This design comes from an exercise in tuning for small area, a short achievable clock period and few clock cycles on the open sky130 flow, not from production work.
Function was checked by simulation only, so behaviour that the tests miss may differ from the original.
Some runs may be left out. An edit can pass the tests and still lose a function that they never use.

**flow/design.v**
```verilog
`timescale 1us / 1us
module fpu_add( clk, rst, enable, opa, opb, sign, sum_2, exponent_2);
input		clk;
input		rst;
input		enable;
input	[63:0]	opa, opb;
output		sign;
output  [55:0]	sum_2;
output	[10:0]	exponent_2;
reg   sign;
reg   [10:0] exponent_a;
reg   [10:0] exponent_b;
reg   [51:0] mantissa_a;
reg   [51:0] mantissa_b;
reg   expa_gt_expb;
reg   [10:0] exponent_small;
reg   [10:0] exponent_large;
reg   [51:0] mantissa_small;
reg   [51:0] mantissa_large;
reg   small_is_denorm;
reg   large_is_denorm;
reg   large_norm_small_denorm;
reg   [10:0] exponent_diff;
reg   [55:0] large_add;
reg   [55:0] small_add;
reg   [55:0] small_shift;
wire   small_shift_nonzero = |small_shift[55:0];
wire	small_is_nonzero = (exponent_small > 0) | |mantissa_small[51:0]; 
wire   small_fraction_enable = small_is_nonzero & !small_shift_nonzero;
wire   [55:0] small_shift_2 = { 55'b0, 1'b1 };
reg   [55:0] small_shift_3;
reg   [55:0] sum;
wire   sum_overflow = sum[55];  
reg   [55:0] sum_2;
reg   [10:0] exponent;
wire   sum_leading_one = sum_2[54];  
reg   denorm_to_norm;
reg   [10:0] exponent_2;
always @(posedge clk) 
	begin
		if (rst) begin
			sign <= 0;
			exponent_a <= 0;
			exponent_b <= 0;
			mantissa_a <= 0;
			mantissa_b <= 0;
			expa_gt_expb <= 0;
			exponent_small  <= 0;
			exponent_large  <= 0;
			mantissa_small  <= 0;
			mantissa_large  <= 0;
			small_is_denorm <= 0;
			large_is_denorm <= 0;
			large_norm_small_denorm <= 0;
			exponent_diff <= 0;
			large_add <= 0;
			small_add <= 0;
			small_shift <= 0;
			small_shift_3 <= 0;
			sum <= 0;
			sum_2 <= 0;
			exponent <= 0;
			denorm_to_norm <= 0;
			exponent_2 <= 0;
		end
		else if (enable) begin
			sign <= opa[63];
			exponent_a <= opa[62:52];
			exponent_b <= opb[62:52];
			mantissa_a <= opa[51:0];
			mantissa_b <= opb[51:0];
			expa_gt_expb <= exponent_a > exponent_b;
			exponent_small  <= expa_gt_expb ? exponent_b : exponent_a;
			exponent_large  <= expa_gt_expb ? exponent_a : exponent_b;
			mantissa_small  <= expa_gt_expb ? mantissa_b : mantissa_a;
			mantissa_large  <= expa_gt_expb ? mantissa_a : mantissa_b;
			small_is_denorm <= !(exponent_small > 0);
			large_is_denorm <= !(exponent_large > 0);
			large_norm_small_denorm <= (small_is_denorm && !large_is_denorm);
			exponent_diff <= exponent_large - exponent_small - large_norm_small_denorm;
			large_add <= { 1'b0, !large_is_denorm, mantissa_large, 2'b0 };
			small_add <= { 1'b0, !small_is_denorm, mantissa_small, 2'b0 };
			small_shift <= small_add >> exponent_diff;
			small_shift_3 <= small_fraction_enable ? small_shift_2 : small_shift;
			sum <= large_add + small_shift_3;
			sum_2 <= sum_overflow ? sum >> 1 : sum;
			exponent <= sum_overflow ? exponent_large + 1: exponent_large;
			denorm_to_norm <= sum_leading_one & large_is_denorm;
			exponent_2 <= denorm_to_norm ? exponent + 1 : exponent;
		end
	end
endmodule
`timescale 1us / 1us
module fpu_sub( clk, rst, enable, opa, opb, fpu_op, sign, diff_2, exponent_2);
input		clk;
input		rst;
input		enable;
input	[63:0]	opa, opb;	  
input	[2:0]	fpu_op;
output		sign;
output	[55:0]	diff_2;
output	[10:0]	exponent_2;
reg [6:0] 	diff_shift;
reg [6:0] 	diff_shift_2;
reg   [10:0] exponent_a;
reg   [10:0] exponent_b;
reg   [51:0] mantissa_a;
reg   [51:0] mantissa_b;
reg   expa_gt_expb;
reg   expa_et_expb;
reg   mana_gtet_manb;
reg   a_gtet_b;
reg   sign;
reg   [10:0] exponent_small;
reg   [10:0] exponent_large;
reg   [51:0] mantissa_small;
reg   [51:0] mantissa_large;
reg   small_is_denorm;
reg   large_is_denorm;
reg   large_norm_small_denorm;
reg   small_is_nonzero;
reg   [10:0] exponent_diff;
reg   [54:0] minuend;
reg   [54:0] subtrahend;
reg   [54:0] subtra_shift;
wire   subtra_shift_nonzero = |subtra_shift[54:0];
wire   subtra_fraction_enable = small_is_nonzero & !subtra_shift_nonzero;
wire   [54:0] subtra_shift_2 = { 54'b0, 1'b1 };
reg   [54:0] subtra_shift_3;
reg   [54:0] diff;
reg   diffshift_gt_exponent;
reg   diffshift_et_55;  
reg   [54:0] diff_1;
reg   [10:0] exponent;
reg   [10:0] exponent_2;
wire   in_norm_out_denorm = (exponent_large > 0) & (exponent== 0);
reg   [55:0] diff_2;
always @(posedge clk) 
	begin
		if (rst) begin
		exponent_a <= 0;
		exponent_b <= 0;
		mantissa_a <= 0;
		mantissa_b <= 0;
		expa_gt_expb <= 0;
		expa_et_expb <= 0;
		mana_gtet_manb <= 0;
   		a_gtet_b <= 0;
   		sign <= 0;
   		exponent_small  <= 0;
   		exponent_large  <= 0;
  		mantissa_small  <= 0;
   		mantissa_large  <= 0;
   		small_is_denorm <= 0;
   		large_is_denorm <= 0;
   		large_norm_small_denorm <= 0;
   		small_is_nonzero <= 0;
		exponent_diff <= 0;
		minuend <= 0;
		subtrahend <= 0;
		subtra_shift <= 0;
		subtra_shift_3 <= 0;
		diff_shift_2 <= 0;
		diff <= 0;
		diffshift_gt_exponent <= 0;
		diffshift_et_55 <= 0;
		diff_1 <= 0;
		exponent <= 0;
		exponent_2 <= 0;
		diff_2 <= 0;
		end
		else if (enable) begin
		exponent_a <= opa[62:52];
		exponent_b <= opb[62:52];
		mantissa_a <= opa[51:0];
		mantissa_b <= opb[51:0];
		expa_gt_expb <= exponent_a > exponent_b;
		expa_et_expb <= exponent_a == exponent_b;
		mana_gtet_manb <= mantissa_a >= mantissa_b;
   		a_gtet_b <= expa_gt_expb | (expa_et_expb & mana_gtet_manb);
   		sign <= a_gtet_b ? opa[63] :!opb[63] ^ (fpu_op == 3'b000);
   		exponent_small  <= a_gtet_b ? exponent_b : exponent_a;
   		exponent_large  <= a_gtet_b ? exponent_a : exponent_b;
  		mantissa_small  <= a_gtet_b ? mantissa_b : mantissa_a;
   		mantissa_large  <= a_gtet_b ? mantissa_a : mantissa_b;
   		small_is_denorm <= !(exponent_small > 0);
   		large_is_denorm <= !(exponent_large > 0);
   		large_norm_small_denorm <= (small_is_denorm == 1 && large_is_denorm == 0);
   		small_is_nonzero <= (exponent_small > 0) | |mantissa_small[51:0];
		exponent_diff <= exponent_large - exponent_small - large_norm_small_denorm;
		minuend <= { !large_is_denorm, mantissa_large, 2'b00 };
		subtrahend <= { !small_is_denorm, mantissa_small, 2'b00 };
		subtra_shift <= subtrahend >> exponent_diff;
		subtra_shift_3 <= subtra_fraction_enable ? subtra_shift_2 : subtra_shift;
		diff_shift_2 <= diff_shift;
		diff <= minuend - subtra_shift_3;
		diffshift_gt_exponent <= diff_shift_2 > exponent_large;
		diffshift_et_55 <= diff_shift_2 == 55; 
		diff_1 <= diffshift_gt_exponent ? diff << exponent_large : diff << diff_shift_2;
		exponent <= diffshift_gt_exponent ? 0 : (exponent_large - diff_shift_2);
		exponent_2 <= diffshift_et_55 ? 0 : exponent;
		diff_2 <= in_norm_out_denorm ? { 1'b0, diff_1 >> 1} : {1'b0, diff_1};
		end
	end
always @(diff)
   casex(diff)	
    55'b1??????????????????????????????????????????????????????: diff_shift <=  0;
	55'b01?????????????????????????????????????????????????????: diff_shift <=  1;
	55'b001????????????????????????????????????????????????????: diff_shift <=  2;
	55'b0001???????????????????????????????????????????????????: diff_shift <=  3;
	55'b00001??????????????????????????????????????????????????: diff_shift <=  4;
	55'b000001?????????????????????????????????????????????????: diff_shift <=  5;
	55'b0000001????????????????????????????????????????????????: diff_shift <=  6;
	55'b00000001???????????????????????????????????????????????: diff_shift <=  7;
	55'b000000001??????????????????????????????????????????????: diff_shift <=  8;
	55'b0000000001?????????????????????????????????????????????: diff_shift <=  9;
	55'b00000000001????????????????????????????????????????????: diff_shift <=  10;
	55'b000000000001???????????????????????????????????????????: diff_shift <=  11;
	55'b0000000000001??????????????????????????????????????????: diff_shift <=  12;
	55'b00000000000001?????????????????????????????????????????: diff_shift <=  13;
	55'b000000000000001????????????????????????????????????????: diff_shift <=  14;
	55'b0000000000000001???????????????????????????????????????: diff_shift <=  15;
	55'b00000000000000001??????????????????????????????????????: diff_shift <=  16;
	55'b000000000000000001?????????????????????????????????????: diff_shift <=  17;
	55'b0000000000000000001????????????????????????????????????: diff_shift <=  18;
	55'b00000000000000000001???????????????????????????????????: diff_shift <=  19;
	55'b000000000000000000001??????????????????????????????????: diff_shift <=  20;
	55'b0000000000000000000001?????????????????????????????????: diff_shift <=  21;
	55'b00000000000000000000001????????????????????????????????: diff_shift <=  22;
	55'b000000000000000000000001???????????????????????????????: diff_shift <=  23;
	55'b0000000000000000000000001??????????????????????????????: diff_shift <=  24;
	55'b00000000000000000000000001?????????????????????????????: diff_shift <=  25;
	55'b000000000000000000000000001????????????????????????????: diff_shift <=  26;
	55'b0000000000000000000000000001???????????????????????????: diff_shift <=  27;
	55'b00000000000000000000000000001??????????????????????????: diff_shift <=  28;
	55'b000000000000000000000000000001?????????????????????????: diff_shift <=  29;
	55'b0000000000000000000000000000001????????????????????????: diff_shift <=  30;
	55'b00000000000000000000000000000001???????????????????????: diff_shift <=  31;
	55'b000000000000000000000000000000001??????????????????????: diff_shift <=  32;
	55'b0000000000000000000000000000000001?????????????????????: diff_shift <=  33;
	55'b00000000000000000000000000000000001????????????????????: diff_shift <=  34;
	55'b000000000000000000000000000000000001???????????????????: diff_shift <=  35;
	55'b0000000000000000000000000000000000001??????????????????: diff_shift <=  36;
	55'b00000000000000000000000000000000000001?????????????????: diff_shift <=  37;
	55'b000000000000000000000000000000000000001????????????????: diff_shift <=  38;
	55'b0000000000000000000000000000000000000001???????????????: diff_shift <=  39;
	55'b00000000000000000000000000000000000000001??????????????: diff_shift <=  40;
	55'b000000000000000000000000000000000000000001?????????????: diff_shift <=  41;
	55'b0000000000000000000000000000000000000000001????????????: diff_shift <=  42;
	55'b00000000000000000000000000000000000000000001???????????: diff_shift <=  43;
	55'b000000000000000000000000000000000000000000001??????????: diff_shift <=  44;
	55'b0000000000000000000000000000000000000000000001?????????: diff_shift <=  45;
	55'b00000000000000000000000000000000000000000000001????????: diff_shift <=  46;
	55'b000000000000000000000000000000000000000000000001???????: diff_shift <=  47;
	55'b0000000000000000000000000000000000000000000000001??????: diff_shift <=  48;
    55'b00000000000000000000000000000000000000000000000001?????: diff_shift <=  49;
	55'b000000000000000000000000000000000000000000000000001????: diff_shift <=  50;
	55'b0000000000000000000000000000000000000000000000000001???: diff_shift <=  51;
	55'b00000000000000000000000000000000000000000000000000001??: diff_shift <=  52;
	55'b000000000000000000000000000000000000000000000000000001?: diff_shift <=  53;
	55'b0000000000000000000000000000000000000000000000000000001: diff_shift <=  54;
	55'b0000000000000000000000000000000000000000000000000000000: diff_shift <=  55;
	endcase	
endmodule
`timescale 1us / 1us
module fpu_mul( clk, rst, enable, opa, opb, sign, product_7, exponent_5);
input		clk;
input		rst;
input		enable;
input	[63:0]	opa, opb;
output		sign;
output  [55:0] product_7;
output  [11:0] exponent_5;
reg [5:0] 	product_shift;
reg [5:0] 	product_shift_2;
reg   sign;
reg   [51:0] mantissa_a;
reg   [51:0] mantissa_b;
reg   [10:0] exponent_a;
reg   [10:0] exponent_b;
reg		a_is_norm;
reg		b_is_norm;
reg		a_is_zero; 
reg		b_is_zero; 
reg		in_zero;
reg   [11:0] exponent_terms;
reg    exponent_gt_expoffset;
reg   [11:0] exponent_under;
reg   [11:0] exponent_1;
wire   [11:0] exponent = 0;
reg   [11:0] exponent_2;
reg   exponent_gt_prodshift;
reg   [11:0] exponent_3;
reg   [11:0] exponent_4;
reg  exponent_et_zero;
reg   [52:0] mul_a;
reg   [52:0] mul_b;
reg		[40:0] product_a;
reg		[40:0] product_b;
reg		[40:0] product_c;
reg		[25:0] product_d;
reg		[33:0] product_e;
reg		[33:0] product_f;
reg		[35:0] product_g;
reg		[28:0] product_h;
reg		[28:0] product_i;
reg		[30:0] product_j;
reg		[41:0] sum_0;
reg		[35:0] sum_1;
reg		[41:0] sum_2;
reg		[35:0] sum_3;
reg		[36:0] sum_4;
reg		[27:0] sum_5;
reg		[29:0] sum_6;
reg		[36:0] sum_7;
reg		[30:0] sum_8;
reg   [105:0] product;
reg   [105:0] product_1;
reg   [105:0] product_2;
reg   [105:0] product_3;
reg   [105:0] product_4; 
reg   [105:0] product_5;
reg   [105:0] product_6;
reg		product_lsb;  
wire  [55:0] product_7 =  { 1'b0, product_6[105:52], product_lsb }; 
reg  [11:0] exponent_5;		
always @(posedge clk) 
begin
	if (rst) begin
		sign <= 0;
		mantissa_a <= 0;
		mantissa_b <= 0;
		exponent_a <= 0;
		exponent_b <= 0;
		a_is_norm <= 0;
		b_is_norm <= 0;
		a_is_zero <= 0; 
		b_is_zero <= 0; 
		in_zero <= 0;
		exponent_terms <= 0;
		exponent_gt_expoffset <= 0;
		exponent_under <= 0;
		exponent_1 <= 0; 
		exponent_2 <= 0;
		exponent_gt_prodshift <= 0;
		exponent_3 <= 0;
		exponent_4 <= 0;
		exponent_et_zero <= 0;
		mul_a <= 0; 
		mul_b <= 0;
		product_a <= 0;
		product_b <= 0;
		product_c <= 0;
		product_d <= 0;
		product_e <= 0;
		product_f <= 0;
		product_g <= 0;
		product_h <= 0;
		product_i <= 0;
		product_j <= 0;
		sum_0 <= 0;
		sum_1 <= 0;
		sum_2 <= 0;
		sum_3 <= 0;
		sum_4 <= 0;
		sum_5 <= 0;
		sum_6 <= 0;
		sum_7 <= 0;
		sum_8 <= 0;
		product <= 0;
		product_1 <= 0;
		product_2 <= 0; 
		product_3 <= 0;
		product_4 <= 0;
		product_5 <= 0; 
		product_6 <= 0;
		product_lsb <= 0;
		exponent_5 <= 0;
		product_shift_2 <= 0;
	end
	else if (enable) begin
		sign <= opa[63] ^ opb[63];
		mantissa_a <= opa[51:0];
		mantissa_b <= opb[51:0];
		exponent_a <= opa[62:52];
		exponent_b <= opb[62:52];
		a_is_norm <= |exponent_a;
		b_is_norm <= |exponent_b;
		a_is_zero <= !(|opa[62:0]); 
		b_is_zero <= !(|opb[62:0]); 
		in_zero <= a_is_zero | b_is_zero;
		exponent_terms <= exponent_a + exponent_b + !a_is_norm + !b_is_norm;
		exponent_gt_expoffset <= exponent_terms > 1021;
		exponent_under <= 1022 - exponent_terms;
		exponent_1 <= exponent_terms - 1022; 
		exponent_2 <= exponent_gt_expoffset ? exponent_1 : exponent;
		exponent_gt_prodshift <= exponent_2 > product_shift_2;
		exponent_3 <= exponent_2 - product_shift;
		exponent_4 <= exponent_gt_prodshift ? exponent_3 : exponent;
		exponent_et_zero <= exponent_4 == 0;
		mul_a <= { a_is_norm, mantissa_a };
		mul_b <= { b_is_norm, mantissa_b };
		product_a <= mul_a[23:0] * mul_b[16:0];
		product_b <= mul_a[23:0] * mul_b[33:17];
		product_c <= mul_a[23:0] * mul_b[50:34];
		product_d <= mul_a[23:0] * mul_b[52:51];
		product_e <= mul_a[40:24] * mul_b[16:0];
		product_f <= mul_a[40:24] * mul_b[33:17];
		product_g <= mul_a[40:24] * mul_b[52:34];
		product_h <= mul_a[52:41] * mul_b[16:0];
		product_i <= mul_a[52:41] * mul_b[33:17];
		product_j <= mul_a[52:41] * mul_b[52:34];
		sum_0 <= product_a[40:17] + product_b;
		sum_1 <= sum_0[41:7] + product_e;
		sum_2 <= sum_1[35:10] + product_c;
		sum_3 <= sum_2[41:7] + product_h;
		sum_4 <= sum_3 + product_f;
		sum_5 <= sum_4[36:10] + product_d;
		sum_6 <= sum_5[27:7] + product_i;
		sum_7 <= sum_6 + product_g;
		sum_8 <= sum_7[36:17] + product_j;
		product <= { sum_8, sum_7[16:0], sum_5[6:0], sum_4[9:0], sum_2[6:0],
					sum_1[9:0], sum_0[6:0], product_a[16:0] };
		product_1 <= product >> exponent_under;
		product_2 <= exponent_gt_expoffset ? product : product_1; 
		product_3 <= product_2 << product_shift_2;
		product_4 <= product_2 << exponent_2;
		product_5 <= exponent_gt_prodshift ? product_3  : product_4;
		product_6 <= exponent_et_zero ? product_5 >> 1 : product_5;
		product_lsb <= |product_6[51:0];
		exponent_5 <= in_zero ? 12'b0 : exponent_4;
		product_shift_2 <= product_shift;  
	end
end
always @(product)
   casex(product)	
    106'b1?????????????????????????????????????????????????????????????????????????????????????????????????????????: product_shift <=  0;
	106'b01????????????????????????????????????????????????????????????????????????????????????????????????????????: product_shift <=  1;
	106'b001???????????????????????????????????????????????????????????????????????????????????????????????????????: product_shift <=  2;
	106'b0001??????????????????????????????????????????????????????????????????????????????????????????????????????: product_shift <=  3;
	106'b00001?????????????????????????????????????????????????????????????????????????????????????????????????????: product_shift <=  4;
	106'b000001????????????????????????????????????????????????????????????????????????????????????????????????????: product_shift <=  5;
	106'b0000001???????????????????????????????????????????????????????????????????????????????????????????????????: product_shift <=  6;
	106'b00000001??????????????????????????????????????????????????????????????????????????????????????????????????: product_shift <=  7;
	106'b000000001?????????????????????????????????????????????????????????????????????????????????????????????????: product_shift <=  8;
	106'b0000000001????????????????????????????????????????????????????????????????????????????????????????????????: product_shift <=  9;
	106'b00000000001???????????????????????????????????????????????????????????????????????????????????????????????: product_shift <=  10;
	106'b000000000001??????????????????????????????????????????????????????????????????????????????????????????????: product_shift <=  11;
	106'b0000000000001?????????????????????????????????????????????????????????????????????????????????????????????: product_shift <=  12;
	106'b00000000000001????????????????????????????????????????????????????????????????????????????????????????????: product_shift <=  13;
	106'b000000000000001???????????????????????????????????????????????????????????????????????????????????????????: product_shift <=  14;
	106'b0000000000000001??????????????????????????????????????????????????????????????????????????????????????????: product_shift <=  15;
	106'b00000000000000001?????????????????????????????????????????????????????????????????????????????????????????: product_shift <=  16;
	106'b000000000000000001????????????????????????????????????????????????????????????????????????????????????????: product_shift <=  17;
	106'b0000000000000000001???????????????????????????????????????????????????????????????????????????????????????: product_shift <=  18;
	106'b00000000000000000001??????????????????????????????????????????????????????????????????????????????????????: product_shift <=  19;
	106'b000000000000000000001?????????????????????????????????????????????????????????????????????????????????????: product_shift <=  20;
	106'b0000000000000000000001????????????????????????????????????????????????????????????????????????????????????: product_shift <=  21;
	106'b00000000000000000000001???????????????????????????????????????????????????????????????????????????????????: product_shift <=  22;
	106'b000000000000000000000001??????????????????????????????????????????????????????????????????????????????????: product_shift <=  23;
	106'b0000000000000000000000001?????????????????????????????????????????????????????????????????????????????????: product_shift <=  24;
	106'b00000000000000000000000001????????????????????????????????????????????????????????????????????????????????: product_shift <=  25;
	106'b000000000000000000000000001???????????????????????????????????????????????????????????????????????????????: product_shift <=  26;
	106'b0000000000000000000000000001??????????????????????????????????????????????????????????????????????????????: product_shift <=  27;
	106'b00000000000000000000000000001?????????????????????????????????????????????????????????????????????????????: product_shift <=  28;
	106'b000000000000000000000000000001????????????????????????????????????????????????????????????????????????????: product_shift <=  29;
	106'b0000000000000000000000000000001???????????????????????????????????????????????????????????????????????????: product_shift <=  30;
	106'b00000000000000000000000000000001??????????????????????????????????????????????????????????????????????????: product_shift <=  31;
	106'b000000000000000000000000000000001?????????????????????????????????????????????????????????????????????????: product_shift <=  32;
	106'b0000000000000000000000000000000001????????????????????????????????????????????????????????????????????????: product_shift <=  33;
	106'b00000000000000000000000000000000001???????????????????????????????????????????????????????????????????????: product_shift <=  34;
	106'b000000000000000000000000000000000001??????????????????????????????????????????????????????????????????????: product_shift <=  35;
	106'b0000000000000000000000000000000000001?????????????????????????????????????????????????????????????????????: product_shift <=  36;
	106'b00000000000000000000000000000000000001????????????????????????????????????????????????????????????????????: product_shift <=  37;
	106'b000000000000000000000000000000000000001???????????????????????????????????????????????????????????????????: product_shift <=  38;
	106'b0000000000000000000000000000000000000001??????????????????????????????????????????????????????????????????: product_shift <=  39;
	106'b00000000000000000000000000000000000000001?????????????????????????????????????????????????????????????????: product_shift <=  40;
	106'b000000000000000000000000000000000000000001????????????????????????????????????????????????????????????????: product_shift <=  41;
	106'b0000000000000000000000000000000000000000001???????????????????????????????????????????????????????????????: product_shift <=  42;
	106'b00000000000000000000000000000000000000000001??????????????????????????????????????????????????????????????: product_shift <=  43;
	106'b000000000000000000000000000000000000000000001?????????????????????????????????????????????????????????????: product_shift <=  44;
	106'b0000000000000000000000000000000000000000000001????????????????????????????????????????????????????????????: product_shift <=  45;
	106'b00000000000000000000000000000000000000000000001???????????????????????????????????????????????????????????: product_shift <=  46;
	106'b000000000000000000000000000000000000000000000001??????????????????????????????????????????????????????????: product_shift <=  47;
	106'b0000000000000000000000000000000000000000000000001?????????????????????????????????????????????????????????: product_shift <=  48;
    106'b00000000000000000000000000000000000000000000000001????????????????????????????????????????????????????????: product_shift <=  49;
	106'b000000000000000000000000000000000000000000000000001???????????????????????????????????????????????????????: product_shift <=  50;
	106'b0000000000000000000000000000000000000000000000000001??????????????????????????????????????????????????????: product_shift <=  51;
	106'b00000000000000000000000000000000000000000000000000001?????????????????????????????????????????????????????: product_shift <=  52;
	106'b000000000000000000000000000000000000000000000000000000????????????????????????????????????????????????????: product_shift <=  53;
	default: product_shift <=  53;
	endcase	
endmodule
`timescale 1us / 1us
module fpu_div( clk, rst, enable, opa, opb, sign, mantissa_7,
exponent_out);
input		clk;
input		rst;
input		enable;
input	[63:0]	opa;
input	[63:0]	opb;
output		sign;
output	[55:0] mantissa_7;
output  [11:0] exponent_out;
parameter	preset  = 53;
reg [53:0] dividend_reg;
reg [53:0] divisor_reg;
reg enable_reg;
reg enable_reg_2;
reg enable_reg_a;
reg enable_reg_b;
reg enable_reg_c;
reg enable_reg_d;
reg enable_reg_e;
reg [5:0] 	dividend_shift;
reg [5:0] 	dividend_shift_2;
reg [5:0] 	divisor_shift;
reg [5:0] 	divisor_shift_2;
reg [5:0] 	count_out;
reg [11:0]  exponent_out;
wire   sign = opa[63] ^ opb[63];
reg [51:0] mantissa_a;
reg [51:0] mantissa_b;
wire [10:0] expon_a = opa[62:52];
wire [10:0] expon_b = opb[62:52];
wire	a_is_norm = |expon_a;
wire	b_is_norm = |expon_b;
wire	a_is_zero = !(|opa[62:0]); 
wire [11:0] exponent_a = { 1'b0, expon_a};
wire [11:0] exponent_b = { 1'b0, expon_b};
reg [51:0] dividend_a;
reg [51:0] dividend_a_shifted;
wire [52:0] dividend_denorm = { dividend_a_shifted, 1'b0};
wire [53:0]	dividend_1 = a_is_norm ? { 2'b01, dividend_a } : { 1'b0, dividend_denorm};
reg [51:0] divisor_b;
reg [51:0] divisor_b_shifted;
wire [52:0] divisor_denorm = { divisor_b_shifted, 1'b0};
wire [53:0]	divisor_1 = b_is_norm ? { 2'b01, divisor_b } : { 1'b0, divisor_denorm};
wire [5:0] count_index = count_out;
wire count_nonzero = !(count_index == 0);
reg [53:0] quotient;
reg	[53:0] quotient_out;
reg [53:0] remainder;
reg [53:0] remainder_out;
reg remainder_msb;
reg count_nonzero_reg;
reg count_nonzero_reg_2;
reg [11:0] expon_term;
reg expon_uf_1;
reg [11:0] expon_uf_term_1;
reg [11:0] expon_final_1;
reg [11:0] expon_final_2;
reg [11:0] expon_shift_a;
reg [11:0] expon_shift_b;
reg expon_uf_2;
reg [11:0] expon_uf_term_2;
reg [11:0] expon_uf_term_3;
reg expon_uf_gt_maxshift;
reg [11:0] expon_uf_term_4;
reg [11:0] expon_final_3;
reg [11:0] expon_final_4;
wire quotient_msb = quotient_out[53];
reg expon_final_4_et0;
reg expon_final_4_term;
reg [11:0] expon_final_5;
reg [51:0] mantissa_1;
wire [51:0] mantissa_2 = quotient_out[52:1];
wire [51:0] mantissa_3 = quotient_out[51:0];
wire [51:0] mantissa_4 = quotient_msb ? mantissa_2 : mantissa_3;
wire [51:0] mantissa_5 = (expon_final_4 == 1) ? mantissa_2 : mantissa_4;
wire [51:0] mantissa_6 = expon_final_4_et0 ? mantissa_1 : mantissa_5;
wire [107:0] remainder_a = { quotient_out[53:0] , remainder_msb, remainder_out[52:0]};
reg [6:0] remainder_shift_term;
reg [107:0] remainder_b;
wire [55:0] remainder_1 = remainder_b[107:52];
wire [55:0] remainder_2 = { quotient_out[0] , remainder_msb, remainder_out[52:0], 1'b0 };
wire [55:0] remainder_3 = { remainder_msb , remainder_out[52:0], 2'b0 };
wire [55:0] remainder_4 = quotient_msb ? remainder_2 : remainder_3;
wire [55:0] remainder_5 = (expon_final_4 == 1) ? remainder_2 : remainder_4;
wire [55:0] remainder_6 = expon_final_4_et0 ? remainder_1 : remainder_5;
wire	m_norm = |expon_final_5;
wire	rem_lsb = |remainder_6[54:0];	
wire [55:0] mantissa_7 = { 1'b0, m_norm, mantissa_6, remainder_6[55], rem_lsb };
always @ (posedge clk)
begin
	if (rst)
		exponent_out <= 0;
	else 
		exponent_out <= a_is_zero ? 12'b0 : expon_final_5; 
end
always @ (posedge clk)
begin
	if (rst)
		count_out <= 0;
	else if (enable_reg) 
		count_out <= preset;
	else if (count_nonzero)
		count_out <= count_out - 1; 
end
always @ (posedge clk)
begin
	if (rst) begin
		quotient_out <= 0;
		remainder_out <= 0;
		end
	else begin
		quotient_out <= quotient;
		remainder_out <= remainder;
		end
end
always @ (posedge clk)
begin
	if (rst) 
		quotient <= 0;
	else if (count_nonzero_reg)
		quotient[count_index] <= !(divisor_reg > dividend_reg);  
end
always @ (posedge clk)
begin
	if (rst) begin
		remainder <= 0;
		remainder_msb <= 0;
		end  
	else if (!count_nonzero_reg & count_nonzero_reg_2) begin	  
	    remainder <= dividend_reg;
		remainder_msb <= (divisor_reg > dividend_reg) ? 0 : 1;
		end
end
always @ (posedge clk)
begin
	if (rst) begin
		dividend_reg <= 0;
		divisor_reg <= 0;
		end
	else if (enable_reg_e) begin
		dividend_reg <= dividend_1;
		divisor_reg <= divisor_1;
		end
	else if (count_nonzero_reg)
		dividend_reg <= (divisor_reg > dividend_reg) ? dividend_reg << 1 : 
						(dividend_reg - divisor_reg) << 1; 
end
always @ (posedge clk)
begin
	if (rst) begin
		expon_term  <= 0;
 		expon_uf_1 <= 0;
        expon_uf_term_1 <= 0;
        expon_final_1 <= 0;
        expon_final_2 <= 0;
        expon_shift_a <= 0;
        expon_shift_b <= 0;
 		expon_uf_2 <= 0;
        expon_uf_term_2 <= 0;
        expon_uf_term_3 <= 0;
 		expon_uf_gt_maxshift <= 0;
        expon_uf_term_4 <= 0;
        expon_final_3 <= 0;
        expon_final_4 <= 0;
 		expon_final_4_et0 <= 0;
 		expon_final_4_term <= 0;
        expon_final_5 <= 0;
        mantissa_a <= 0;
		mantissa_b <= 0;
		dividend_a <= 0;
		divisor_b <= 0;
		dividend_shift_2 <= 0;
		divisor_shift_2 <= 0;
		remainder_shift_term <= 0;
		remainder_b <= 0;
		dividend_a_shifted <= 0;
		divisor_b_shifted <=  0;
		mantissa_1 <= 0;
		end
	else if (enable_reg_2) begin
		expon_term  <= exponent_a + 1023;
 		expon_uf_1 <= exponent_b > expon_term;
        expon_uf_term_1 <= expon_uf_1 ? (exponent_b - expon_term) : 0;
        expon_final_1 <= expon_term - exponent_b;
        expon_final_2 <= expon_uf_1 ? 0 : expon_final_1;
        expon_shift_a <= a_is_norm ? 0 : dividend_shift_2;
        expon_shift_b <= b_is_norm ? 0 : divisor_shift_2;
 		expon_uf_2 <= expon_shift_a > expon_final_2;
        expon_uf_term_2 <= expon_uf_2 ? (expon_shift_a - expon_final_2) : 0;
        expon_uf_term_3 <= expon_uf_term_2 + expon_uf_term_1;
 		expon_uf_gt_maxshift <= (expon_uf_term_3 > 51);
        expon_uf_term_4 <= expon_uf_gt_maxshift ? 52 : expon_uf_term_3;
        expon_final_3 <= expon_uf_2 ? 0 : (expon_final_2 - expon_shift_a);
        expon_final_4 <= expon_final_3 + expon_shift_b;
 		expon_final_4_et0 <= (expon_final_4 == 0);
 		expon_final_4_term <= expon_final_4_et0 ? 0 : 1;
        expon_final_5 <= quotient_msb ? expon_final_4 : expon_final_4 - expon_final_4_term;
		mantissa_a <= opa[51:0];
		mantissa_b <= opb[51:0];
		dividend_a <= mantissa_a;
		divisor_b <= mantissa_b;
		dividend_shift_2 <= dividend_shift;
		divisor_shift_2 <= divisor_shift;
		remainder_shift_term <= 52 - expon_uf_term_4;
		remainder_b <= remainder_a << remainder_shift_term;
		dividend_a_shifted <= dividend_a << dividend_shift_2;
		divisor_b_shifted <= divisor_b << divisor_shift_2;
		mantissa_1 <= quotient_out[53:2] >> expon_uf_term_4;
		end
end
always @ (posedge clk)
begin
	if (rst) begin
		count_nonzero_reg <= 0;	
		count_nonzero_reg_2 <= 0;
		enable_reg <= 0;
		enable_reg_a <= 0;
		enable_reg_b <= 0;
		enable_reg_c <= 0;
		enable_reg_d <= 0;
		enable_reg_e <= 0;
		end
	else begin
		count_nonzero_reg <= count_nonzero;	 
		count_nonzero_reg_2 <= count_nonzero_reg;
		enable_reg <= enable_reg_e;
		enable_reg_a <= enable;
		enable_reg_b <= enable_reg_a;
		enable_reg_c <= enable_reg_b;
		enable_reg_d <= enable_reg_c;
		enable_reg_e <= enable_reg_d;
		end
end
always @ (posedge clk)
begin
	if (rst) 
		enable_reg_2 <= 0;
	else if (enable)
		enable_reg_2 <= 1;
end
always @(dividend_a)
   casex(dividend_a)
    52'b1???????????????????????????????????????????????????: dividend_shift <= 0;
    52'b01??????????????????????????????????????????????????: dividend_shift <= 1;
    52'b001?????????????????????????????????????????????????: dividend_shift <= 2;
    52'b0001????????????????????????????????????????????????: dividend_shift <= 3;
    52'b00001???????????????????????????????????????????????: dividend_shift <= 4;
    52'b000001??????????????????????????????????????????????: dividend_shift <= 5;
    52'b0000001?????????????????????????????????????????????: dividend_shift <= 6;
    52'b00000001????????????????????????????????????????????: dividend_shift <= 7;
    52'b000000001???????????????????????????????????????????: dividend_shift <= 8;
    52'b0000000001??????????????????????????????????????????: dividend_shift <= 9;
    52'b00000000001?????????????????????????????????????????: dividend_shift <= 10;
    52'b000000000001????????????????????????????????????????: dividend_shift <= 11;
    52'b0000000000001???????????????????????????????????????: dividend_shift <= 12;
    52'b00000000000001??????????????????????????????????????: dividend_shift <= 13;
    52'b000000000000001?????????????????????????????????????: dividend_shift <= 14;
    52'b0000000000000001????????????????????????????????????: dividend_shift <= 15;
    52'b00000000000000001???????????????????????????????????: dividend_shift <= 16;
    52'b000000000000000001??????????????????????????????????: dividend_shift <= 17;
    52'b0000000000000000001?????????????????????????????????: dividend_shift <= 18;
    52'b00000000000000000001????????????????????????????????: dividend_shift <= 19;
    52'b000000000000000000001???????????????????????????????: dividend_shift <= 20;
    52'b0000000000000000000001??????????????????????????????: dividend_shift <= 21;
    52'b00000000000000000000001?????????????????????????????: dividend_shift <= 22;
    52'b000000000000000000000001????????????????????????????: dividend_shift <= 23;
    52'b0000000000000000000000001???????????????????????????: dividend_shift <= 24;
    52'b00000000000000000000000001??????????????????????????: dividend_shift <= 25;
    52'b000000000000000000000000001?????????????????????????: dividend_shift <= 26;
    52'b0000000000000000000000000001????????????????????????: dividend_shift <= 27;
    52'b00000000000000000000000000001???????????????????????: dividend_shift <= 28;
    52'b000000000000000000000000000001??????????????????????: dividend_shift <= 29;
    52'b0000000000000000000000000000001?????????????????????: dividend_shift <= 30;
    52'b00000000000000000000000000000001????????????????????: dividend_shift <= 31;
    52'b000000000000000000000000000000001???????????????????: dividend_shift <= 32;
    52'b0000000000000000000000000000000001??????????????????: dividend_shift <= 33;
    52'b00000000000000000000000000000000001?????????????????: dividend_shift <= 34;
    52'b000000000000000000000000000000000001????????????????: dividend_shift <= 35;
    52'b0000000000000000000000000000000000001???????????????: dividend_shift <= 36;
    52'b00000000000000000000000000000000000001??????????????: dividend_shift <= 37;
    52'b000000000000000000000000000000000000001?????????????: dividend_shift <= 38;
    52'b0000000000000000000000000000000000000001????????????: dividend_shift <= 39;
    52'b00000000000000000000000000000000000000001???????????: dividend_shift <= 40;
    52'b000000000000000000000000000000000000000001??????????: dividend_shift <= 41;
    52'b0000000000000000000000000000000000000000001?????????: dividend_shift <= 42;
    52'b00000000000000000000000000000000000000000001????????: dividend_shift <= 43;
    52'b000000000000000000000000000000000000000000001???????: dividend_shift <= 44;
    52'b0000000000000000000000000000000000000000000001??????: dividend_shift <= 45;
    52'b00000000000000000000000000000000000000000000001?????: dividend_shift <= 46;
    52'b000000000000000000000000000000000000000000000001????: dividend_shift <= 47;
    52'b0000000000000000000000000000000000000000000000001???: dividend_shift <= 48;
    52'b00000000000000000000000000000000000000000000000001??: dividend_shift <= 49;
    52'b000000000000000000000000000000000000000000000000001?: dividend_shift <= 50;
    52'b0000000000000000000000000000000000000000000000000001: dividend_shift <= 51;
    52'b0000000000000000000000000000000000000000000000000000: dividend_shift <= 52;
    endcase
always @(divisor_b)
   casex(divisor_b)
    52'b1???????????????????????????????????????????????????: divisor_shift <= 0;
    52'b01??????????????????????????????????????????????????: divisor_shift <= 1;
    52'b001?????????????????????????????????????????????????: divisor_shift <= 2;
    52'b0001????????????????????????????????????????????????: divisor_shift <= 3;
    52'b00001???????????????????????????????????????????????: divisor_shift <= 4;
    52'b000001??????????????????????????????????????????????: divisor_shift <= 5;
    52'b0000001?????????????????????????????????????????????: divisor_shift <= 6;
    52'b00000001????????????????????????????????????????????: divisor_shift <= 7;
    52'b000000001???????????????????????????????????????????: divisor_shift <= 8;
    52'b0000000001??????????????????????????????????????????: divisor_shift <= 9;
    52'b00000000001?????????????????????????????????????????: divisor_shift <= 10;
    52'b000000000001????????????????????????????????????????: divisor_shift <= 11;
    52'b0000000000001???????????????????????????????????????: divisor_shift <= 12;
    52'b00000000000001??????????????????????????????????????: divisor_shift <= 13;
    52'b000000000000001?????????????????????????????????????: divisor_shift <= 14;
    52'b0000000000000001????????????????????????????????????: divisor_shift <= 15;
    52'b00000000000000001???????????????????????????????????: divisor_shift <= 16;
    52'b000000000000000001??????????????????????????????????: divisor_shift <= 17;
    52'b0000000000000000001?????????????????????????????????: divisor_shift <= 18;
    52'b00000000000000000001????????????????????????????????: divisor_shift <= 19;
    52'b000000000000000000001???????????????????????????????: divisor_shift <= 20;
    52'b0000000000000000000001??????????????????????????????: divisor_shift <= 21;
    52'b00000000000000000000001?????????????????????????????: divisor_shift <= 22;
    52'b000000000000000000000001????????????????????????????: divisor_shift <= 23;
    52'b0000000000000000000000001???????????????????????????: divisor_shift <= 24;
    52'b00000000000000000000000001??????????????????????????: divisor_shift <= 25;
    52'b000000000000000000000000001?????????????????????????: divisor_shift <= 26;
    52'b0000000000000000000000000001????????????????????????: divisor_shift <= 27;
    52'b00000000000000000000000000001???????????????????????: divisor_shift <= 28;
    52'b000000000000000000000000000001??????????????????????: divisor_shift <= 29;
    52'b0000000000000000000000000000001?????????????????????: divisor_shift <= 30;
    52'b00000000000000000000000000000001????????????????????: divisor_shift <= 31;
    52'b000000000000000000000000000000001???????????????????: divisor_shift <= 32;
    52'b0000000000000000000000000000000001??????????????????: divisor_shift <= 33;
    52'b00000000000000000000000000000000001?????????????????: divisor_shift <= 34;
    52'b000000000000000000000000000000000001????????????????: divisor_shift <= 35;
    52'b0000000000000000000000000000000000001???????????????: divisor_shift <= 36;
    52'b00000000000000000000000000000000000001??????????????: divisor_shift <= 37;
    52'b000000000000000000000000000000000000001?????????????: divisor_shift <= 38;
    52'b0000000000000000000000000000000000000001????????????: divisor_shift <= 39;
    52'b00000000000000000000000000000000000000001???????????: divisor_shift <= 40;
    52'b000000000000000000000000000000000000000001??????????: divisor_shift <= 41;
    52'b0000000000000000000000000000000000000000001?????????: divisor_shift <= 42;
    52'b00000000000000000000000000000000000000000001????????: divisor_shift <= 43;
    52'b000000000000000000000000000000000000000000001???????: divisor_shift <= 44;
    52'b0000000000000000000000000000000000000000000001??????: divisor_shift <= 45;
    52'b00000000000000000000000000000000000000000000001?????: divisor_shift <= 46;
    52'b000000000000000000000000000000000000000000000001????: divisor_shift <= 47;
    52'b0000000000000000000000000000000000000000000000001???: divisor_shift <= 48;
    52'b00000000000000000000000000000000000000000000000001??: divisor_shift <= 49;
    52'b000000000000000000000000000000000000000000000000001?: divisor_shift <= 50;
    52'b0000000000000000000000000000000000000000000000000001: divisor_shift <= 51;
    52'b0000000000000000000000000000000000000000000000000000: divisor_shift <= 52;
    endcase
endmodule
`timescale 1us / 1us
module fpu_round( clk, rst, enable, round_mode, sign_term, 
mantissa_term, exponent_term, round_out, exponent_final);
input		clk;
input		rst;
input		enable;
input	[1:0]	round_mode;
input		sign_term;
input	[55:0]	mantissa_term;
input	[11:0]	exponent_term;
output	[63:0]	round_out;
output	[11:0]	exponent_final;
wire	[55:0] rounding_amount = { 53'b0, 1'b1, 2'b0};
wire	round_nearest = (round_mode == 2'b00);
wire	round_to_zero = (round_mode == 2'b01);
wire	round_to_pos_inf = (round_mode == 2'b10);
wire	round_to_neg_inf = (round_mode == 2'b11);
wire 	round_nearest_trigger = round_nearest &  mantissa_term[1]; 
wire	round_to_pos_inf_trigger = !sign_term & |mantissa_term[1:0]; 
wire	round_to_neg_inf_trigger = sign_term & |mantissa_term[1:0];
wire 	round_trigger = ( round_nearest & round_nearest_trigger)
						| (round_to_pos_inf & round_to_pos_inf_trigger) 
						| (round_to_neg_inf & round_to_neg_inf_trigger);
reg	  [55:0] sum_round;
wire	sum_round_overflow = sum_round[55]; 
reg	  [55:0] sum_round_2;
reg   [11:0] exponent_round;
reg	  [55:0] sum_final; 
reg   [11:0] exponent_final;
reg   [63:0] round_out;
always @(posedge clk) 
	begin
		if (rst) begin
			sum_round <= 0;
			sum_round_2 <= 0;
			exponent_round <= 0;
			sum_final <= 0; 
			exponent_final <= 0;
			round_out <= 0;
		end
		else begin
			sum_round <= rounding_amount + mantissa_term;
			sum_round_2 <= sum_round_overflow ? sum_round >> 1 : sum_round;
			exponent_round <= sum_round_overflow ? (exponent_term + 1) : exponent_term;
			sum_final <= round_trigger ? sum_round_2 : mantissa_term; 
			exponent_final <= round_trigger ? exponent_round : exponent_term;
			round_out <= { sign_term, exponent_final[10:0], sum_final[53:2] };
			end
	end
endmodule	
`timescale 1us / 1us
module fpu_exceptions( clk, rst, enable, rmode, opa, opb, in_except,
exponent_in, mantissa_in, fpu_op, out, ex_enable, underflow, overflow, 
inexact, exception, invalid);
input		clk;
input		rst;
input		enable;
input	[1:0]	rmode;
input	[63:0]	opa;
input	[63:0]	opb;
input	[63:0]	in_except;
input	[11:0]	exponent_in;
input	[1:0]	mantissa_in;
input	[2:0]	fpu_op;
output	[63:0]	out;
output		ex_enable;
output		underflow;
output		overflow;
output		inexact;
output		exception;
output		invalid;
reg		[63:0]	out;
reg		ex_enable;
reg		underflow;
reg		overflow;
reg		inexact;
reg		exception;
reg		invalid;
reg		in_et_zero;
reg		opa_et_zero;
reg		opb_et_zero;
reg		input_et_zero;
reg		add;
reg		subtract;
reg		multiply;
reg		divide;
reg		opa_QNaN;
reg		opb_QNaN;
reg		opa_SNaN;
reg		opb_SNaN;
reg		opa_pos_inf;
reg		opb_pos_inf;
reg		opa_neg_inf;
reg		opb_neg_inf;
reg		opa_inf;
reg		opb_inf;
reg		NaN_input;
reg		SNaN_input;
reg		a_NaN;
reg		div_by_0;
reg		div_0_by_0;
reg		div_inf_by_inf;
reg		div_by_inf;
reg		mul_0_by_inf;
reg		mul_inf;
reg		div_inf;
reg		add_inf;
reg		sub_inf;
reg		addsub_inf_invalid;
reg		addsub_inf;
reg		out_inf_trigger;
reg		out_pos_inf;
reg		out_neg_inf;
reg		round_nearest;
reg		round_to_zero;
reg		round_to_pos_inf;
reg		round_to_neg_inf;
reg		inf_round_down_trigger;
reg		mul_uf;
reg		div_uf;								
reg		underflow_trigger;			
reg		invalid_trigger;
reg		overflow_trigger;
reg		inexact_trigger;
reg	 	except_trigger;
reg		enable_trigger;
reg		NaN_out_trigger;
reg		SNaN_trigger;
wire	[10:0]  exp_2047 = 11'b11111111111;
wire	[10:0]  exp_2046 = 11'b11111111110;
reg		[62:0] NaN_output_0; 
reg		[62:0] NaN_output; 
wire	[51:0]  mantissa_max = 52'b1111111111111111111111111111111111111111111111111111;
reg		[62:0]	inf_round_down;
reg		[62:0]	out_inf;
reg		[63:0]	out_0;
reg		[63:0]	out_1;
reg		[63:0]	out_2;
always @(posedge clk)
begin
	if (rst) begin
		in_et_zero <=    0;
		opa_et_zero <=   0;
		opb_et_zero <=   0;
		input_et_zero <= 0;
		add 	<= 	0;
		subtract <= 0;
		multiply <= 0;
		divide 	<= 	0;
		opa_QNaN <= 0;
		opb_QNaN <= 0;
		opa_SNaN <= 0;
		opb_SNaN <= 0;
		opa_pos_inf <= 0;
		opb_pos_inf <= 0;
		opa_neg_inf <= 0;
		opb_neg_inf <= 0; 
		opa_inf <= 0;
		opb_inf <= 0;
		NaN_input <= 0; 
		SNaN_input <= 0;
		a_NaN <= 0;
		div_by_0 <= 0;
		div_0_by_0 <= 0;
		div_inf_by_inf <= 0;
		div_by_inf <= 0;
		mul_0_by_inf <= 0;
		mul_inf <= 0;
		div_inf <= 0;
		add_inf <= 0;
		sub_inf <= 0;
		addsub_inf_invalid <= 0;
		addsub_inf <= 0;
		out_inf_trigger <= 0;
		out_pos_inf <= 0;
		out_neg_inf <= 0;
		round_nearest <= 0;
		round_to_zero <= 0;
		round_to_pos_inf <= 0;
		round_to_neg_inf <= 0;
		inf_round_down_trigger <= 0;
		mul_uf <= 0;
		div_uf <= 0;															
		underflow_trigger <= 0;		
		invalid_trigger <= 0;
		overflow_trigger <= 0;
		inexact_trigger <= 0;
		except_trigger <= 0;
		enable_trigger <= 0;
		NaN_out_trigger <= 0;
		SNaN_trigger <= 0;
		NaN_output_0 <= 0;
		NaN_output <= 0;
		inf_round_down <= 0;
		out_inf <= 0;
		out_0 <= 0;
		out_1 <= 0;
		out_2 <= 0;
		end
	else if (enable) begin
		in_et_zero <= !(|in_except[62:0]);
		opa_et_zero <= !(|opa[62:0]);
		opb_et_zero <= !(|opb[62:0]);
		input_et_zero <= !(|in_except[62:0]);	
		add 	<= 	fpu_op == 3'b000;
		subtract <= 	fpu_op == 3'b001;
		multiply <= 	fpu_op == 3'b010;
		divide 	<= 	fpu_op == 3'b011;
		opa_QNaN <= (opa[62:52] == 2047) & |opa[51:0] & opa[51];
		opb_QNaN <= (opb[62:52] == 2047) & |opb[51:0] & opb[51];
		opa_SNaN <= (opa[62:52] == 2047) & |opa[51:0] & !opa[51];
		opb_SNaN <= (opb[62:52] == 2047) & |opb[51:0] & !opb[51];
		opa_pos_inf <= !opa[63] & (opa[62:52] == 2047) & !(|opa[51:0]);
		opb_pos_inf <= !opb[63] & (opb[62:52] == 2047) & !(|opb[51:0]);
		opa_neg_inf <= opa[63] & (opa[62:52] == 2047) & !(|opa[51:0]);
		opb_neg_inf <= opb[63] & (opb[62:52] == 2047) & !(|opb[51:0]);
		opa_inf <= (opa[62:52] == 2047) & !(|opa[51:0]);
		opb_inf <= (opb[62:52] == 2047) & !(|opb[51:0]);
		NaN_input <= opa_QNaN | opb_QNaN | opa_SNaN | opb_SNaN;
		SNaN_input <= opa_SNaN | opb_SNaN;
		a_NaN <= opa_QNaN | opa_SNaN;
		div_by_0 <= divide & opb_et_zero & !opa_et_zero;
		div_0_by_0 <= divide & opb_et_zero & opa_et_zero;
		div_inf_by_inf <= divide & opa_inf & opb_inf;
		div_by_inf <= divide & !opa_inf & opb_inf;
		mul_0_by_inf <= multiply & ((opa_inf & opb_et_zero) | (opa_et_zero & opb_inf));
		mul_inf <= multiply & (opa_inf | opb_inf) & !mul_0_by_inf;
		div_inf <= divide & opa_inf & !opb_inf;
		add_inf <= (add & (opa_inf | opb_inf));
		sub_inf <= (subtract & (opa_inf | opb_inf));
		addsub_inf_invalid <= (add & opa_pos_inf & opb_neg_inf) | (add & opa_neg_inf & opb_pos_inf) | 
					(subtract & opa_pos_inf & opb_pos_inf) | (subtract & opa_neg_inf & opb_neg_inf);
		addsub_inf <= (add_inf | sub_inf) & !addsub_inf_invalid;
		out_inf_trigger <= addsub_inf | mul_inf | div_inf | div_by_0 | (exponent_in > 2046);
		out_pos_inf <= out_inf_trigger & !in_except[63];
		out_neg_inf <= out_inf_trigger & in_except[63];
		round_nearest <= (rmode == 2'b00);
		round_to_zero <= (rmode == 2'b01);
		round_to_pos_inf <= (rmode == 2'b10);
		round_to_neg_inf <= (rmode == 2'b11);
		inf_round_down_trigger <= (out_pos_inf & round_to_neg_inf) | 
								(out_neg_inf & round_to_pos_inf) |
								(out_inf_trigger & round_to_zero);
		mul_uf <= multiply & !opa_et_zero & !opb_et_zero & in_et_zero;
		div_uf <= divide & !opa_et_zero & in_et_zero;																
		underflow_trigger <= div_by_inf | mul_uf | div_uf;								
		invalid_trigger <= SNaN_input | addsub_inf_invalid | mul_0_by_inf |
						div_0_by_0 | div_inf_by_inf;
		overflow_trigger <= out_inf_trigger & !NaN_input;
		inexact_trigger <= (|mantissa_in[1:0] | out_inf_trigger | underflow_trigger) &
						!NaN_input;
		except_trigger <= invalid_trigger | overflow_trigger | underflow_trigger |
						inexact_trigger;
		enable_trigger <= except_trigger | out_inf_trigger | NaN_input;	
		NaN_out_trigger <= NaN_input | invalid_trigger;
		SNaN_trigger <= invalid_trigger & !SNaN_input;
		NaN_output_0 <= a_NaN ? { exp_2047, 1'b1, opa[50:0]} : { exp_2047, 1'b1, opb[50:0]};
		NaN_output <= SNaN_trigger ? { exp_2047, 2'b01, opa[49:0]} : NaN_output_0;
		inf_round_down <= { exp_2046, mantissa_max };
		out_inf <= inf_round_down_trigger ? inf_round_down : { exp_2047, 52'b0 };
		out_0 <= underflow_trigger ? { in_except[63], 63'b0 } : in_except;
		out_1 <= out_inf_trigger ? { in_except[63], out_inf } : out_0;
		out_2 <= NaN_out_trigger ? { in_except[63], NaN_output} : out_1;
		end
end 
always @(posedge clk)
begin
	if (rst) begin
		ex_enable <= 0;
		underflow <= 0;
		overflow <= 0;	   
		inexact <= 0;
		exception <= 0;
		invalid <= 0;
		out <= 0;
		end
	else if (enable) begin
		ex_enable <= enable_trigger;
		underflow <= underflow_trigger;
		overflow <= overflow_trigger;	   
		inexact <= inexact_trigger;
		exception <= except_trigger;
		invalid <= invalid_trigger;
		out <= out_2;
		end
end 
endmodule
`timescale 1us / 1us
module fpu( clk, rst, enable, rmode, fpu_op, opa, opb, out, ready, underflow,
overflow, inexact, exception, invalid);
input		clk;
input		rst;
input		enable;
input	[1:0]	rmode;
input	[2:0]	fpu_op;
input	[63:0]	opa, opb;
output	[63:0]	out;
output		ready;
output		underflow;
output		overflow;
output		inexact;
output		exception;
output		invalid;
reg [63:0]	opa_reg;
reg [63:0]	opb_reg;
reg [2:0]	fpu_op_reg;
reg [1:0]	rmode_reg;
reg			enable_reg;
reg			enable_reg_1;  
reg			enable_reg_2;  
reg			enable_reg_3;  
reg			op_enable;	  
reg [63:0]	out;
reg [6:0] 	count_cycles;
reg [6:0]	count_ready;
wire		count_busy = (count_ready <= count_cycles);
reg			ready;
reg			ready_0;
reg			ready_1;
reg		underflow;
reg		overflow;
reg		inexact;
reg		exception;
reg		invalid;
wire		underflow_0;
wire		overflow_0;
wire		inexact_0;
wire		exception_0;
wire		invalid_0;
wire	add_enable_0 = (fpu_op_reg == 3'b000) & !(opa_reg[63] ^ opb_reg[63]);
wire	add_enable_1 = (fpu_op_reg == 3'b001) & (opa_reg[63] ^ opb_reg[63]);
reg		add_enable; 
wire	sub_enable_0 = (fpu_op_reg == 3'b000) & (opa_reg[63] ^ opb_reg[63]);
wire	sub_enable_1 = (fpu_op_reg == 3'b001) & !(opa_reg[63] ^ opb_reg[63]);
reg		sub_enable; 
reg		mul_enable; 
reg		div_enable; 
wire	[55:0]	sum_out;
wire	[55:0]	diff_out;
reg		[55:0]	addsub_out;
wire	[55:0]	mul_out;
wire	[55:0]	div_out;
reg		[55:0]	mantissa_round;
wire	[10:0] 	exp_add_out;
wire	[10:0] 	exp_sub_out;
wire	[11:0] 	exp_mul_out;
wire	[11:0] 	exp_div_out;
reg		[11:0] 	exponent_round;
reg		[11:0] 	exp_addsub;
wire	[11:0]	exponent_post_round;
wire	add_sign;
wire	sub_sign;
wire	mul_sign;
wire	div_sign;
reg		addsub_sign;
reg		sign_round;
wire	[63:0]	out_round;
wire	[63:0]	out_except;
fpu_add u1(
	.clk(clk),.rst(rst),.enable(add_enable),.opa(opa_reg),.opb(opb_reg),
	.sign(add_sign),.sum_2(sum_out),.exponent_2(exp_add_out));
fpu_sub u2(
	.clk(clk),.rst(rst),.enable(sub_enable),.opa(opa_reg),.opb(opb_reg),
	.fpu_op(fpu_op_reg),.sign(sub_sign),.diff_2(diff_out),
	.exponent_2(exp_sub_out));
fpu_mul u3(
	.clk(clk),.rst(rst),.enable(mul_enable),.opa(opa_reg),.opb(opb_reg),
	.sign(mul_sign),.product_7(mul_out),.exponent_5(exp_mul_out));	
fpu_div u4(
	.clk(clk),.rst(rst),.enable(div_enable),.opa(opa_reg),.opb(opb_reg),
	.sign(div_sign),.mantissa_7(div_out),.exponent_out(exp_div_out));	
fpu_round u5(.clk(clk),.rst(rst),.enable(op_enable),	.round_mode(rmode_reg),
	.sign_term(sign_round),.mantissa_term(mantissa_round), .exponent_term(exponent_round),
	.round_out(out_round),.exponent_final(exponent_post_round));		
fpu_exceptions u6(.clk(clk),.rst(rst),.enable(op_enable),.rmode(rmode_reg),
	.opa(opa_reg),.opb(opb_reg),
	.in_except(out_round), .exponent_in(exponent_post_round),
	.mantissa_in(mantissa_round[1:0]),.fpu_op(fpu_op_reg),.out(out_except),
	.ex_enable(except_enable),.underflow(underflow_0),.overflow(overflow_0),
	.inexact(inexact_0),.exception(exception_0),.invalid(invalid_0));
always @(posedge clk)
begin
	case (fpu_op_reg)
	3'b000:		mantissa_round <= addsub_out;
	3'b001:		mantissa_round <= addsub_out;
	3'b010:		mantissa_round <= mul_out;
	3'b011:		mantissa_round <= div_out;
	default:	mantissa_round <= 0;
	endcase
end
always @(posedge clk)
begin
	case (fpu_op_reg)
	3'b000:		exponent_round <= exp_addsub;
	3'b001:		exponent_round <= exp_addsub;
	3'b010:		exponent_round <= exp_mul_out;
	3'b011:		exponent_round <= exp_div_out;
	default:	exponent_round <= 0;
	endcase
end
always @(posedge clk)
begin
	case (fpu_op_reg)
	3'b000:		sign_round <= addsub_sign;
	3'b001:		sign_round <= addsub_sign;
	3'b010:		sign_round <= mul_sign;
	3'b011:		sign_round <= div_sign;
	default:	sign_round <= 0;
	endcase
end
always @(posedge clk)
begin
	case (fpu_op_reg)
	3'b000:		count_cycles <= 32;
	3'b001:		count_cycles <= 33;
	3'b010:		count_cycles <= 36;
	3'b011:		count_cycles <= 92; 
	default:	count_cycles <= 0;
	endcase
end
always @(posedge clk)
begin
	if (rst) begin
		add_enable <= 0;
		sub_enable <= 0;
		mul_enable <= 0;
		div_enable <= 0;
		addsub_out <= 0;
		addsub_sign <= 0;
		exp_addsub <= 0;
		end
	else begin
		add_enable <= (add_enable_0 | add_enable_1) & op_enable;
		sub_enable <= (sub_enable_0 | sub_enable_1) & op_enable;
		mul_enable <= (fpu_op_reg == 3'b010) & op_enable;
		div_enable <= (fpu_op_reg == 3'b011) & op_enable & enable_reg_3;
		addsub_out <= add_enable ? sum_out : diff_out;
		addsub_sign <= add_enable ? add_sign : sub_sign;
		exp_addsub <= add_enable ? { 1'b0, exp_add_out} : { 1'b0, exp_sub_out};
		end
end 
always @ (posedge clk)
begin
	if (rst)
		count_ready <= 0;
	else if (enable_reg_1) 
		count_ready <= 0;
	else if (count_busy)
		count_ready <= count_ready + 1; 
end
always @(posedge clk)
begin
	if (rst) begin
		enable_reg <= 0;
		enable_reg_1 <= 0;
		enable_reg_2 <= 0;	   
		enable_reg_3 <= 0;
		end
	else begin
		enable_reg <= enable;
		enable_reg_1 <= enable & !enable_reg;
		enable_reg_2 <= enable_reg_1;  
		enable_reg_3 <= enable_reg_1 | enable_reg_2;
		end
end 
always @(posedge clk) 
begin
	if (rst) begin
		opa_reg <= 0;
		opb_reg <= 0;
		fpu_op_reg <= 0; 
		rmode_reg <= 0;
		op_enable <= 0;
		end
	else if (enable_reg_1) begin
		opa_reg <= opa;
		opb_reg <= opb;
		fpu_op_reg <= fpu_op; 
		rmode_reg <= rmode;
		op_enable <= 1;
		end
end
always @(posedge clk)
begin
	if (rst) begin
		ready_0 <= 0;
		ready_1 <= 0;
		ready <= 0;	   
		end
	else if (enable_reg_1) begin
		ready_0 <= 0;
		ready_1 <= 0;
		ready <= 0;	 
		end
	else begin
		ready_0 <= !count_busy;
		ready_1 <= ready_0;
		ready <= ready_1;  
		end
end 
always @(posedge clk)
begin
	if (rst) begin
		underflow <= 0;
		overflow <= 0;
		inexact <= 0;
		exception <= 0;
		invalid <= 0;	   	 
		out <= 0;
		end
	else if (ready_1) begin
		underflow <= underflow_0;
		overflow <= overflow_0;
		inexact <= inexact_0;
		exception <= exception_0;
		invalid <= invalid_0; 	
		out <= except_enable ? out_except : out_round;
		end
end 
endmodule
```
**flow/run.sh**
```bash
#!/bin/bash
# synth_recipe.tcl (not shown) runs the flow's synth.tcl, then flattens the netlist and writes it again
# the make line also repeats each setting of config.mk as NAME=value (left out here)
make -C /OpenROAD-flow-scripts/flow DESIGN_CONFIG=/design/flow/config.mk WORK_HOME=/design/flow/orfs CLKGATE_MAP_FILE= SYNTH_SCRIPT=/design/flow/synth_recipe.tcl finish
```
**flow/config.mk**
```make
export PLATFORM = sky130hd
export DESIGN_NAME = fpu
export DESIGN_NICKNAME = fpu
export VERILOG_FILES = /design/flow/design.v
export SDC_FILE = /design/flow/constraint.sdc
export NUM_CORES = 8
export LEC_CHECK = 0
export CAP_MARGIN = 20
export CORE_MARGIN = 2
export CORE_UTILIZATION = 45
export SLEW_MARGIN = 20
```
**flow/constraint.sdc**
```tcl
create_clock -name core_clock -period 10.0 [get_ports {clk}]
set_input_delay 2.0000 -clock core_clock [delete_from_list [all_inputs] [get_ports {clk}]]
set_output_delay 2.0000 -clock core_clock [all_outputs]
set_load 0.01 [all_outputs]
```
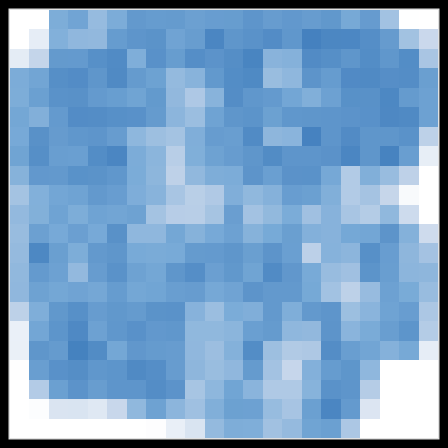
Fig. 1. Cell area per tile (run 1).
22 x 22 tiles, from white (low) to dark blue (high), 0 to 100% covered.
mean over tiles = 47%
nearly empty tiles = 6.8%
fullest tile = 67%

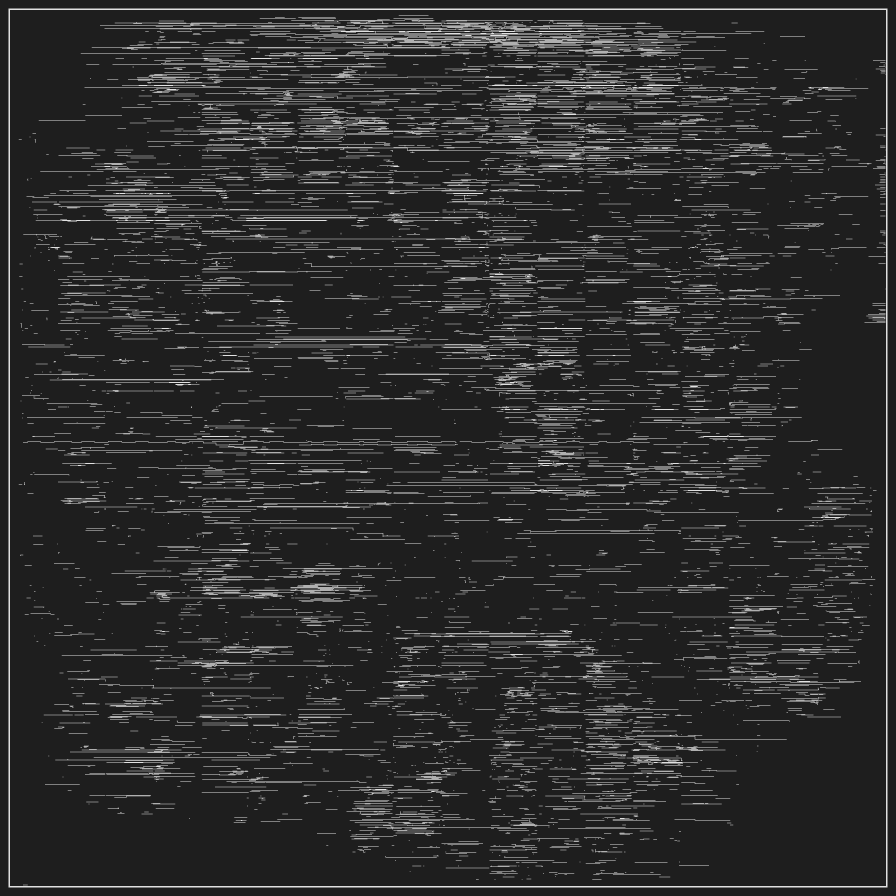
Fig. 2. The metal 3 layer (run 1).
wire length on this layer = 104 mm
share of all routed wire = 7.9%
main direction = horizontal
Final Routed Wirelength: 1318000 um
met3 demand-to-capacity share in global routing: 5.365%
number of vias in the routed layout: 293200

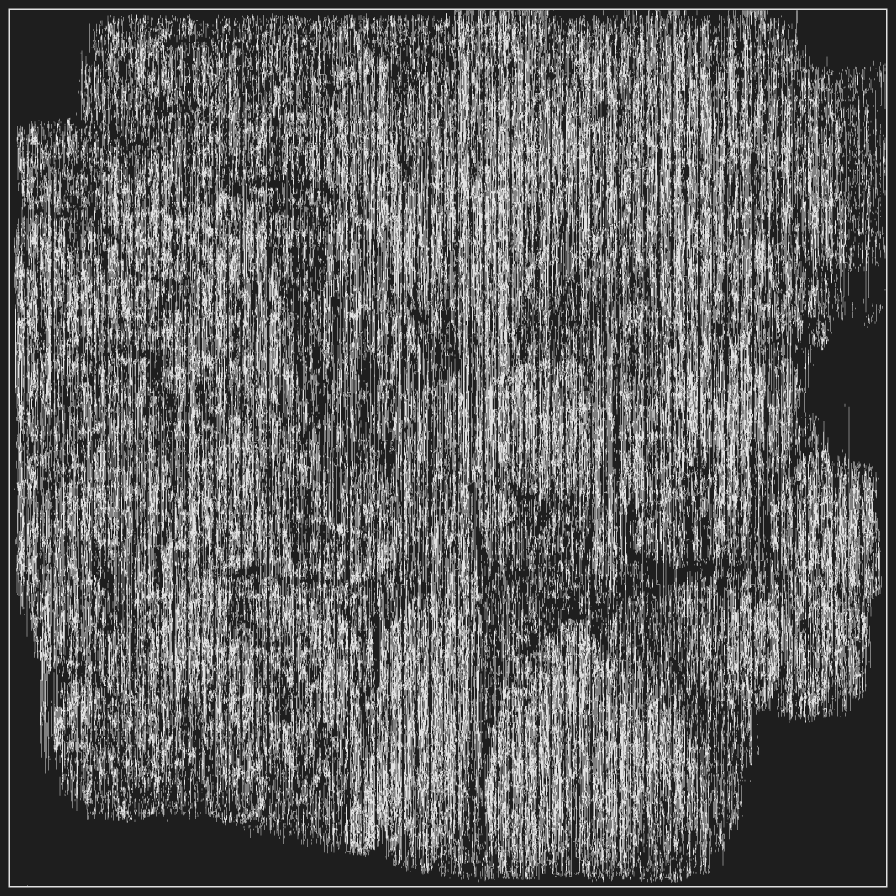
Fig. 3. The metal 2 layer (run 1).
wire length on this layer = 563 mm
longest straight run = 208 um

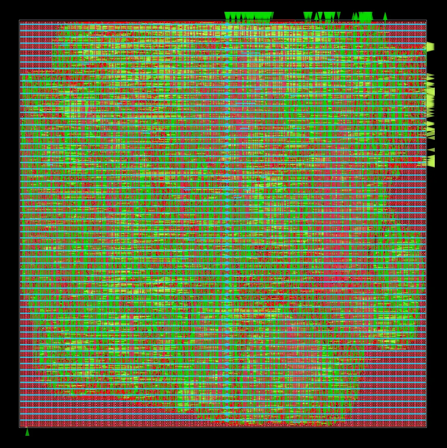
Fig. 4. Finished layout with every layer on (run 1).
width of the chip: 882.5 um
Post-Layout Cell Count: 49860
Layout Utilization: 48.90%

==> impl_metrics.yaml, run 1 <==
outcome:
  run_status: "no timing/DRC/antenna violations"
drt:
  dr.pass1.iters: 9
  post-route-drc-count: 0
setup_path:
  path_type_of_the_worst_setup_path: "reg -> reg"
  rr_startpoint: "u3.mul_a[12]$_SDFFE_PP0P_"
  worst-endpoint-required_ns: 11.03
  r2r_slack_ns: 1.87
  worstRegToRegCells: 24
timing:
  finalCriticalPeriod_ns: 8.134
  fin_worst_skew_ns: 0.08487
  fmax_mhz: 122.9
layout:
  clock_buffer_count: 802
  nFillCells: 73450
  inv_count: 3278
  clkCellAreaFrac_pct: 5.197
  multi_input_comb_cells: 29450
cts:
  tritoncts.num_buffers: 576
  cts_max_level: 6
  clkLatencyLatePin_ns: 1.14
  post_cts_hold_buffer_count: 0
logic_synthesis:
  count_of_flip_flops_with_a_built_in_enable_after_synthesis: 0
  yosys.cell_count.top_type: "sky130_fd_sc_hd__nor2_1"
  netlist_top_cells_area: "sky130_fd_sc_hd__dfxtp_1 (29%), sky130_fd_sc_hd__fa_1 (13%), sky130_fd_sc_hd__mux2i_1 (11%)"
  synthFlopType: "sky130_fd_sc_hd__dfxtp_1"
global_route:
  grt_remaining_overflow: 0
placed_design:
  number_of_placed_cells_counting_well_taps: 48730
  dp_hpwl_um: 982000
hold_path:
  hold_path_class: "reg -> reg"
  timing.hold.worst_endpoint: "enable_reg_1$_SDFF_PP0_"
  min_path_cells: 1
Testbench counts for the RTL of run 1, summed over its fixed seeds: cycles 454,816.
## run 1: logic make-up after synthesis
family,synth area share (%)
adder cells (fa/ha/maj),18.28
AND/OR/NAND/NOR,16.86
XOR/XNOR,2.086
AO/OA/AOI/OAI,13.09
flip-flops,28.73
multiplexers,14.10
buffers and inverters,6.859
## run 1: worst max-delay path, stage by stage, from the launching register on
cell and delay, ns:
sky130_fd_sc_hd__dfxtp_2 1.00, sky130_fd_sc_hd__nand2_1 0.17, sky130_fd_sc_hd__fa_1 0.55, sky130_fd_sc_hd__inv_1 0.06, sky130_fd_sc_hd__fa_1 0.54, sky130_fd_sc_hd__inv_1 0.06, sky130_fd_sc_hd__fa_1 0.49, sky130_fd_sc_hd__inv_1 0.05
sky130_fd_sc_hd__fa_1 0.52, sky130_fd_sc_hd__fa_1 0.49, sky130_fd_sc_hd__inv_1 0.05, sky130_fd_sc_hd__fa_1 0.48, sky130_fd_sc_hd__inv_1 0.04, sky130_fd_sc_hd__ha_1 0.35, sky130_fd_sc_hd__a21o_1 0.19, sky130_fd_sc_hd__a21oi_1 0.14
sky130_fd_sc_hd__nor2b_1 0.06, sky130_fd_sc_hd__a311oi_1 0.56, sky130_fd_sc_hd__a31oi_1 0.31, sky130_fd_sc_hd__o31ai_1 0.88, sky130_fd_sc_hd__a21o_1 0.26, sky130_fd_sc_hd__a31oi_1 0.15, sky130_fd_sc_hd__a31o_2 0.31, sky130_fd_sc_hd__a21oi_1 0.15
sky130_fd_sc_hd__a2bb2oi_1 0.18
## run 1: how the worst max path moves through the flow
stage,to,cells after the start,from
global placement,u3.product_a[40]$_SDFFE_PP0P_,24,u3.mul_a[12]$_SDFFE_PP0P_
global route,u3.product_a[36]$_SDFFE_PP0P_,24,u3.mul_a[12]$_SDFFE_PP0P_
floorplan,u3.product_a[39]$_SDFFE_PP0P_,27,u3.mul_b[2]$_SDFFE_PP0P_
detailed placement,u3.product_a[40]$_SDFFE_PP0P_,24,u3.mul_a[12]$_SDFFE_PP0P_
finish,u3.product_a[40]$_SDFFE_PP0P_,24,u3.mul_a[12]$_SDFFE_PP0P_
CTS,u3.product_a[40]$_SDFFE_PP0P_,24,u3.mul_a[12]$_SDFFE_PP0P_
## run 1: cell usage in the layout (no fill, tap or decap), types with 115 or more instances in the layout
cell                              netlist  routed
sky130_fd_sc_hd__nor2_1              5500    5490
sky130_fd_sc_hd__dfxtp_1             4984    4782
sky130_fd_sc_hd__nand2_1             4580    4579
sky130_fd_sc_hd__mux2i_1             3794    3776
sky130_fd_sc_hd__inv_1               3257    3252
sky130_fd_sc_hd__fa_1                2185    2185
sky130_fd_sc_hd__a21oi_1             1660    1659
sky130_fd_sc_hd__ha_1                1578    1578
sky130_fd_sc_hd__o21ai_0             1457    1455
sky130_fd_sc_hd__a211oi_1            1374    1374
sky130_fd_sc_hd__and2_1              1098    1097
sky130_fd_sc_hd__nand3_1              590     589
sky130_fd_sc_hd__clkbuf_16              0     586
sky130_fd_sc_hd__buf_4                  2     566
sky130_fd_sc_hd__xnor2_1              490     489
sky130_fd_sc_hd__a22oi_1              468     468
sky130_fd_sc_hd__mux4_2               417     417
sky130_fd_sc_hd__a21o_1               392     392
sky130_fd_sc_hd__nor2b_1              385     383
sky130_fd_sc_hd__nor3_1               344     338
sky130_fd_sc_hd__xor2_1               337     337
sky130_fd_sc_hd__nor4_1               237     224
sky130_fd_sc_hd__clkdlybuf4s50_1        0     204
sky130_fd_sc_hd__a31oi_1              193     192
sky130_fd_sc_hd__nand2b_1             189     188
sky130_fd_sc_hd__o22ai_1              177     177
sky130_fd_sc_hd__dfxtp_2                0     164
sky130_fd_sc_hd__o21a_1               160     160
sky130_fd_sc_hd__o211ai_1             145     145
sky130_fd_sc_hd__nand4_1              142     142
sky130_fd_sc_hd__mux2_2               142     142
sky130_fd_sc_hd__and3_1               132     131
sky130_fd_sc_hd__a311oi_1             121     121
sky130_fd_sc_hd__or3_1                115     115
sky130_fd_sc_hd__clkbuf_8               0     115
## run 1: routing by layer
layer  share of wire [%]  track usage, %  vias to the layer above
met5               0.024               0                        -
met4                 7.3           20.68                       43
met3                 7.9           5.365                     2448
met2                  43           48.65                    11930
met1                  42           44.39                   144500
li1                    -               -                   134300
--- run 2 (changed files replaced; the others as in run 1) ---
==> flow/design.v <==
`timescale 1us / 1us
module fpu( clk, rst, enable, rmode, fpu_op, opa, opb, out, ready, underflow,
overflow, inexact, exception, invalid);
input		clk;
input		rst;
input		enable;
input	[1:0]	rmode;
input	[2:0]	fpu_op;
input	[63:0]	opa, opb;
output	[63:0]	out;
output		ready;
output		underflow;
output		overflow;
output		inexact;
output		exception;
output		invalid;
reg [63:0] out;
reg ready, underflow, overflow, inexact, exception, invalid;
localparam [3:0] S_IDLE = 4'd0, S_AS1 = 4'd1, S_AS2 = 4'd2, S_MP = 4'd3, S_MF = 4'd4,
                 S_MC = 4'd5, S_DN = 4'd6, S_DP = 4'd7, S_DC = 4'd8, S_DF = 4'd9,
                 S_DR = 4'd10, S_SLL = 4'd11, S_SLR = 4'd12, S_SF = 4'd13;
reg [3:0] st;
reg [6:0] cnt;
reg en_d;
wire start = enable & !en_d & !rst;
reg [1:0] op;       
reg [1:0] rm;
reg sa, sb, az, bz, ainf, binf, anan, bnan, aq, bq, an_r, bn_r;
reg [53:0] RA;      
reg [55:0] RB;      
reg [55:0] QM;      
reg [58:0] RS;      
reg [58:0] RC;      
reg        cin;     
reg        bprev;   
reg [11:0] EX1;     
reg [11:0] EX2;     
reg        SNZ;     
reg        SGN;     
reg        ESUB;    
reg        FAST;    
reg [5:0]  LZ;      
reg [5:0]  CA, CB;  
reg [11:0] DEF4;
reg [5:0]  DUFT4;
reg        RMSB;
reg [11:0] XE;      
integer i;
wire [10:0] ea = opa[62:52];
wire [10:0] eb = opb[62:52];
wire an = |ea;
wire bn = |eb;
wire a_ge_b = opa[62:0] >= opb[62:0];
wire sdiff = opa[63] ^ opb[63];
wire effsub = fpu_op[0] ? !sdiff : sdiff;
wire [62:0] Lop = a_ge_b ? opa[62:0] : opb[62:0];
wire [62:0] Sop = a_ge_b ? opb[62:0] : opa[62:0];
wire [10:0] el0 = Lop[62:52];
wire [10:0] es0 = Sop[62:52];
wire lnsd0 = (es0 == 0) & (el0 != 0);
wire [10:0] ediff0 = el0 - es0 - lnsd0;
wire [6:0] ediff_sat = (ediff0 > 11'd63) ? 7'd64 : {1'b0, ediff0[5:0]};
wire as_sign = effsub ? (a_ge_b ? opa[63] : (!opb[63] ^ !fpu_op[0])) : opa[63];
wire [11:0] m_terms = ea + eb + !an + !bn;
wire m_gtoff = m_terms > 1021;
wire [11:0] m_under = 12'd1022 - m_terms;
wire [11:0] m_exp2 = m_gtoff ? m_terms - 12'd1022 : 12'd0;
wire [6:0] m_rsh = (m_under > 12'd120) ? 7'd121 : m_under[6:0] + 7'd1;
wire m_fast = an & bn & (m_terms >= 12'd1024);
wire [11:0] d_eterm = {1'b0, ea} + 12'd1023;
wire d_uf1 = {1'b0, eb} > d_eterm;
wire [11:0] d_uft1 = d_uf1 ? ({1'b0, eb} - d_eterm) : 12'd0;
wire [11:0] d_ef2 = d_uf1 ? 12'd0 : (d_eterm - {1'b0, eb});
wire [55:0] as_L = {1'b0, RA[52:0], 2'b00};
wire [55:0] as_S0 = {1'b0, RB[52:0], 2'b00};
wire [55:0] as_S = as_S0 >> EX2[6:0];
reg [55:0] as_mask;
always @* for (i = 0; i < 56; i = i + 1) as_mask[i] = (i >= EX2[6:0]);
wire as_fix = SNZ & !(|(as_S0 & as_mask));
wire [55:0] as_Sx = ESUB ? ~as_S : as_S;
wire as_ci = ESUB ? !as_fix : as_fix;
wire [55:0] as_R = as_L + as_Sx + as_ci;
reg [5:0] as_lz;
always @* begin
	as_lz = 6'd55;
	for (i = 0; i < 55; i = i + 1) if (as_R[i]) as_lz = 6'd54 - i;
end
wire [10:0] as_el = EX1[10:0];
wire as_c = RS[55];
wire [55:0] ad_m = as_c ? {1'b0, RS[55:1]} : RS[55:0];
wire [10:0] ad_e1 = as_el + as_c;
wire [10:0] ad_e2 = (ad_m[54] & (as_el == 0)) ? ad_e1 + 11'd1 : ad_e1;
wire el_le_lz = as_el <= {5'd0, LZ};
wire [5:0] sb_sh = (as_el == 0) ? 6'd0 : el_le_lz ? as_el[5:0] - 6'd1 : LZ;
wire [10:0] sb_exp2 = (el_le_lz | (LZ == 6'd55)) ? 11'd0 : (as_el - LZ);
wire [54:0] sb_d1 = RS[54:0] << sb_sh;
wire [55:0] sb_m = {1'b0, sb_d1};
wire [55:0] as_MR = ESUB ? sb_m : ad_m;
wire [11:0] as_ER = {1'b0, ESUB ? sb_exp2 : ad_e2};
localparam TW = 76;
function [2*TW-1:0] csa;
	input [TW-1:0] x, y, z;
	begin
		csa = {x ^ y ^ z, ((x & y) | (x & z) | (y & z)) << 1};
	end
endfunction
wire [18:0] bd = {RB[17:0], bprev};
reg [TW-1:0] row [0:8];
reg [TW-1:0] negv;
reg [53:0] mm, mx;
reg bneg, bone, btwo;
always @* begin
	negv = 0;
	for (i = 0; i < 9; i = i + 1) begin
		bneg = bd[2*i+2];
		bone = bd[2*i+1] ^ bd[2*i];
		btwo = (bd[2*i+2] & !bd[2*i+1] & !bd[2*i]) | (!bd[2*i+2] & bd[2*i+1] & bd[2*i]);
		mm = bone ? {1'b0, RA[52:0]} : btwo ? {RA[52:0], 1'b0} : 54'd0;
		mx = bneg ? ~mm : mm;
		row[i] = {{(TW-55){1'b0}}, !bneg, mx} << (2*i);
		negv[2*i] = bneg;
	end
end
wire [2*TW-1:0] l1a = csa(row[0], row[1], row[2]);
wire [2*TW-1:0] l1b = csa(row[3], row[4], row[5]);
wire [2*TW-1:0] l1c = csa(row[6], row[7], row[8]);
wire [2*TW-1:0] l1d = csa(negv, {{(TW-56){1'b0}}, RS[55:0]}, {{(TW-56){1'b0}}, RC[55:0]});
wire [2*TW-1:0] l2a = csa(l1a[2*TW-1:TW], l1a[TW-1:0], l1b[2*TW-1:TW]);
wire [2*TW-1:0] l2b = csa(l1b[TW-1:0], l1c[2*TW-1:TW], l1c[TW-1:0]);
wire [2*TW-1:0] l3a = csa(l2a[2*TW-1:TW], l2a[TW-1:0], l2b[2*TW-1:TW]);
wire [2*TW-1:0] l3b = csa(l2b[TW-1:0], l1d[2*TW-1:TW], l1d[TW-1:0]);
wire [2*TW-1:0] l4a = csa(l3a[2*TW-1:TW], l3a[TW-1:0], l3b[2*TW-1:TW]);
wire [2*TW-1:0] l5a = csa(l4a[2*TW-1:TW], l4a[TW-1:0], l3b[TW-1:0]);
wire [TW-1:0] t_s = l5a[2*TW-1:TW];
wire [TW-1:0] t_c = l5a[TW-1:0];
wire [18:0] m_low = t_s[17:0] + t_c[17:0] + cin;
localparam [51:0] NEG_BIAS = 52'h0 - 52'h5555555555555;
wire [51:0] m_phi = RS[51:0] + RC[51:0] + cin + NEG_BIAS;
wire [55:0] mf_MR = m_phi[51] ? {1'b0, m_phi[51:0], RB[53:52], |RB[51:0]}
                              : {1'b0, m_phi[50:0], RB[53:51], |RB[50:0]};
wire [11:0] mf_ER = EX1 - !m_phi[51];
wire [58:0] D8 = {2'b00, RA, 3'b000};
function [58+59+2:0] srt;
	input [58:0] ws, wc;
	input [58:0] dd;
	reg [58:0] ys, yc, x, ns, nc;
	reg [3:0] est;
	reg qp, qn;
	begin
		ys = ws << 1;
		yc = wc << 1;
		est = ys[58:55] + yc[58:55];
		qp = !est[3];
		qn = est[3] & (est != 4'b1111);
		x = qp ? ~dd : (qn ? dd : 59'd0);
		ns = ys ^ yc ^ x;
		nc = ((ys & yc) | (ys & x) | (yc & x)) << 1;
		nc[0] = qp;
		srt = {ns, nc, qp, qn};
	end
endfunction
function [111:0] otf;
	input [55:0] q, qm;
	input qp, qn;
	begin
		otf[111:56] = qp ? {q[54:0], 1'b1} : (qn ? {qm[54:0], 1'b1} : {q[54:0], 1'b0});
		otf[55:0] = qp ? {q[54:0], 1'b0} : (qn ? {qm[54:0], 1'b0} : {qm[54:0], 1'b1});
	end
endfunction
wire [119:0] sr1 = srt(RS, RC, D8);
wire [119:0] sr2 = srt(sr1[119:61], sr1[60:2], D8);
wire [119:0] sr3 = srt(sr2[119:61], sr2[60:2], D8);
wire [119:0] sr4 = srt(sr3[119:61], sr3[60:2], D8);
wire [111:0] qo1 = otf(RB, QM, sr1[1], sr1[0]);
wire [111:0] qo2 = otf(qo1[111:56], qo1[55:0], sr2[1], sr2[0]);
wire [111:0] qo3 = otf(qo2[111:56], qo2[55:0], sr3[1], sr3[0]);
wire [111:0] qo4 = otf(qo3[111:56], qo3[55:0], sr4[1], sr4[0]);
wire [58:0] dw = RS + RC;
wire [58:0] dwd = RS + RC + D8;
wire d_neg = dw[58];
wire [11:0] d_sha = an_r ? 12'd0 : {6'd0, CA - 6'd1};
wire [11:0] d_shb = bn_r ? 12'd0 : {6'd0, CB - 6'd1};
wire d_uf2 = d_sha > EX1;
wire [11:0] d_uft2 = d_uf2 ? (d_sha - EX1) : 12'd0;
wire [11:0] d_uft3 = d_uft2 + EX2;
wire [5:0] d_uft4 = (d_uft3 > 51) ? 6'd52 : d_uft3[5:0];
wire [11:0] d_ef3 = d_uf2 ? 12'd0 : (EX1 - d_sha);
wire [11:0] d_ef4 = d_ef3 + d_shb;
wire d_rmsb = RS[57:0] >= {2'b00, RA, 2'b00};    
wire d_rnz = |RS[54:3];                         
wire d_qmsb = RB[53];
wire d_sel1 = d_qmsb | (DEF4 == 12'd1);
wire [11:0] d_ef5 = d_qmsb ? DEF4 : (DEF4 - (DEF4 != 0));
wire [55:0] df_MR = {1'b0, |d_ef5, d_sel1 ? RB[52:1] : RB[51:0], d_sel1 ? RB[0] : d_rmsb,
                     d_sel1 ? (d_rmsb | d_rnz) : d_rnz};
wire [11:0] df_ER = az ? 12'd0 : d_ef5;
wire [55:0] sm_MR = {1'b0, RS[51:0], RB[53:52], |RB[51:0]};
wire [55:0] sd_MR = {1'b0, 1'b0, RB[53:2], RB[1], RB[0] | RMSB | |RS[52:0]};
wire [55:0] sf_MR = op[0] ? sd_MR : sm_MR;
wire [11:0] sf_ER = op[0] ? 12'd0 : ((az | bz) ? 12'd0 : XE);
reg [55:0] MR;
reg [11:0] ER;
always @* begin
	case (st)
	S_AS2: begin MR = as_MR; ER = as_ER; end
	S_MF:  begin MR = mf_MR; ER = mf_ER; end
	S_DF:  begin MR = df_MR; ER = df_ER; end
	default: begin MR = sf_MR; ER = sf_ER; end
	endcase
end
wire SR = SGN;
wire rn = rm == 2'b00, rz = rm == 2'b01, rp = rm == 2'b10, rmi = rm == 2'b11;
wire rtrig = (rn & MR[1]) | (rp & !SR & |MR[1:0]) | (rmi & SR & |MR[1:0]);
wire rovf = &MR[54:2];
wire [51:0] frac = rtrig ? MR[53:2] + 52'd1 : MR[53:2];
wire [11:0] efinal = (rtrig & rovf) ? ER + 12'd1 : ER;
wire [63:0] round_out = {SR, efinal[10:0], frac};
wire e_big = (ER > 12'd2046) | ((ER == 12'd2046) & rtrig & rovf);
wire in_et_zero = !(|round_out[62:0]);
wire f_add = op == 2'd0, f_sub = op == 2'd1, f_mul = op == 2'd2, f_div = op == 2'd3;
wire opa_SNaN = anan & !aq;
wire opb_SNaN = bnan & !bq;
wire opa_pos_inf = !sa & ainf;
wire opb_pos_inf = !sb & binf;
wire opa_neg_inf = sa & ainf;
wire opb_neg_inf = sb & binf;
wire NaN_input = anan | bnan;
wire SNaN_input = opa_SNaN | opb_SNaN;
wire div_by_0 = f_div & bz & !az;
wire div_0_by_0 = f_div & bz & az;
wire div_inf_by_inf = f_div & ainf & binf;
wire div_by_inf = f_div & !ainf & binf;
wire mul_0_by_inf = f_mul & ((ainf & bz) | (az & binf));
wire mul_inf = f_mul & (ainf | binf) & !mul_0_by_inf;
wire div_inf = f_div & ainf & !binf;
wire add_inf = f_add & (ainf | binf);
wire sub_inf = f_sub & (ainf | binf);
wire addsub_inf_invalid = (f_add & opa_pos_inf & opb_neg_inf) | (f_add & opa_neg_inf & opb_pos_inf) |
                          (f_sub & opa_pos_inf & opb_pos_inf) | (f_sub & opa_neg_inf & opb_neg_inf);
wire addsub_inf = (add_inf | sub_inf) & !addsub_inf_invalid;
wire out_inf_trigger = addsub_inf | mul_inf | div_inf | div_by_0 | e_big;
wire out_pos_inf = out_inf_trigger & !SR;
wire out_neg_inf = out_inf_trigger & SR;
wire inf_round_down_trigger = (out_pos_inf & rmi) | (out_neg_inf & rp) | (out_inf_trigger & rz);
wire mul_uf = f_mul & !az & !bz & in_et_zero;
wire div_uf = f_div & !az & in_et_zero;
wire underflow_trigger = div_by_inf | mul_uf | div_uf;
wire invalid_trigger = SNaN_input | addsub_inf_invalid | mul_0_by_inf | div_0_by_0 | div_inf_by_inf;
wire overflow_trigger = out_inf_trigger & !NaN_input;
wire inexact_trigger = (|MR[1:0] | out_inf_trigger | underflow_trigger) & !NaN_input;
wire except_trigger = invalid_trigger | overflow_trigger | underflow_trigger | inexact_trigger;
wire NaN_out_trigger = NaN_input | invalid_trigger;
wire SNaN_trigger = invalid_trigger & !SNaN_input;
wire [62:0] NaN_output_0 = anan ? {11'h7ff, 1'b1, opa[50:0]} : {11'h7ff, 1'b1, opb[50:0]};
wire [62:0] NaN_output = SNaN_trigger ? {11'h7ff, 2'b01, opa[49:0]} : NaN_output_0;
wire [62:0] out_inf = inf_round_down_trigger ? {11'h7fe, {52{1'b1}}} : {11'h7ff, 52'b0};
wire [63:0] out_0 = underflow_trigger ? {SR, 63'b0} : round_out;
wire [63:0] out_1 = out_inf_trigger ? {SR, out_inf} : out_0;
wire [63:0] out_2 = NaN_out_trigger ? {SR, NaN_output} : out_1;
wire finish = (st == S_AS2) | (st == S_MF) | (st == S_DF) | (st == S_SF);
wire sl_stop = RS[51] | (cnt == 7'd53) | ({5'd0, cnt} == EX1);
wire sl_gtps = (RS[51] | (cnt == 7'd53)) & ({5'd0, cnt} != EX1);
always @(posedge clk) begin
	if (rst) en_d <= 1'b0;
	else en_d <= enable;
end
always @(posedge clk) begin
	if (rst) begin
		st <= S_IDLE;
		ready <= 1'b0;
	end else if (start) begin
		ready <= 1'b0;
		case (fpu_op[1:0])
		2'd0, 2'd1: st <= S_AS1;
		2'd2: st <= S_MP;
		default: st <= (an & bn) ? S_DP : S_DN;
		endcase
	end else begin
		case (st)
		S_AS1: st <= S_AS2;
		S_MP: if (cnt == 7'd2) st <= FAST ? S_MF : S_MC;
		S_MC: st <= SNZ ? S_SLL : S_SLR;
		S_DN: if ((RS[52] | CA == 6'd53) & (RA[52] | CB == 6'd53)) st <= S_DP;
		S_DP: if (cnt == 7'd13) st <= S_DC;
		S_DC: st <= (DEF4 == 12'd0) ? S_DR : S_DF;
		S_DR: st <= S_SLR;
		S_SLL: if (sl_stop) st <= sl_gtps ? S_SF : S_SLR;
		S_SLR: if (cnt == 7'd0) st <= S_SF;
		default: st <= S_IDLE;
		endcase
		if (finish) ready <= 1'b1;
	end
end
always @(posedge clk) begin
	if (finish) begin
		out <= out_2;
		underflow <= underflow_trigger;
		overflow <= overflow_trigger;
		inexact <= inexact_trigger;
		exception <= except_trigger;
		invalid <= invalid_trigger;
	end
end
always @(posedge clk) begin
	if (start) begin
		op <= fpu_op[1:0];
		rm <= rmode;
		sa <= opa[63];
		sb <= opb[63];
		az <= !(|opa[62:0]);
		bz <= !(|opb[62:0]);
		ainf <= (ea == 11'h7ff) & !(|opa[51:0]);
		binf <= (eb == 11'h7ff) & !(|opb[51:0]);
		anan <= (ea == 11'h7ff) & (|opa[51:0]);
		bnan <= (eb == 11'h7ff) & (|opb[51:0]);
		aq <= opa[51];
		bq <= opb[51];
		an_r <= an;
		bn_r <= bn;
		cnt <= 7'd0;
		CA <= 6'd0;
		CB <= 6'd0;
		cin <= 1'b0;
		bprev <= 1'b0;
		RC <= 59'd0;
		QM <= {56{1'b1}};
		case (fpu_op[1:0])
		2'd0, 2'd1: begin
			RA <= {1'b0, el0 != 0, Lop[51:0]};
			RB <= {3'b0, es0 != 0, Sop[51:0]};
			EX1 <= {1'b0, el0};
			EX2 <= {5'd0, ediff_sat};
			SNZ <= |Sop;
			SGN <= as_sign;
			ESUB <= effsub;
		end
		2'd2: begin
			RA <= {1'b0, an, opa[51:0]};
			RB <= {3'b0, bn, opb[51:0]};
			RS <= 59'd0;
			EX1 <= m_exp2;
			EX2 <= {5'd0, m_rsh};
			SNZ <= m_gtoff;
			SGN <= sdiff;
			FAST <= m_fast;
		end
		default: begin
			RA <= {1'b0, bn, opb[51:0]};
			RS <= {6'b0, an, opa[51:0]};
			RB <= 56'd0;
			EX1 <= d_ef2;
			EX2 <= d_uft1;
			SGN <= sdiff;
		end
		endcase
	end else begin
		case (st)
		S_AS1: begin
			RS[55:0] <= as_R;
			LZ <= as_lz;
		end
		S_MP: begin
			RS <= {3'b0, t_s[TW-1:18]};
			RC <= {3'b0, t_c[TW-1:18]};
			cin <= m_low[18];
			RB[53:0] <= {m_low[17:0], RB[53:18]};
			bprev <= RB[17];
			cnt <= cnt + 7'd1;
		end
		S_MC: begin
			RS[51:0] <= m_phi;
			XE <= 12'd0;
			cnt <= SNZ ? 7'd0 : EX2[6:0];
		end
		S_SLL: begin
			if (sl_stop) begin
				XE <= sl_gtps ? EX1 - cnt : 12'd0;
				cnt <= 7'd1;
			end else begin
				RS[51:0] <= {RS[50:0], RB[53]};
				RB[53:0] <= {RB[52:0], 1'b0};
				cnt <= cnt + 7'd1;
			end
		end
		S_SLR: begin
			if (cnt != 0) begin
				cnt <= cnt - 7'd1;
				if (op[0]) begin
					RB[53:0] <= {1'b0, RB[53:1]};
					RMSB <= RB[0];
					RS[52:0] <= {RMSB, RS[52:1]};
				end else begin
					RB[53:0] <= {RS[0], RB[53:1]};
					RS[51:0] <= {1'b0, RS[51:1]};
				end
			end
		end
		S_DN: begin
			if (!(RS[52] | CA == 6'd53)) begin
				RS[53:0] <= {RS[52:0], 1'b0};
				CA <= CA + 6'd1;
			end
			if (!(RA[52] | CB == 6'd53)) begin
				RA <= {RA[52:0], 1'b0};
				CB <= CB + 6'd1;
			end
		end
		S_DP: begin
			RS <= sr4[119:61];
			RC <= sr4[60:2];
			RB <= qo4[111:56];
			QM <= qo4[55:0];
			cnt <= cnt + 7'd1;
		end
		S_DC: begin
			RS <= bz ? 59'd0 : (d_neg ? dwd : dw);
			RB <= bz ? {56{1'b1}} : (d_neg ? QM : RB);
		end
		S_DR: begin
			RMSB <= d_rmsb;
			RS[52:0] <= {RS[54:3], 1'b0};
			cnt <= {1'b0, DUFT4};
		end
		default: ;
		endcase
	end
end
always @(posedge clk) begin
	DEF4 <= d_ef4;
	DUFT4 <= d_uft4;
end
endmodule
==> flow/config.mk <==
export PLATFORM = sky130hd
export DESIGN_NAME = fpu
export DESIGN_NICKNAME = fpu
export VERILOG_FILES = /design/flow/design.v
export SDC_FILE = /design/flow/constraint.sdc
export NUM_CORES = 8
export LEC_CHECK = 0
export ABC_AREA = 1
export CAP_MARGIN = 20
export CORE_MARGIN = 2
export CORE_UTILIZATION = 45
export SETUP_SLACK_MARGIN = 4
export SLEW_MARGIN = 20
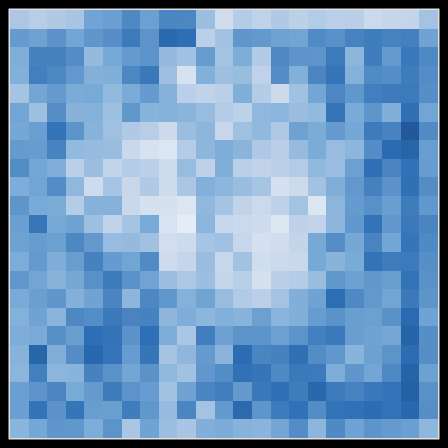
Fig. 5. Cell area per tile (run 2).
23 x 23 tiles, from white (low) to dark blue (high), 0 to 100% covered.
tiles over 75% full = 3.4%
emptiest ninth of the die = center
fullest tile = 83%
Initial Utilization: 45.36%
Layout Utilization: 53.63%
Core Box Area: 205000 um^2

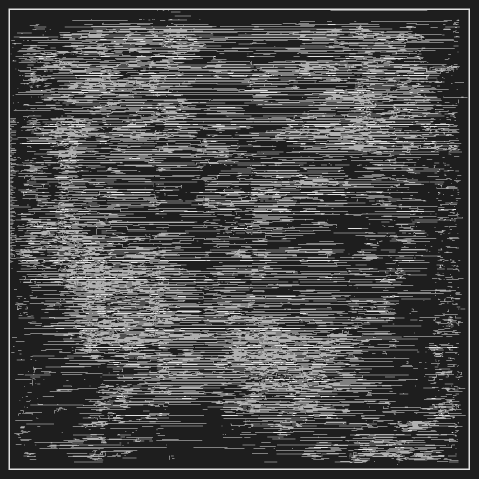
Fig. 6. The metal 3 layer (run 2).
(1 px per um)
main direction = horizontal
nets with wire on the layer = 2566
longest straight run = 249 um
wire length on this layer = 98.9 mm

==> run 2 against run 1 <==
Effect of this change: sequential cell count decreased by 4527; global-route usage increased by 23 points; largest cell class unchanged; highest routed layer unchanged.
==> impl_metrics.yaml, run 2 <==
layout:
  largest_register: "out"
  reg_top3: "out x64, RC x59, RS x59"
  final_nets: 15430
  final_common_cell: "sky130_fd_sc_hd__nand2_1"
  leading_cell_types_in_the_layout_fill_and_taps_excluded: "sky130_fd_sc_hd__nand2_1 (2419), sky130_fd_sc_hd__inv_1 (1714), sky130_fd_sc_hd__o21ai_0 (1364), sky130_fd_sc_hd__buf_4 (979), sky130_fd_sc_hd__xor2_1 (784)"
  drive_above_1_share_pct: 13.62
global_route:
  grt_first_pass_wirelength_um: 827600
  grt_pass1_vias: 107800
  number_of_antenna_violations_at_the_first_check_in_global_routing: 109
  grt.total_usage_pct: 55.60
  grt_remaining_overflow: 0
  largest_net_degree_at_the_start_of_global_routing: 211
cts:
  cts_sinks: 457
  cts_max_level: 3
  post_cts_hold_buffer_count: 0
  tritoncts_clock_tree: "yes"
  clkLatencyLatePin_ns: 0.80
  tritoncts.num_buffers: 68
  clock_tree.buffer_depth: 3
logic_synthesis:
  yosysSeqAreaShare_pct: 13.06
  netlist_top_cells_area: "sky130_fd_sc_hd__fa_1 (16%), sky130_fd_sc_hd__nand2_1 (10%), sky130_fd_sc_hd__edfxtp_1 (9.7%)"
  count_of_flip_flops_with_a_built_in_enable_after_synthesis: 299
  synthFlopType: "sky130_fd_sc_hd__edfxtp_1"
  postSynthAreaPerCell_um2: 6.911
  yosys_warnings: 2
  number_of_distinct_library_cells_after_synthesis: 86
  yosys.cell_count.top_type: "sky130_fd_sc_hd__nand2_1"
timing:
  fmax_mhz: 104.4
  grt_setup_unrepaired: "true"
  fin_crit_sh_pct: 95.81
  final_hold_viol_count: 0
  fin_worst_skew_ns: 0.04594
  finalCriticalPeriod_ns: 9.581
outcome:
  run_status: "no timing/DRC/antenna violations"
setup_path:
  critical-path-slowest-cell: "sky130_fd_sc_hd__o31ai_1"
  timing.critical_path.fanout_max: 5
  crit_buf_inv: 2
  crit_arrival_ns: 10.07
  most_common_cell_on_crit_path: "sky130_fd_sc_hd__a21oi_1"
  slowest_delay_ns: 1.07
  cp_top_family: "compound AO/OA/AOI/OAI gates"
  worst-endpoint-required_ns: 10.49
  path_type_of_the_worst_setup_path: "reg -> reg"
placed_design:
  detailedPlace.worstSlack_ns: 0.03599
  postPlaceCellArea_um2: 103200
  dp_hpwl_um: 473600
  buffer_ports.inserted: 204
  number_of_placed_cells_counting_well_taps: 16430
drt:
  dr.pass1.iters: 15
  vias: 116600
  post-route-drc-count: 0
hold_path:
  hold_path_class: "reg -> reg"
Testbench counts for the RTL of run 2, summed over its fixed seeds: cycles 53,172.
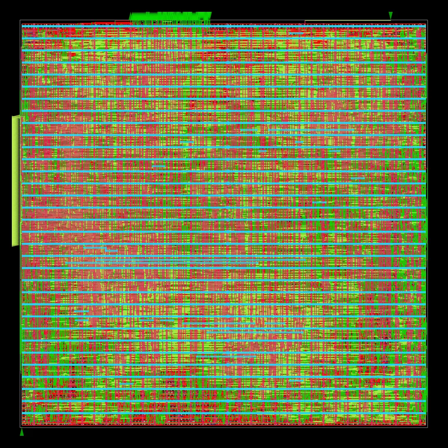
Fig. 7. Finished layout with every layer on (run 2).
Boundary Pins: 206
width of the chip: 458.6 um
Post-Layout Cell Count: 16810
die footprint: 210300 um^2
Final Routed Wirelength: 611900 um

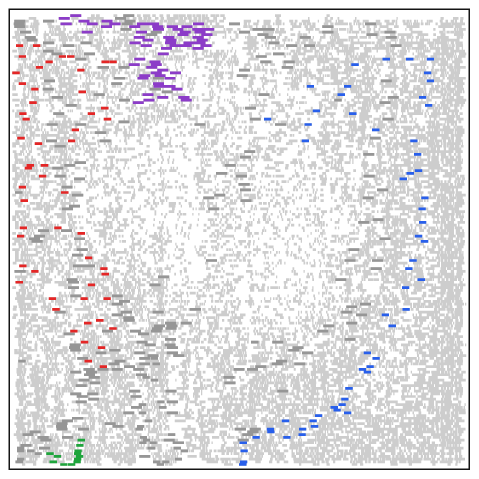
Fig. 8. Sequential cells colored by netlist name (run 2).
(1 px per um)
red -> QM  # placed flops 54
green -> DEF4  # placed flops 12, where south-west
purple -> out  # placed flops 64
blue -> RC  # placed flops 59
not colored = 268

[run 2: cell count changes after synthesis, sizes merged, moves of 453 or more]
cell / delta
dfxtp: -4826
nor2: -4708
mux2i: -3754
nand2: -2082
clkbuf: -1873
inv: -1472
fa: -1449
a211oi: -1331
and2: -1096
ha: -993
a21oi: -940
o22ai: +508
xor2: +453
[run 2: final timing paths]
kind         slack, ns                   end  cells past startpoint           startpoint
max               0.42  RS[53]$_SDFFCE_PP0P_                     37   RC[1]$_SDFFE_PP0N_
min               0.49   RC[58]$_SDFFE_PP0N_                      2  RC[58]$_SDFFE_PP0N_
min reg2reg       0.49   RC[58]$_SDFFE_PP0N_                      2  RC[58]$_SDFFE_PP0N_
max reg2reg       0.42  RS[53]$_SDFFCE_PP0P_                     37   RC[1]$_SDFFE_PP0N_
[run 2: metal layers]
layer / GRT usage (%) / routed length (um) / vias to the layer above
met5: 2.710 / 1051 / -
met1: 63.75 / 205000 / 55120
met4: 49.90 / 71340 / 46
li1: - / - / 46760
met3: 26.16 / 98870 / 3467
met2: 76.11 / 235700 / 11220
[run 2: what timing repair did]
| action | CTS | global route |
|---|---|---|
| gates cloned | 12 | 12 |
| gates resized for setup | 226 | 557 |
| pin swaps | 122 | 165 |
| setup buffers | 29 | 106 |
| setup endpoints to repair | 430 | 435 |
[run 2: cell type report]
class                      instances  area, um^2
sequential                       457       12140
fill                           19980       95050
inverter                        1825        6920
timing repair buffer            1311       11760
tap                             2688        3363
clock buffer                      90        1824
clock inverter                    35       461.7
antenna                           95       237.7
multi-input combinational      10310       73220
timing repair inverter             2       15.01
[run 2: stage by stage]
| step | TNS [ns] |
|---|---|
| 2_1_floorplan | -16.62 |
| 3_3_place_gp | -0.009926 |
| 3_5_place_dp | 0 |
| 4_1_cts | 0 |
| 5_1_grt | 0 |
| 6_report | 0 |
[run 2: cells by family (layout without fill, tap and decap cells)]
group                      Yosys count  count (layout)  share of synthesized area (%)
and+or+nand+nor                   4098            4098                          18.30
other                                1              98                       0.004033
muxes                               40              40                         0.4306
buffers and inverters             2695            3263                          11.09
DFF                                457             457                          13.06
AOI/OAI and AO/OA                 3926            3926                          24.75
adders and majority gates         1321            1321                          23.72
xor gates and xnor gates           917             917                          8.645
[run 2: worst reg2reg max path: cells and delay by family, from the launching register on]
kind | cells | cell delay (ns)
xor gates and xnor gates | 2 | 0.38
and+or+nand+nor | 10 | 1.38
buffers and inverters | 2 | 0.36
DFF | 1 | 0.48
adders and majority gates | 2 | 0.94
AOI/OAI and AO/OA | 21 | 5.77
--- run 3: outline of the changes from run 2 ---
flow/design.v: 432 -> 594 lines; modules unchanged: 0
  fpu_addn: new, 26 lines
  fpu_incn: new, 18 lines
  fpu_geu: new, 25 lines
  fpu_mul_pass: new, 47 lines
  fpu_div_pass: new, 70 lines
  fpu: edited, 431 -> 404 lines
==> module fpu_addn as of run 3 <==
module fpu_addn(a, b, ci, s);
parameter N = 56;
input	[N-1:0]	a, b;
input		ci;
output	[N-1:0]	s;
wire [N:0] g0 = {a & b, ci};
wire [N:0] p0 = {a ^ b, 1'b0};
reg [N:0] g, p, gn, pn;
integer i, l;
always @* begin
	g = g0;
	p = p0;
	for (l = 0; (1 << l) < N + 1; l = l + 1) begin
		gn = g;
		pn = p;
		for (i = 0; i < N + 1; i = i + 1)
			if ((i >> l) & 1) begin
				gn[i] = g[i] | (p[i] & g[((i >> l) << l) - 1]);
				pn[i] = p[i] & p[((i >> l) << l) - 1];
			end
		g = gn;
		p = pn;
	end
end
assign s = p0[N:1] ^ g[N-1:0];
endmodule
==> module fpu_div_pass as of run 3 <==
module fpu_div_pass(ws, wc, dd, ws_o, wc_o, qp, qn);
parameter WW = 57;
parameter NPAIR = 3;
input	[WW-1:0]	ws, wc, dd;
output	[WW-1:0]	ws_o, wc_o;
output	[2*NPAIR-1:0]	qp, qn;
function [1:0] sel;
	input [WW-1:0] ys, yc;
	reg [3:0] a, b, p, g;
	reg c3, neg;
	begin
		a = ys[WW-1:WW-4];
		b = yc[WW-1:WW-4];
		p = a ^ b;
		g = a & b;
		c3 = g[2] | (p[2] & g[1]) | (p[2] & p[1] & g[0]);
		neg = p[3] ^ c3;
		sel = {!neg, neg & !(&p)};
	end
endfunction
function [2*WW-1:0] upd;
	input [WW-1:0] ys, yc, d;
	input qp, qn;
	reg [WW-1:0] x, ns, nc;
	begin
		x = qp ? ~d : (qn ? d : {WW{1'b0}});
		ns = ys ^ yc ^ x;
		nc = ((ys & yc) | (ys & x) | (yc & x)) << 1;
		nc[0] = qp;
		upd = {ns, nc};
	end
endfunction
reg [WW-1:0] s [0:NPAIR];
reg [WW-1:0] c [0:NPAIR];
reg [2*NPAIR-1:0] rqp, rqn;
reg [WW-1:0] ys, yc, s1, c1;
reg [2*WW-1:0] u, up, uz, un;
reg [1:0] q1, q2, q2p, q2z, q2n;
integer i;
always @* begin
	s[0] = ws;
	c[0] = wc;
	for (i = 0; i < NPAIR; i = i + 1) begin
		ys = s[i] << 1;
		yc = c[i] << 1;
		q1 = sel(ys, yc);
		up = upd(ys, yc, dd, 1'b1, 1'b0);
		uz = upd(ys, yc, dd, 1'b0, 1'b0);
		un = upd(ys, yc, dd, 1'b0, 1'b1);
		q2p = sel(up[2*WW-1:WW] << 1, up[WW-1:0] << 1);
		q2z = sel(uz[2*WW-1:WW] << 1, uz[WW-1:0] << 1);
		q2n = sel(un[2*WW-1:WW] << 1, un[WW-1:0] << 1);
		q2 = q1[1] ? q2p : (q1[0] ? q2n : q2z);
		u = upd(ys, yc, dd, q1[1], q1[0]);
		s1 = u[2*WW-1:WW];
		c1 = u[WW-1:0];
		u = upd(s1 << 1, c1 << 1, dd, q2[1], q2[0]);
		s[i+1] = u[2*WW-1:WW];
		c[i+1] = u[WW-1:0];
		rqp[2*NPAIR-1-2*i] = q1[1];
		rqn[2*NPAIR-1-2*i] = q1[0];
		rqp[2*NPAIR-2-2*i] = q2[1];
		rqn[2*NPAIR-2-2*i] = q2[0];
	end
end
assign ws_o = s[NPAIR];
assign wc_o = c[NPAIR];
assign qp = rqp;
assign qn = rqn;
endmodule
==> module fpu_geu as of run 3 <==
module fpu_geu(a, b, ge);
parameter N = 58;
input	[N-1:0]	a, b;
output		ge;
wire [N:0] g0 = {a & ~b, 1'b1};
wire [N:0] p0 = {a ^ ~b, 1'b0};
reg [N:0] g, p, gn, pn;
integer i, l;
always @* begin
	g = g0;
	p = p0;
	for (l = 0; (1 << l) < N + 1; l = l + 1) begin
		gn = g;
		pn = p;
		for (i = 0; i < N + 1; i = i + 1)
			if ((i >> l) & 1) begin
				gn[i] = g[i] | (p[i] & g[((i >> l) << l) - 1]);
				pn[i] = p[i] & p[((i >> l) << l) - 1];
			end
		g = gn;
		p = pn;
	end
end
assign ge = g[N];
endmodule
==> module fpu_incn as of run 3 <==
module fpu_incn(a, s);
parameter N = 52;
input	[N-1:0]	a;
output	[N-1:0]	s;
reg [N-1:0] p, pn;
integer i, l;
always @* begin
	p = a;
	for (l = 0; (1 << l) < N; l = l + 1) begin
		pn = p;
		for (i = 0; i < N; i = i + 1)
			if ((i >> l) & 1)
				pn[i] = p[i] & p[((i >> l) << l) - 1];
		p = pn;
	end
end
assign s = a ^ {p[N-2:0], 1'b1};
endmodule
==> module fpu_mul_pass as of run 3 <==
module fpu_mul_pass(a, bd, s, c, cin, s_o, c_o, low);
input	[52:0]	a;       
input	[18:0]	bd;      
input	[55:0]	s, c;    
input		cin;
output	[55:0]	s_o, c_o;
output	[18:0]	low;
localparam TW = 76;
function [2*TW-1:0] csa;
	input [TW-1:0] x, y, z;
	begin
		csa = {x ^ y ^ z, ((x & y) | (x & z) | (y & z)) << 1};
	end
endfunction
reg [TW-1:0] row [0:8];
reg [TW-1:0] negv;
reg [53:0] mm, mx;
reg bneg, bone, btwo;
integer i;
always @* begin
	negv = 0;
	for (i = 0; i < 9; i = i + 1) begin
		bneg = bd[2*i+2];
		bone = bd[2*i+1] ^ bd[2*i];
		btwo = (bd[2*i+2] & !bd[2*i+1] & !bd[2*i]) | (!bd[2*i+2] & bd[2*i+1] & bd[2*i]);
		mm = bone ? {1'b0, a} : btwo ? {a, 1'b0} : 54'd0;
		mx = bneg ? ~mm : mm;
		row[i] = {{(TW-55){1'b0}}, !bneg, mx} << (2*i);
		negv[2*i] = bneg;
	end
end
wire [2*TW-1:0] l1a = csa(row[0], row[1], row[2]);
wire [2*TW-1:0] l1b = csa(row[3], row[4], row[5]);
wire [2*TW-1:0] l1c = csa(row[6], row[7], row[8]);
wire [2*TW-1:0] l1d = csa(negv, {{(TW-56){1'b0}}, s}, {{(TW-56){1'b0}}, c});
wire [2*TW-1:0] l2a = csa(l1a[2*TW-1:TW], l1a[TW-1:0], l1b[2*TW-1:TW]);
wire [2*TW-1:0] l2b = csa(l1b[TW-1:0], l1c[2*TW-1:TW], l1c[TW-1:0]);
wire [2*TW-1:0] l3a = csa(l2a[2*TW-1:TW], l2a[TW-1:0], l2b[2*TW-1:TW]);
wire [2*TW-1:0] l3b = csa(l2b[TW-1:0], l1d[2*TW-1:TW], l1d[TW-1:0]);
wire [2*TW-1:0] l4a = csa(l3a[2*TW-1:TW], l3a[TW-1:0], l3b[2*TW-1:TW]);
wire [2*TW-1:0] l5a = csa(l4a[2*TW-1:TW], l4a[TW-1:0], l3b[TW-1:0]);
wire [TW-1:0] t_s = l5a[2*TW-1:TW];
wire [TW-1:0] t_c = l5a[TW-1:0];
assign low = t_s[17:0] + {t_c[17:1], cin};    
assign s_o = t_s[TW-3:18];
assign c_o = t_c[TW-3:18];
endmodule
--- a/flow/config.mk
+++ b/flow/config.mk
@@ -9,5 +9,5 @@
 export CAP_MARGIN = 20
 export CORE_MARGIN = 2
-export CORE_UTILIZATION = 45
-export SETUP_SLACK_MARGIN = 4
+export CORE_UTILIZATION = 50
+export SETUP_SLACK_MARGIN = 3
 export SLEW_MARGIN = 20
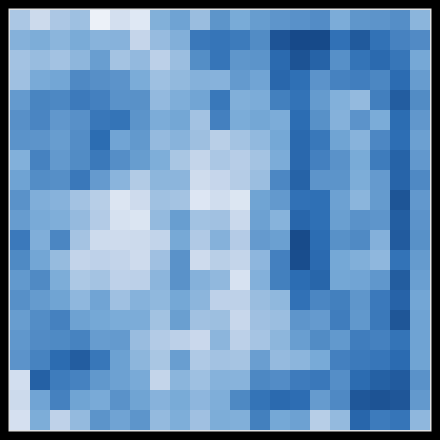
Fig. 9. Cell area per tile (run 3).
(1 px per um) 21 x 21 tiles, from white (low) to dark blue (high), 0 to 100% covered.
tiles over 75% full = 10%
fullest tile = 90%
mean over tiles = 53%

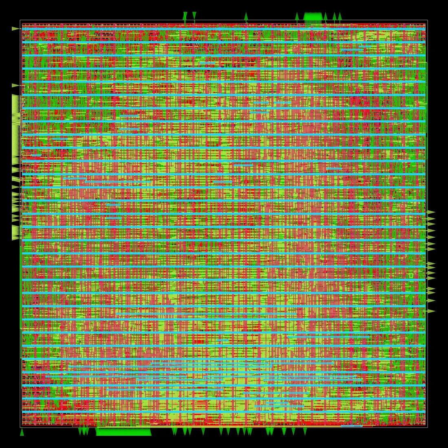
Fig. 10. Finished layout with every layer on (run 3).
Layout Utilization: 56.49%
number of cell rows: 152
post-route standard cell area excluding fillers: 97010 um^2

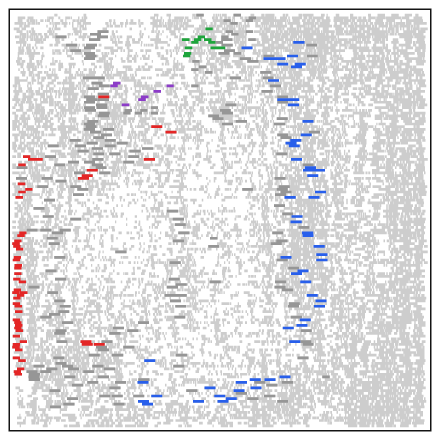
Fig. 11. Sequential cells colored by netlist name (run 3).
(1 px per um)
blue -> RC  # placed flops 59
purple -> cnt  # placed flops 7
red -> QM  # placed flops 54
green -> DEF4  # placed flops 12, where north

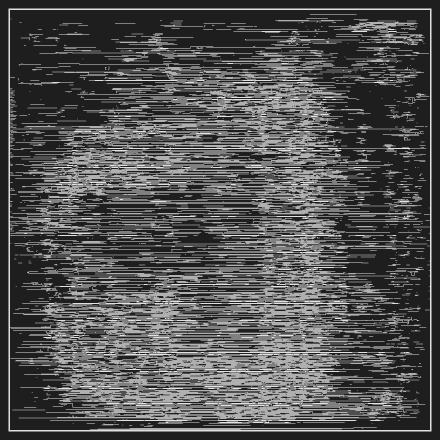
Fig. 12. The metal 3 layer (run 3).
(1 px per um)
nets with wire on the layer = 2361
share of all routed wire = 19%
main direction = horizontal
longest straight run = 244 um

==> run 3 against run 2 <==
Effect of this change: utilization up 2.9 points; worst setup slack better by 2.5 ns; cell area down 12%; critical path depth down 17; clock skew up 0.0031 ns; non-clock buffer count down 524.
==> impl_metrics.yaml, run 3 <==
outcome:
  run_status: "no timing/DRC/antenna violations"
timing:
  fin_tns_setup_ns: 0
  fmax_mhz: 140.3
  final_hold_viol_count: 0
layout:
  reg_top3: "RC x59, RS x59"
  area_taken_by_multi_input_logic_gates_um2: 67210
  ff_latch_area_um2: 10220
  leading_cell_types_in_the_layout_fill_and_taps_excluded: "sky130_fd_sc_hd__nand2_1 (2101), sky130_fd_sc_hd__inv_1 (1848), sky130_fd_sc_hd__o21ai_0 (1010), sky130_fd_sc_hd__a21oi_1 (898), sky130_fd_sc_hd__nor2_1 (776)"
setup_path:
  cp_top_family: "adder cells"
  crit_arrival_ns: 7.53
  timing.critical_path.fanout_max: 35
  worst-endpoint-required_ns: 10.40
  slowest_delay_ns: 0.99
  rr_startpoint: "RB[5]$_DFFE_PP_"
  r2r_slack_ns: 2.87
global_route:
  grt_pass1_vias: 93680
  largest_net_degree_at_the_start_of_global_routing: 96
  grt_remaining_overflow: 0
  grt.total_usage_pct: 54.60
logic_synthesis:
  main_combinational_cell_family_by_area_after_synthesis: "adder cells"
  number_of_distinct_library_cells_after_synthesis: 75
  count_of_flip_flops_with_a_built_in_enable_after_synthesis: 281
  post_synth_and_or_nand_nor_area_fraction_pct: 19.11
drt:
  vias: 103400
  drt_wl_total_um: 510300
  dr.pass1.iters: 17
cts:
  cts_sinks: 370
  post_cts_hold_buffer_count: 0
  tritoncts_clock_tree: "yes"
  clkLatencyLatePin_ns: 0.69
floorplan:
  core-area_um2: 171700
  die_width_um: 420.0
placed_design:
  number_of_placed_cells_counting_well_taps: 14540
  buffer_ports.inserted: 204
hold_path:
  timing.hold.worst.start: "QM[17]$_SDFFE_PP0P_"
  min_path_cells: 2
Testbench counts for the RTL of run 3, summed over its fixed seeds: cycles 54,165.
-- run 3: cell types whose count changed in the layout (fill, tap and decap cells not counted), sizes merged, moves of 54 or more --
cell     change
a21oi      +210
xor2        -88
nand3       +61
dfxtp       -69
a221oi      -69
o21ai      -668
o2111ai     -58
nand2      -332
buf        -531
inv        +112
nor2        +54
nor3        +79
xnor2       -56
-- run 3: tightest hold or removal path, stage by stage (launching register included) --
cell	delay [ns]
sky130_fd_sc_hd__dfxtp_1	0.31
sky130_fd_sc_hd__nand2_1	0.06
sky130_fd_sc_hd__a21oi_1	0.06
-- run 3: how the worst max path moves through the flow --
stage,from,to,slack (ns),cells after the start
finish,RB[5]$_DFFE_PP_,RS[6]$_DFFE_PP_,2.87,20
global placement,opa[53],EX1[9]$_DFFE_PP_,1.61,29
floorplan,RS[55]$_DFFE_PP_,RS[33]$_DFFE_PP_,3.04,35
CTS,RC[55]$_DFFE_PP_,RS[24]$_DFFE_PP_,2.98,32
global route,RS[54]$_DFFE_PP_,RS[24]$_DFFE_PP_,2.90,33
detailed placement,opa[53],EX2[0]$_DFFE_PP_,1.57,28
-- run 3: cells by family (layout without fill, tap and decap cells) --
group / Yosys count / count (layout)
simple gates: 3919 / 3924
flops: 370 / 370
mux: 48 / 48
xor+xnor: 773 / 773
buf+inv: 2702 / 2823
compound gates: 3281 / 3282
fa+ha+maj: 1371 / 1371
other cells: 1 / 61
-- run 3: what timing repair did --
action	4_1_cts	5_1_grt
pin swaps	9	47
setup endpoints to repair	161	154
resized for setup	138	212
hold endpoints to repair	0	0
setup buffers	95	152
cloned	8	13
-- run 3: layer usage --
layer | vias up | part of all wire (%) | GRT usage [%]
met2 | 10140 | 37 | 71.80
li1 | 41980 | - | -
met3 | 2625 | 19 | 29.40
met4 | 64 | 9.3 | 35.48
met1 | 48540 | 35 | 67.63
met5 | - | 0.34 | 5.807
-- run 3: cell type report --
type	instances	share of cell area [%]
repair buffers	787	7.681
flip-flops and latches	370	10.53
inverters	1945	7.654
well taps	2310	2.979
diodes	58	0.1496
clock buffers	72	1.535
clock inverters	19	0.1844
multi-input cells	9401	69.28
-- run 3: per-stage QoR --
| step | setup slack [ns] | area [um^2] | util, % |
|---|---|---|---|
| CTS | 2.981 | 94500 | 55.02 |
| detailed placement | 1.569 | 91230 | 53.12 |
| global route | 2.898 | 96900 | 56.42 |
| global placement | 1.608 | 91210 | 53.11 |
| floorplan | 3.045 | 86570 | - |
| finish | 2.872 | 97010 | 56.49 |
## Run 4: what changed since run 3
--- a/flow/design.v
+++ b/flow/design.v
@@ -4,69 +4,7 @@
 input	[N-1:0]	a, b;
 input		ci;
 output	[N-1:0]	s;
-wire [N:0] g0 = {a & b, ci};
-wire [N:0] p0 = {a ^ b, 1'b0};
-reg [N:0] g, p, gn, pn;
-integer i, l;
-always @* begin
-	g = g0;
-	p = p0;
-	for (l = 0; (1 << l) < N + 1; l = l + 1) begin
-		gn = g;
-		pn = p;
-		for (i = 0; i < N + 1; i = i + 1)
-			if ((i >> l) & 1) begin
-				gn[i] = g[i] | (p[i] & g[((i >> l) << l) - 1]);
-				pn[i] = p[i] & p[((i >> l) << l) - 1];
-			end
-		g = gn;
-		p = pn;
-	end
-end
-assign s = p0[N:1] ^ g[N-1:0];
-endmodule
-module fpu_incn(a, s);
-parameter N = 52;
-input	[N-1:0]	a;
-output	[N-1:0]	s;
-reg [N-1:0] p, pn;
-integer i, l;
-always @* begin
-	p = a;
-	for (l = 0; (1 << l) < N; l = l + 1) begin
-		pn = p;
-		for (i = 0; i < N; i = i + 1)
-			if ((i >> l) & 1)
-				pn[i] = p[i] & p[((i >> l) << l) - 1];
-		p = pn;
-	end
-end
-assign s = a ^ {p[N-2:0], 1'b1};
-endmodule
-module fpu_geu(a, b, ge);
-parameter N = 58;
-input	[N-1:0]	a, b;
-output		ge;
-wire [N:0] g0 = {a & ~b, 1'b1};
-wire [N:0] p0 = {a ^ ~b, 1'b0};
-reg [N:0] g, p, gn, pn;
-integer i, l;
-always @* begin
-	g = g0;
-	p = p0;
-	for (l = 0; (1 << l) < N + 1; l = l + 1) begin
-		gn = g;
-		pn = p;
-		for (i = 0; i < N + 1; i = i + 1)
-			if ((i >> l) & 1) begin
-				gn[i] = g[i] | (p[i] & g[((i >> l) << l) - 1]);
-				pn[i] = p[i] & p[((i >> l) << l) - 1];
-			end
-		g = gn;
-		p = pn;
-	end
-end
-assign ge = g[N];
+assign s = a + b + ci;
 endmodule
 `timescale 1us / 1us
 module fpu_mul_pass(a, bd, s, c, cin, s_o, c_o, low);
@@ -203,15 +141,15 @@
 output		inexact;
 output		exception;
 output		invalid;
-reg ready;
-localparam NPAIR = 2;
-localparam NPASS = 14;
+reg [63:0] out;
+reg ready, underflow, overflow, inexact, exception, invalid;
+localparam NPAIR = 3;
+localparam NPASS = 9;
 localparam K = 2 * NPAIR * NPASS - 53;
 localparam WW = 56 + K;           
 localparam [3:0] S_IDLE = 4'd0, S_AS1 = 4'd1, S_AS2 = 4'd2, S_MP = 4'd3, S_MF = 4'd4,
                  S_MC = 4'd5, S_DN = 4'd6, S_DP = 4'd7, S_DC = 4'd8, S_DF = 4'd9,
-                 S_DR = 4'd10, S_SLL = 4'd11, S_SLR = 4'd12, S_SF = 4'd13, S_NL = 4'd14,
-                 S_DC2 = 4'd15;
+                 S_DR = 4'd10, S_SLL = 4'd11, S_SLR = 4'd12, S_SF = 4'd13;
 reg [3:0] st;
 reg [6:0] cnt;
 reg en_d;
@@ -236,13 +174,13 @@
 reg [11:0] DEF4;
 reg [5:0]  DUFT4;
 reg        RMSB;
+reg [11:0] XE;      
 integer i;
 wire [10:0] ea = opa[62:52];
 wire [10:0] eb = opb[62:52];
 wire an = |ea;
 wire bn = |eb;
-wire a_ge_b;
-fpu_geu #(.N(63)) u_a_ge_b(.a(opa[62:0]), .b(opb[62:0]), .ge(a_ge_b));
+wire a_ge_b = opa[62:0] >= opb[62:0];
 wire sdiff = opa[63] ^ opb[63];
 wire effsub = fpu_op[0] ? !sdiff : sdiff;
 wire [62:0] Lop = a_ge_b ? opa[62:0] : opb[62:0];
@@ -287,8 +225,15 @@
 wire sb_sh1 = el_ge2 & !lz0;
 wire [55:0] sr_m = sb_sh1 ? {1'b0, RS[53:0], 1'b0} : {1'b0, RS[54:0]};
 wire [10:0] sr_e = lz0 ? as_el : ((lz1 & el_ge2) ? as_el - 11'd1 : 11'd0);
-wire nl_stop = RS[54] | ({4'd0, cnt} == as_el - 11'd1) | !(|RS[54:0]);
-wire [10:0] nl_e = RS[54] ? as_el - {4'd0, cnt} : 11'd0;
+reg [5:0] LZ;
+always @* begin
+	LZ = 6'd55;
+	for (i = 0; i < 55; i = i + 1) if (RS[i]) LZ = 6'd54 - i;
+end
+wire el_le_lz = as_el <= {5'd0, LZ};
+wire [5:0] sn_sh = el_le_lz ? as_el[5:0] - 6'd1 : LZ;
+wire [10:0] sn_e = (el_le_lz | (LZ == 6'd55)) ? 11'd0 : (as_el - LZ);
+wire [54:0] sn_m = RS[54:0] << sn_sh;
 wire [55:0] as_MR = ESUB ? sr_m : ad_m;
 wire [11:0] as_ER = {1'b0, ESUB ? sr_e : ad_e2};
 wire [55:0] mp_s, mp_c;
@@ -310,10 +255,15 @@
 	.ws_o(dp_s), .wc_o(dp_c), .qp(dp_qp), .qn(dp_qn));
 wire [WW-1:0] dw;
 fpu_addn #(.N(WW)) u_dw_add(.a(RS), .b(RC), .ci(1'b0), .s(dw));
+wire [WW-1:0] dd_x = RS ^ RC ^ DK;
+wire [WW-1:0] dd_y = {(RS[WW-2:0] & RC[WW-2:0]) | (RS[WW-2:0] & DK[WW-2:0]) | (RC[WW-2:0] & DK[WW-2:0]), 1'b0};
+wire [WW-1:0] dwd;
+fpu_addn #(.N(WW)) u_dwd_add(.a(dd_x), .b(dd_y), .ci(1'b0), .s(dwd));
 wire d_neg = dw[WW-1];
-wire [55:0] d_q;
-fpu_addn #(.N(56)) u_q_add(.a(RB), .b(~QM), .ci(1'b1), .s(d_q));    
-wire d_fix = d_neg & !bz;
+wire [55:0] d_q0, d_q1;
+fpu_addn #(.N(56)) u_q0_add(.a(RB), .b(~QM), .ci(1'b1), .s(d_q0));    
+fpu_addn #(.N(56)) u_q1_add(.a(RB), .b(~QM), .ci(1'b0), .s(d_q1));    
+wire [55:0] d_q = d_neg ? d_q1 : d_q0;
 wire [11:0] d_sha = an_r ? 12'd0 : {6'd0, CA - 6'd1};
 wire [11:0] d_shb = bn_r ? 12'd0 : {6'd0, CB - 6'd1};
 wire d_uf2 = d_sha > EX1;
@@ -322,8 +272,7 @@
 wire [5:0] d_uft4 = (d_uft3 > 51) ? 6'd52 : d_uft3[5:0];
 wire [11:0] d_ef3 = d_uf2 ? 12'd0 : (EX1 - d_sha);
 wire [11:0] d_ef4 = d_ef3 + d_shb;
-wire d_rmsb;    
-fpu_geu #(.N(55+K)) u_rmsb(.a(RS[54+K:0]), .b({{(K+1){1'b0}}, RA} << (K-1)), .ge(d_rmsb));
+wire d_rmsb = RS[54+K:0] >= ({{(K+1){1'b0}}, RA} << (K-1));    
 wire d_rnz = |RS[51+K:K];                            
 wire d_qmsb = RB[53];
 wire d_sel1 = d_qmsb | (DEF4 == 12'd1);
@@ -334,7 +283,7 @@
 wire [55:0] sm_MR = {1'b0, RS[51:0], RB[53:52], |RB[51:0]};
 wire [55:0] sd_MR = {1'b0, 1'b0, RB[53:2], RB[1], RB[0] | RMSB | |RS[52:0]};
 wire [55:0] sf_MR = op[0] ? sd_MR : sm_MR;
-wire [11:0] sf_ER = op[0] ? 12'd0 : ((az | bz) ? 12'd0 : EX2);
+wire [11:0] sf_ER = op[0] ? 12'd0 : ((az | bz) ? 12'd0 : XE);
 reg [55:0] MR;
 reg [11:0] ER;
 always @* begin
@@ -342,17 +291,16 @@
 	S_AS2: begin MR = as_MR; ER = as_ER; end
 	S_MF:  begin MR = mf_MR; ER = mf_ER; end
 	S_DF:  begin MR = df_MR; ER = df_ER; end
-	S_NL:  begin MR = {1'b0, RS[54:0]}; ER = {1'b0, nl_e}; end
 	default: begin MR = sf_MR; ER = sf_ER; end
 	endcase
 end
-wire seln = ESUB & !sb_r;
+wire seln = (st == S_AS2) & ESUB & !sb_r;
 wire SR = SGN;
 wire rn = rm == 2'b00, rz = rm == 2'b01, rp = rm == 2'b10, rmi = rm == 2'b11;
 wire rtrig = (rn & MR[1]) | (rp & !SR & |MR[1:0]) | (rmi & SR & |MR[1:0]);
 wire rovf = &MR[54:2];
 wire [51:0] minc;
-fpu_incn #(.N(52)) u_round_inc(.a(MR[53:2]), .s(minc));
+fpu_addn #(.N(52)) u_round_inc(.a(MR[53:2]), .b(52'd0), .ci(1'b1), .s(minc));
 wire [51:0] frac_r = rtrig ? minc : MR[53:2];
 wire rup = rtrig & rovf;                  
 wire [11:0] ER1 = ER + 12'd1;
@@ -360,12 +308,12 @@
 wire fz_r = rtrig ? (&MR[53:2]) : !(|MR[53:2]);
 wire ez_r = rup ? (ER[10:0] == 11'h7ff) : (ER[10:0] == 11'd0);
 wire eb_r = rup ? (ER >= 12'd2046) : (ER > 12'd2046);
-wire [51:0] frac = frac_r;
-wire [11:0] efinal = efin_r;
+wire [51:0] frac = seln ? sn_m[53:2] : frac_r;
+wire [11:0] efinal = seln ? {1'b0, sn_e} : efin_r;
 wire [63:0] round_out = {SR, efinal[10:0], frac};
-wire e_big = eb_r;
-wire mr_ix = |MR[1:0];
-wire in_et_zero = fz_r & ez_r;
+wire e_big = seln ? 1'b0 : eb_r;
+wire mr_ix = seln ? 1'b0 : |MR[1:0];
+wire in_et_zero = seln ? ((sn_e == 11'd0) & !(|sn_m[53:2])) : (fz_r & ez_r);
 wire f_add = op == 2'd0, f_sub = op == 2'd1, f_mul = op == 2'd2, f_div = op == 2'd3;
 wire opa_SNaN = anan & !aq;
 wire opb_SNaN = bnan & !bq;
@@ -406,7 +354,7 @@
 wire [63:0] out_0 = underflow_trigger ? {SR, 63'b0} : round_out;
 wire [63:0] out_1 = out_inf_trigger ? {SR, out_inf} : out_0;
 wire [63:0] out_2 = NaN_out_trigger ? {SR, NaN_output} : out_1;
-wire finish = ((st == S_AS2) & !seln) | (st == S_MF) | (st == S_DF) | (st == S_SF) | ((st == S_NL) & nl_stop);
+wire finish = (st == S_AS2) | (st == S_MF) | (st == S_DF) | (st == S_SF);
 wire sl_stop = RS[51] | (cnt == 7'd53) | ({5'd0, cnt} == EX1);
 wire sl_gtps = (RS[51] | (cnt == 7'd53)) & ({5'd0, cnt} != EX1);
 always @(posedge clk) begin
@@ -427,14 +375,11 @@
 	end else begin
 		case (st)
 		S_AS1: st <= S_AS2;
-		S_AS2: st <= seln ? S_NL : S_IDLE;
-		S_NL: if (nl_stop) st <= S_IDLE;
 		S_MP: if (cnt == 7'd2) st <= FAST ? S_MF : S_MC;
 		S_MC: st <= SNZ ? S_SLL : S_SLR;
 		S_DN: if ((RS[52] | CA == 6'd53) & (RA[52] | CB == 6'd53)) st <= S_DP;
 		S_DP: if (cnt == NPASS - 1) st <= S_DC;
-		S_DC: st <= d_fix ? S_DC2 : (DEF4 == 12'd0) ? S_DR : S_DF;
-		S_DC2: st <= (DEF4 == 12'd0) ? S_DR : S_DF;
+		S_DC: st <= (DEF4 == 12'd0) ? S_DR : S_DF;
 		S_DR: st <= S_SLR;
 		S_SLL: if (sl_stop) st <= sl_gtps ? S_SF : S_SLR;
 		S_SLR: if (cnt == 7'd0) st <= S_SF;
@@ -443,8 +388,16 @@
 		if (finish) ready <= 1'b1;
 	end
 end
-assign out = {QM[63-WW:0], RC};
-assign {underflow, overflow, inexact, exception, invalid} = QM[68-WW:64-WW];
+always @(posedge clk) begin
+	if (finish) begin
+		out <= out_2;
+		underflow <= underflow_trigger;
+		overflow <= overflow_trigger;
+		inexact <= inexact_trigger;
+		exception <= except_trigger;
+		invalid <= invalid_trigger;
+	end
+end
 always @(posedge clk) begin
 	if (start) begin
 		op <= fpu_op[1:0];
@@ -502,12 +455,6 @@
 		S_AS1: begin
 			RS[55:0] <= as_R;
 		end
-		S_NL: begin
-			if (!nl_stop) begin
-				RS[54:0] <= {RS[53:0], 1'b0};
-				cnt <= cnt + 7'd1;
-			end
-		end
 		S_MP: begin
 			RS <= {{(WW-56){1'b0}}, mp_s};
 			RC <= {{(WW-56){1'b0}}, mp_c};
@@ -518,12 +465,12 @@
 		end
 		S_MC: begin
 			RS[51:0] <= m_phi;
-			EX2 <= 12'd0;
+			XE <= 12'd0;
 			cnt <= SNZ ? 7'd0 : EX2[6:0];
 		end
 		S_SLL: begin
 			if (sl_stop) begin
-				EX2 <= sl_gtps ? EX1 - cnt : 12'd0;
+				XE <= sl_gtps ? EX1 - cnt : 12'd0;
 				cnt <= 7'd1;
 			end else begin
 				RS[51:0] <= {RS[50:0], RB[53]};
@@ -560,14 +507,8 @@
 			cnt <= cnt + 7'd1;
 		end
 		S_DC: begin
-			RS <= bz ? {WW{1'b0}} : dw;
-			RC <= d_fix ? DK : {WW{1'b0}};
+			RS <= bz ? {WW{1'b0}} : (d_neg ? dwd : dw);
 			RB <= bz ? {56{1'b1}} : d_q;
-			QM <= {55'd0, d_fix};
-		end
-		S_DC2: begin
-			RS <= dw;
-			RB <= d_q;
 		end
 		S_DR: begin
 			RMSB <= d_rmsb;
@@ -577,11 +518,6 @@
 		default: ;
 		endcase
 	end
-	if (!start && finish) begin
-		RC <= out_2[WW-1:0];
-		QM[68-WW:0] <= {underflow_trigger, overflow_trigger, inexact_trigger, except_trigger,
-		                invalid_trigger, out_2[63:WW]};
-	end
 	if (!start && st == S_DP) begin
 		RS <= dp_s;
 		RC <= dp_c;
--- a/flow/config.mk
+++ b/flow/config.mk
@@ -8,6 +8,6 @@
 export ABC_AREA = 1
 export CAP_MARGIN = 20
 export CORE_MARGIN = 2
-export CORE_UTILIZATION = 50
-export SETUP_SLACK_MARGIN = 3
+export CORE_UTILIZATION = 70
+export SETUP_SLACK_MARGIN = 4
 export SLEW_MARGIN = 20
==> run 4 against run 3 <==
Effect of this change: the run now fails in global routing (5_1_grt); synthesized cell count grew 13%; area after synthesis grew 17%.
==> impl_metrics.yaml, run 4 <==
outcome:
  run_status: "stopped before the end"
  error: "[ERROR GRT-0116] Global routing finished with congestion. Check the congestion regions in the DRC Viewer."
  stop_stage: "global routing (5_1_grt)"
cts:
  cts_max_level: 2
  tritoncts.num_buffers: 58
  clock_tree.buffer_depth: 3
  cts_sinks: 447
  clockRootBuffer: "sky130_fd_sc_hd__clkbuf_16"
floorplan:
  chipHeight_um: 383.7
  die_width_um: 383.7
  initial_utilization_pct: 70.40
  core.rowCount: 139
  ioPinCount: 206
logic_synthesis:
  post_syn_instances: 14080
  count_of_state_elements_after_synthesis: 447
  yosysSeqAreaShare_pct: 12.32
  netlist.top_cell.by_area: "sky130_fd_sc_hd__fa_1"
  netlist_top_cells_area: "sky130_fd_sc_hd__fa_1 (18%), sky130_fd_sc_hd__edfxtp_1 (10%), sky130_fd_sc_hd__ha_1 (8.6%)"
  postSynthAreaPerCell_um2: 7.168
  synth_top_area_share_pct: 18.10
  yosys.cell_count.top_type: "sky130_fd_sc_hd__nand2_1"
  yosys_warnings: 6
  synthFlopType: "sky130_fd_sc_hd__edfxtp_1"
  postSynth.asyncResetShare_pct: 0
  synthTopCellsByCount: "sky130_fd_sc_hd__nand2_1 (2123), sky130_fd_sc_hd__inv_1 (1962), sky130_fd_sc_hd__o21ai_0 (1101), sky130_fd_sc_hd__nor2_1 (1027), sky130_fd_sc_hd__a21oi_1 (992)"
  count_of_flip_flops_with_a_built_in_enable_after_synthesis: 348
  netlist_area_um2: 100900
  number_of_distinct_library_cells_after_synthesis: 99
placed_design:
  dp_hpwl_um: 399900
  postPlaceCellArea_um2: 105800
  buffer_ports.inserted: 204
  routabilityCongestion: 1.316
global_route:
  grt_first_pass_wirelength_um: 822200
  largest_net_degree_at_the_start_of_global_routing: 113
  grt.total_usage_pct: 75.97
  grt_pass1_vias: 122200
  grt_remaining_overflow: 170
Testbench counts for the RTL of run 4, summed over its fixed seeds: cycles 47,007.
==> run 4: cell count changes after synthesis, sizes merged, moves of 76 or more <==
cell	previous run	this run
xor2	702	855
nand3	446	669
o21ai	1076	1170
nor2	846	1046
inv	1918	1994
clkbuf	588	722
fa	740	912
==> run 4: cells by family after synthesis <==
family / synth area share, %
and+or+nand+nor: 18.74
AOI/OAI and AO/OA: 21.49
buffers and inverters: 11.61
adders and majority gates: 26.74
xor gates and xnor gates: 8.568
DFF: 12.32
muxes: 0.5159
other: 0.003717
==> run 4: how the worst max path moves through the flow <==
stage                          start               end  slack (ns)  depth (start not counted)
global placement    RS[53]$_DFFE_PP_   RS[5]$_DFFE_PP_        0.27                         49
floorplan           RA[52]$_DFFE_PP_  RS[42]$_DFFE_PP_        0.77                         49
detailed placement  RS[53]$_DFFE_PP_  RS[14]$_DFFE_PP_       -0.06                         49
CTS                 RC[53]$_DFFE_PP_  RS[14]$_DFFE_PP_        1.03                         43
==> run 4: per-layer routing <==
| metal | GRT overflow | global-route usage (%) |
|---|---|---|
| met3 | 0 | 60.16 |
| met4 | 71 | 72.62 |
| met1 | 2 | 79.32 |
| met2 | 96 | 90.56 |
| met5 | 1 | 27.39 |
==> run 4: metrics by stage <==
step                cells  util, %  hold slack (ns)  setup slack (ns)
global placement    15700    73.84           0.4620            0.2721
CTS                 15900    76.51           0.4890             1.033
detailed placement  15700    73.84           0.4722          -0.06080
floorplan           14080        -           0.4408            0.7747
==> run 4: timing repair <==
item,4_1_cts
hold buffers,0
pin swaps,79
gates resized for setup,269
endpoints found under the setup margin,302
cloned,13
buffers inserted,75

port drivers added, routing unchanged:
The results above use ideal ports. As a check the final layouts listed here were re-extracted and re-timed, cells and wires unchanged. Step 1 (the two cells are an assumption about what drives the block):
set clk [get_ports {clk}]
set_driving_cell -lib_cell sky130_fd_sc_hd__clkbuf_16 $clk
set_driving_cell -lib_cell sky130_fd_sc_hd__buf_2 [delete_from_list [all_inputs] $clk]
Step 2 adds t to the input delays and takes it off the output delays; t is the mean of the earliest and latest rising clock arrival at the registers after step 1. Input paths then give back, and output paths get back, about the clock's delay inside the block. a / b / c = ideal / step 1 / step 2; a / b = the first two.
| run | t, ns | setup slack, ns | pins driven straight from the clock port |
|---|---|---|---|
| run 1 | 1.264 | 1.866 / 1.866 / 1.866 | 1 |
| run 2 | 0.873 | 0.419 / 0.419 / 0.419 | 1 |
| run 3 | 0.744 | 2.872 / 2.872 / 2.340 | 1 |
After both steps every run listed still meets setup and hold. For run 3, which loses most, drivers alone change the setup slack by 0.000 ns; drivers and shift together by -0.532 ns.
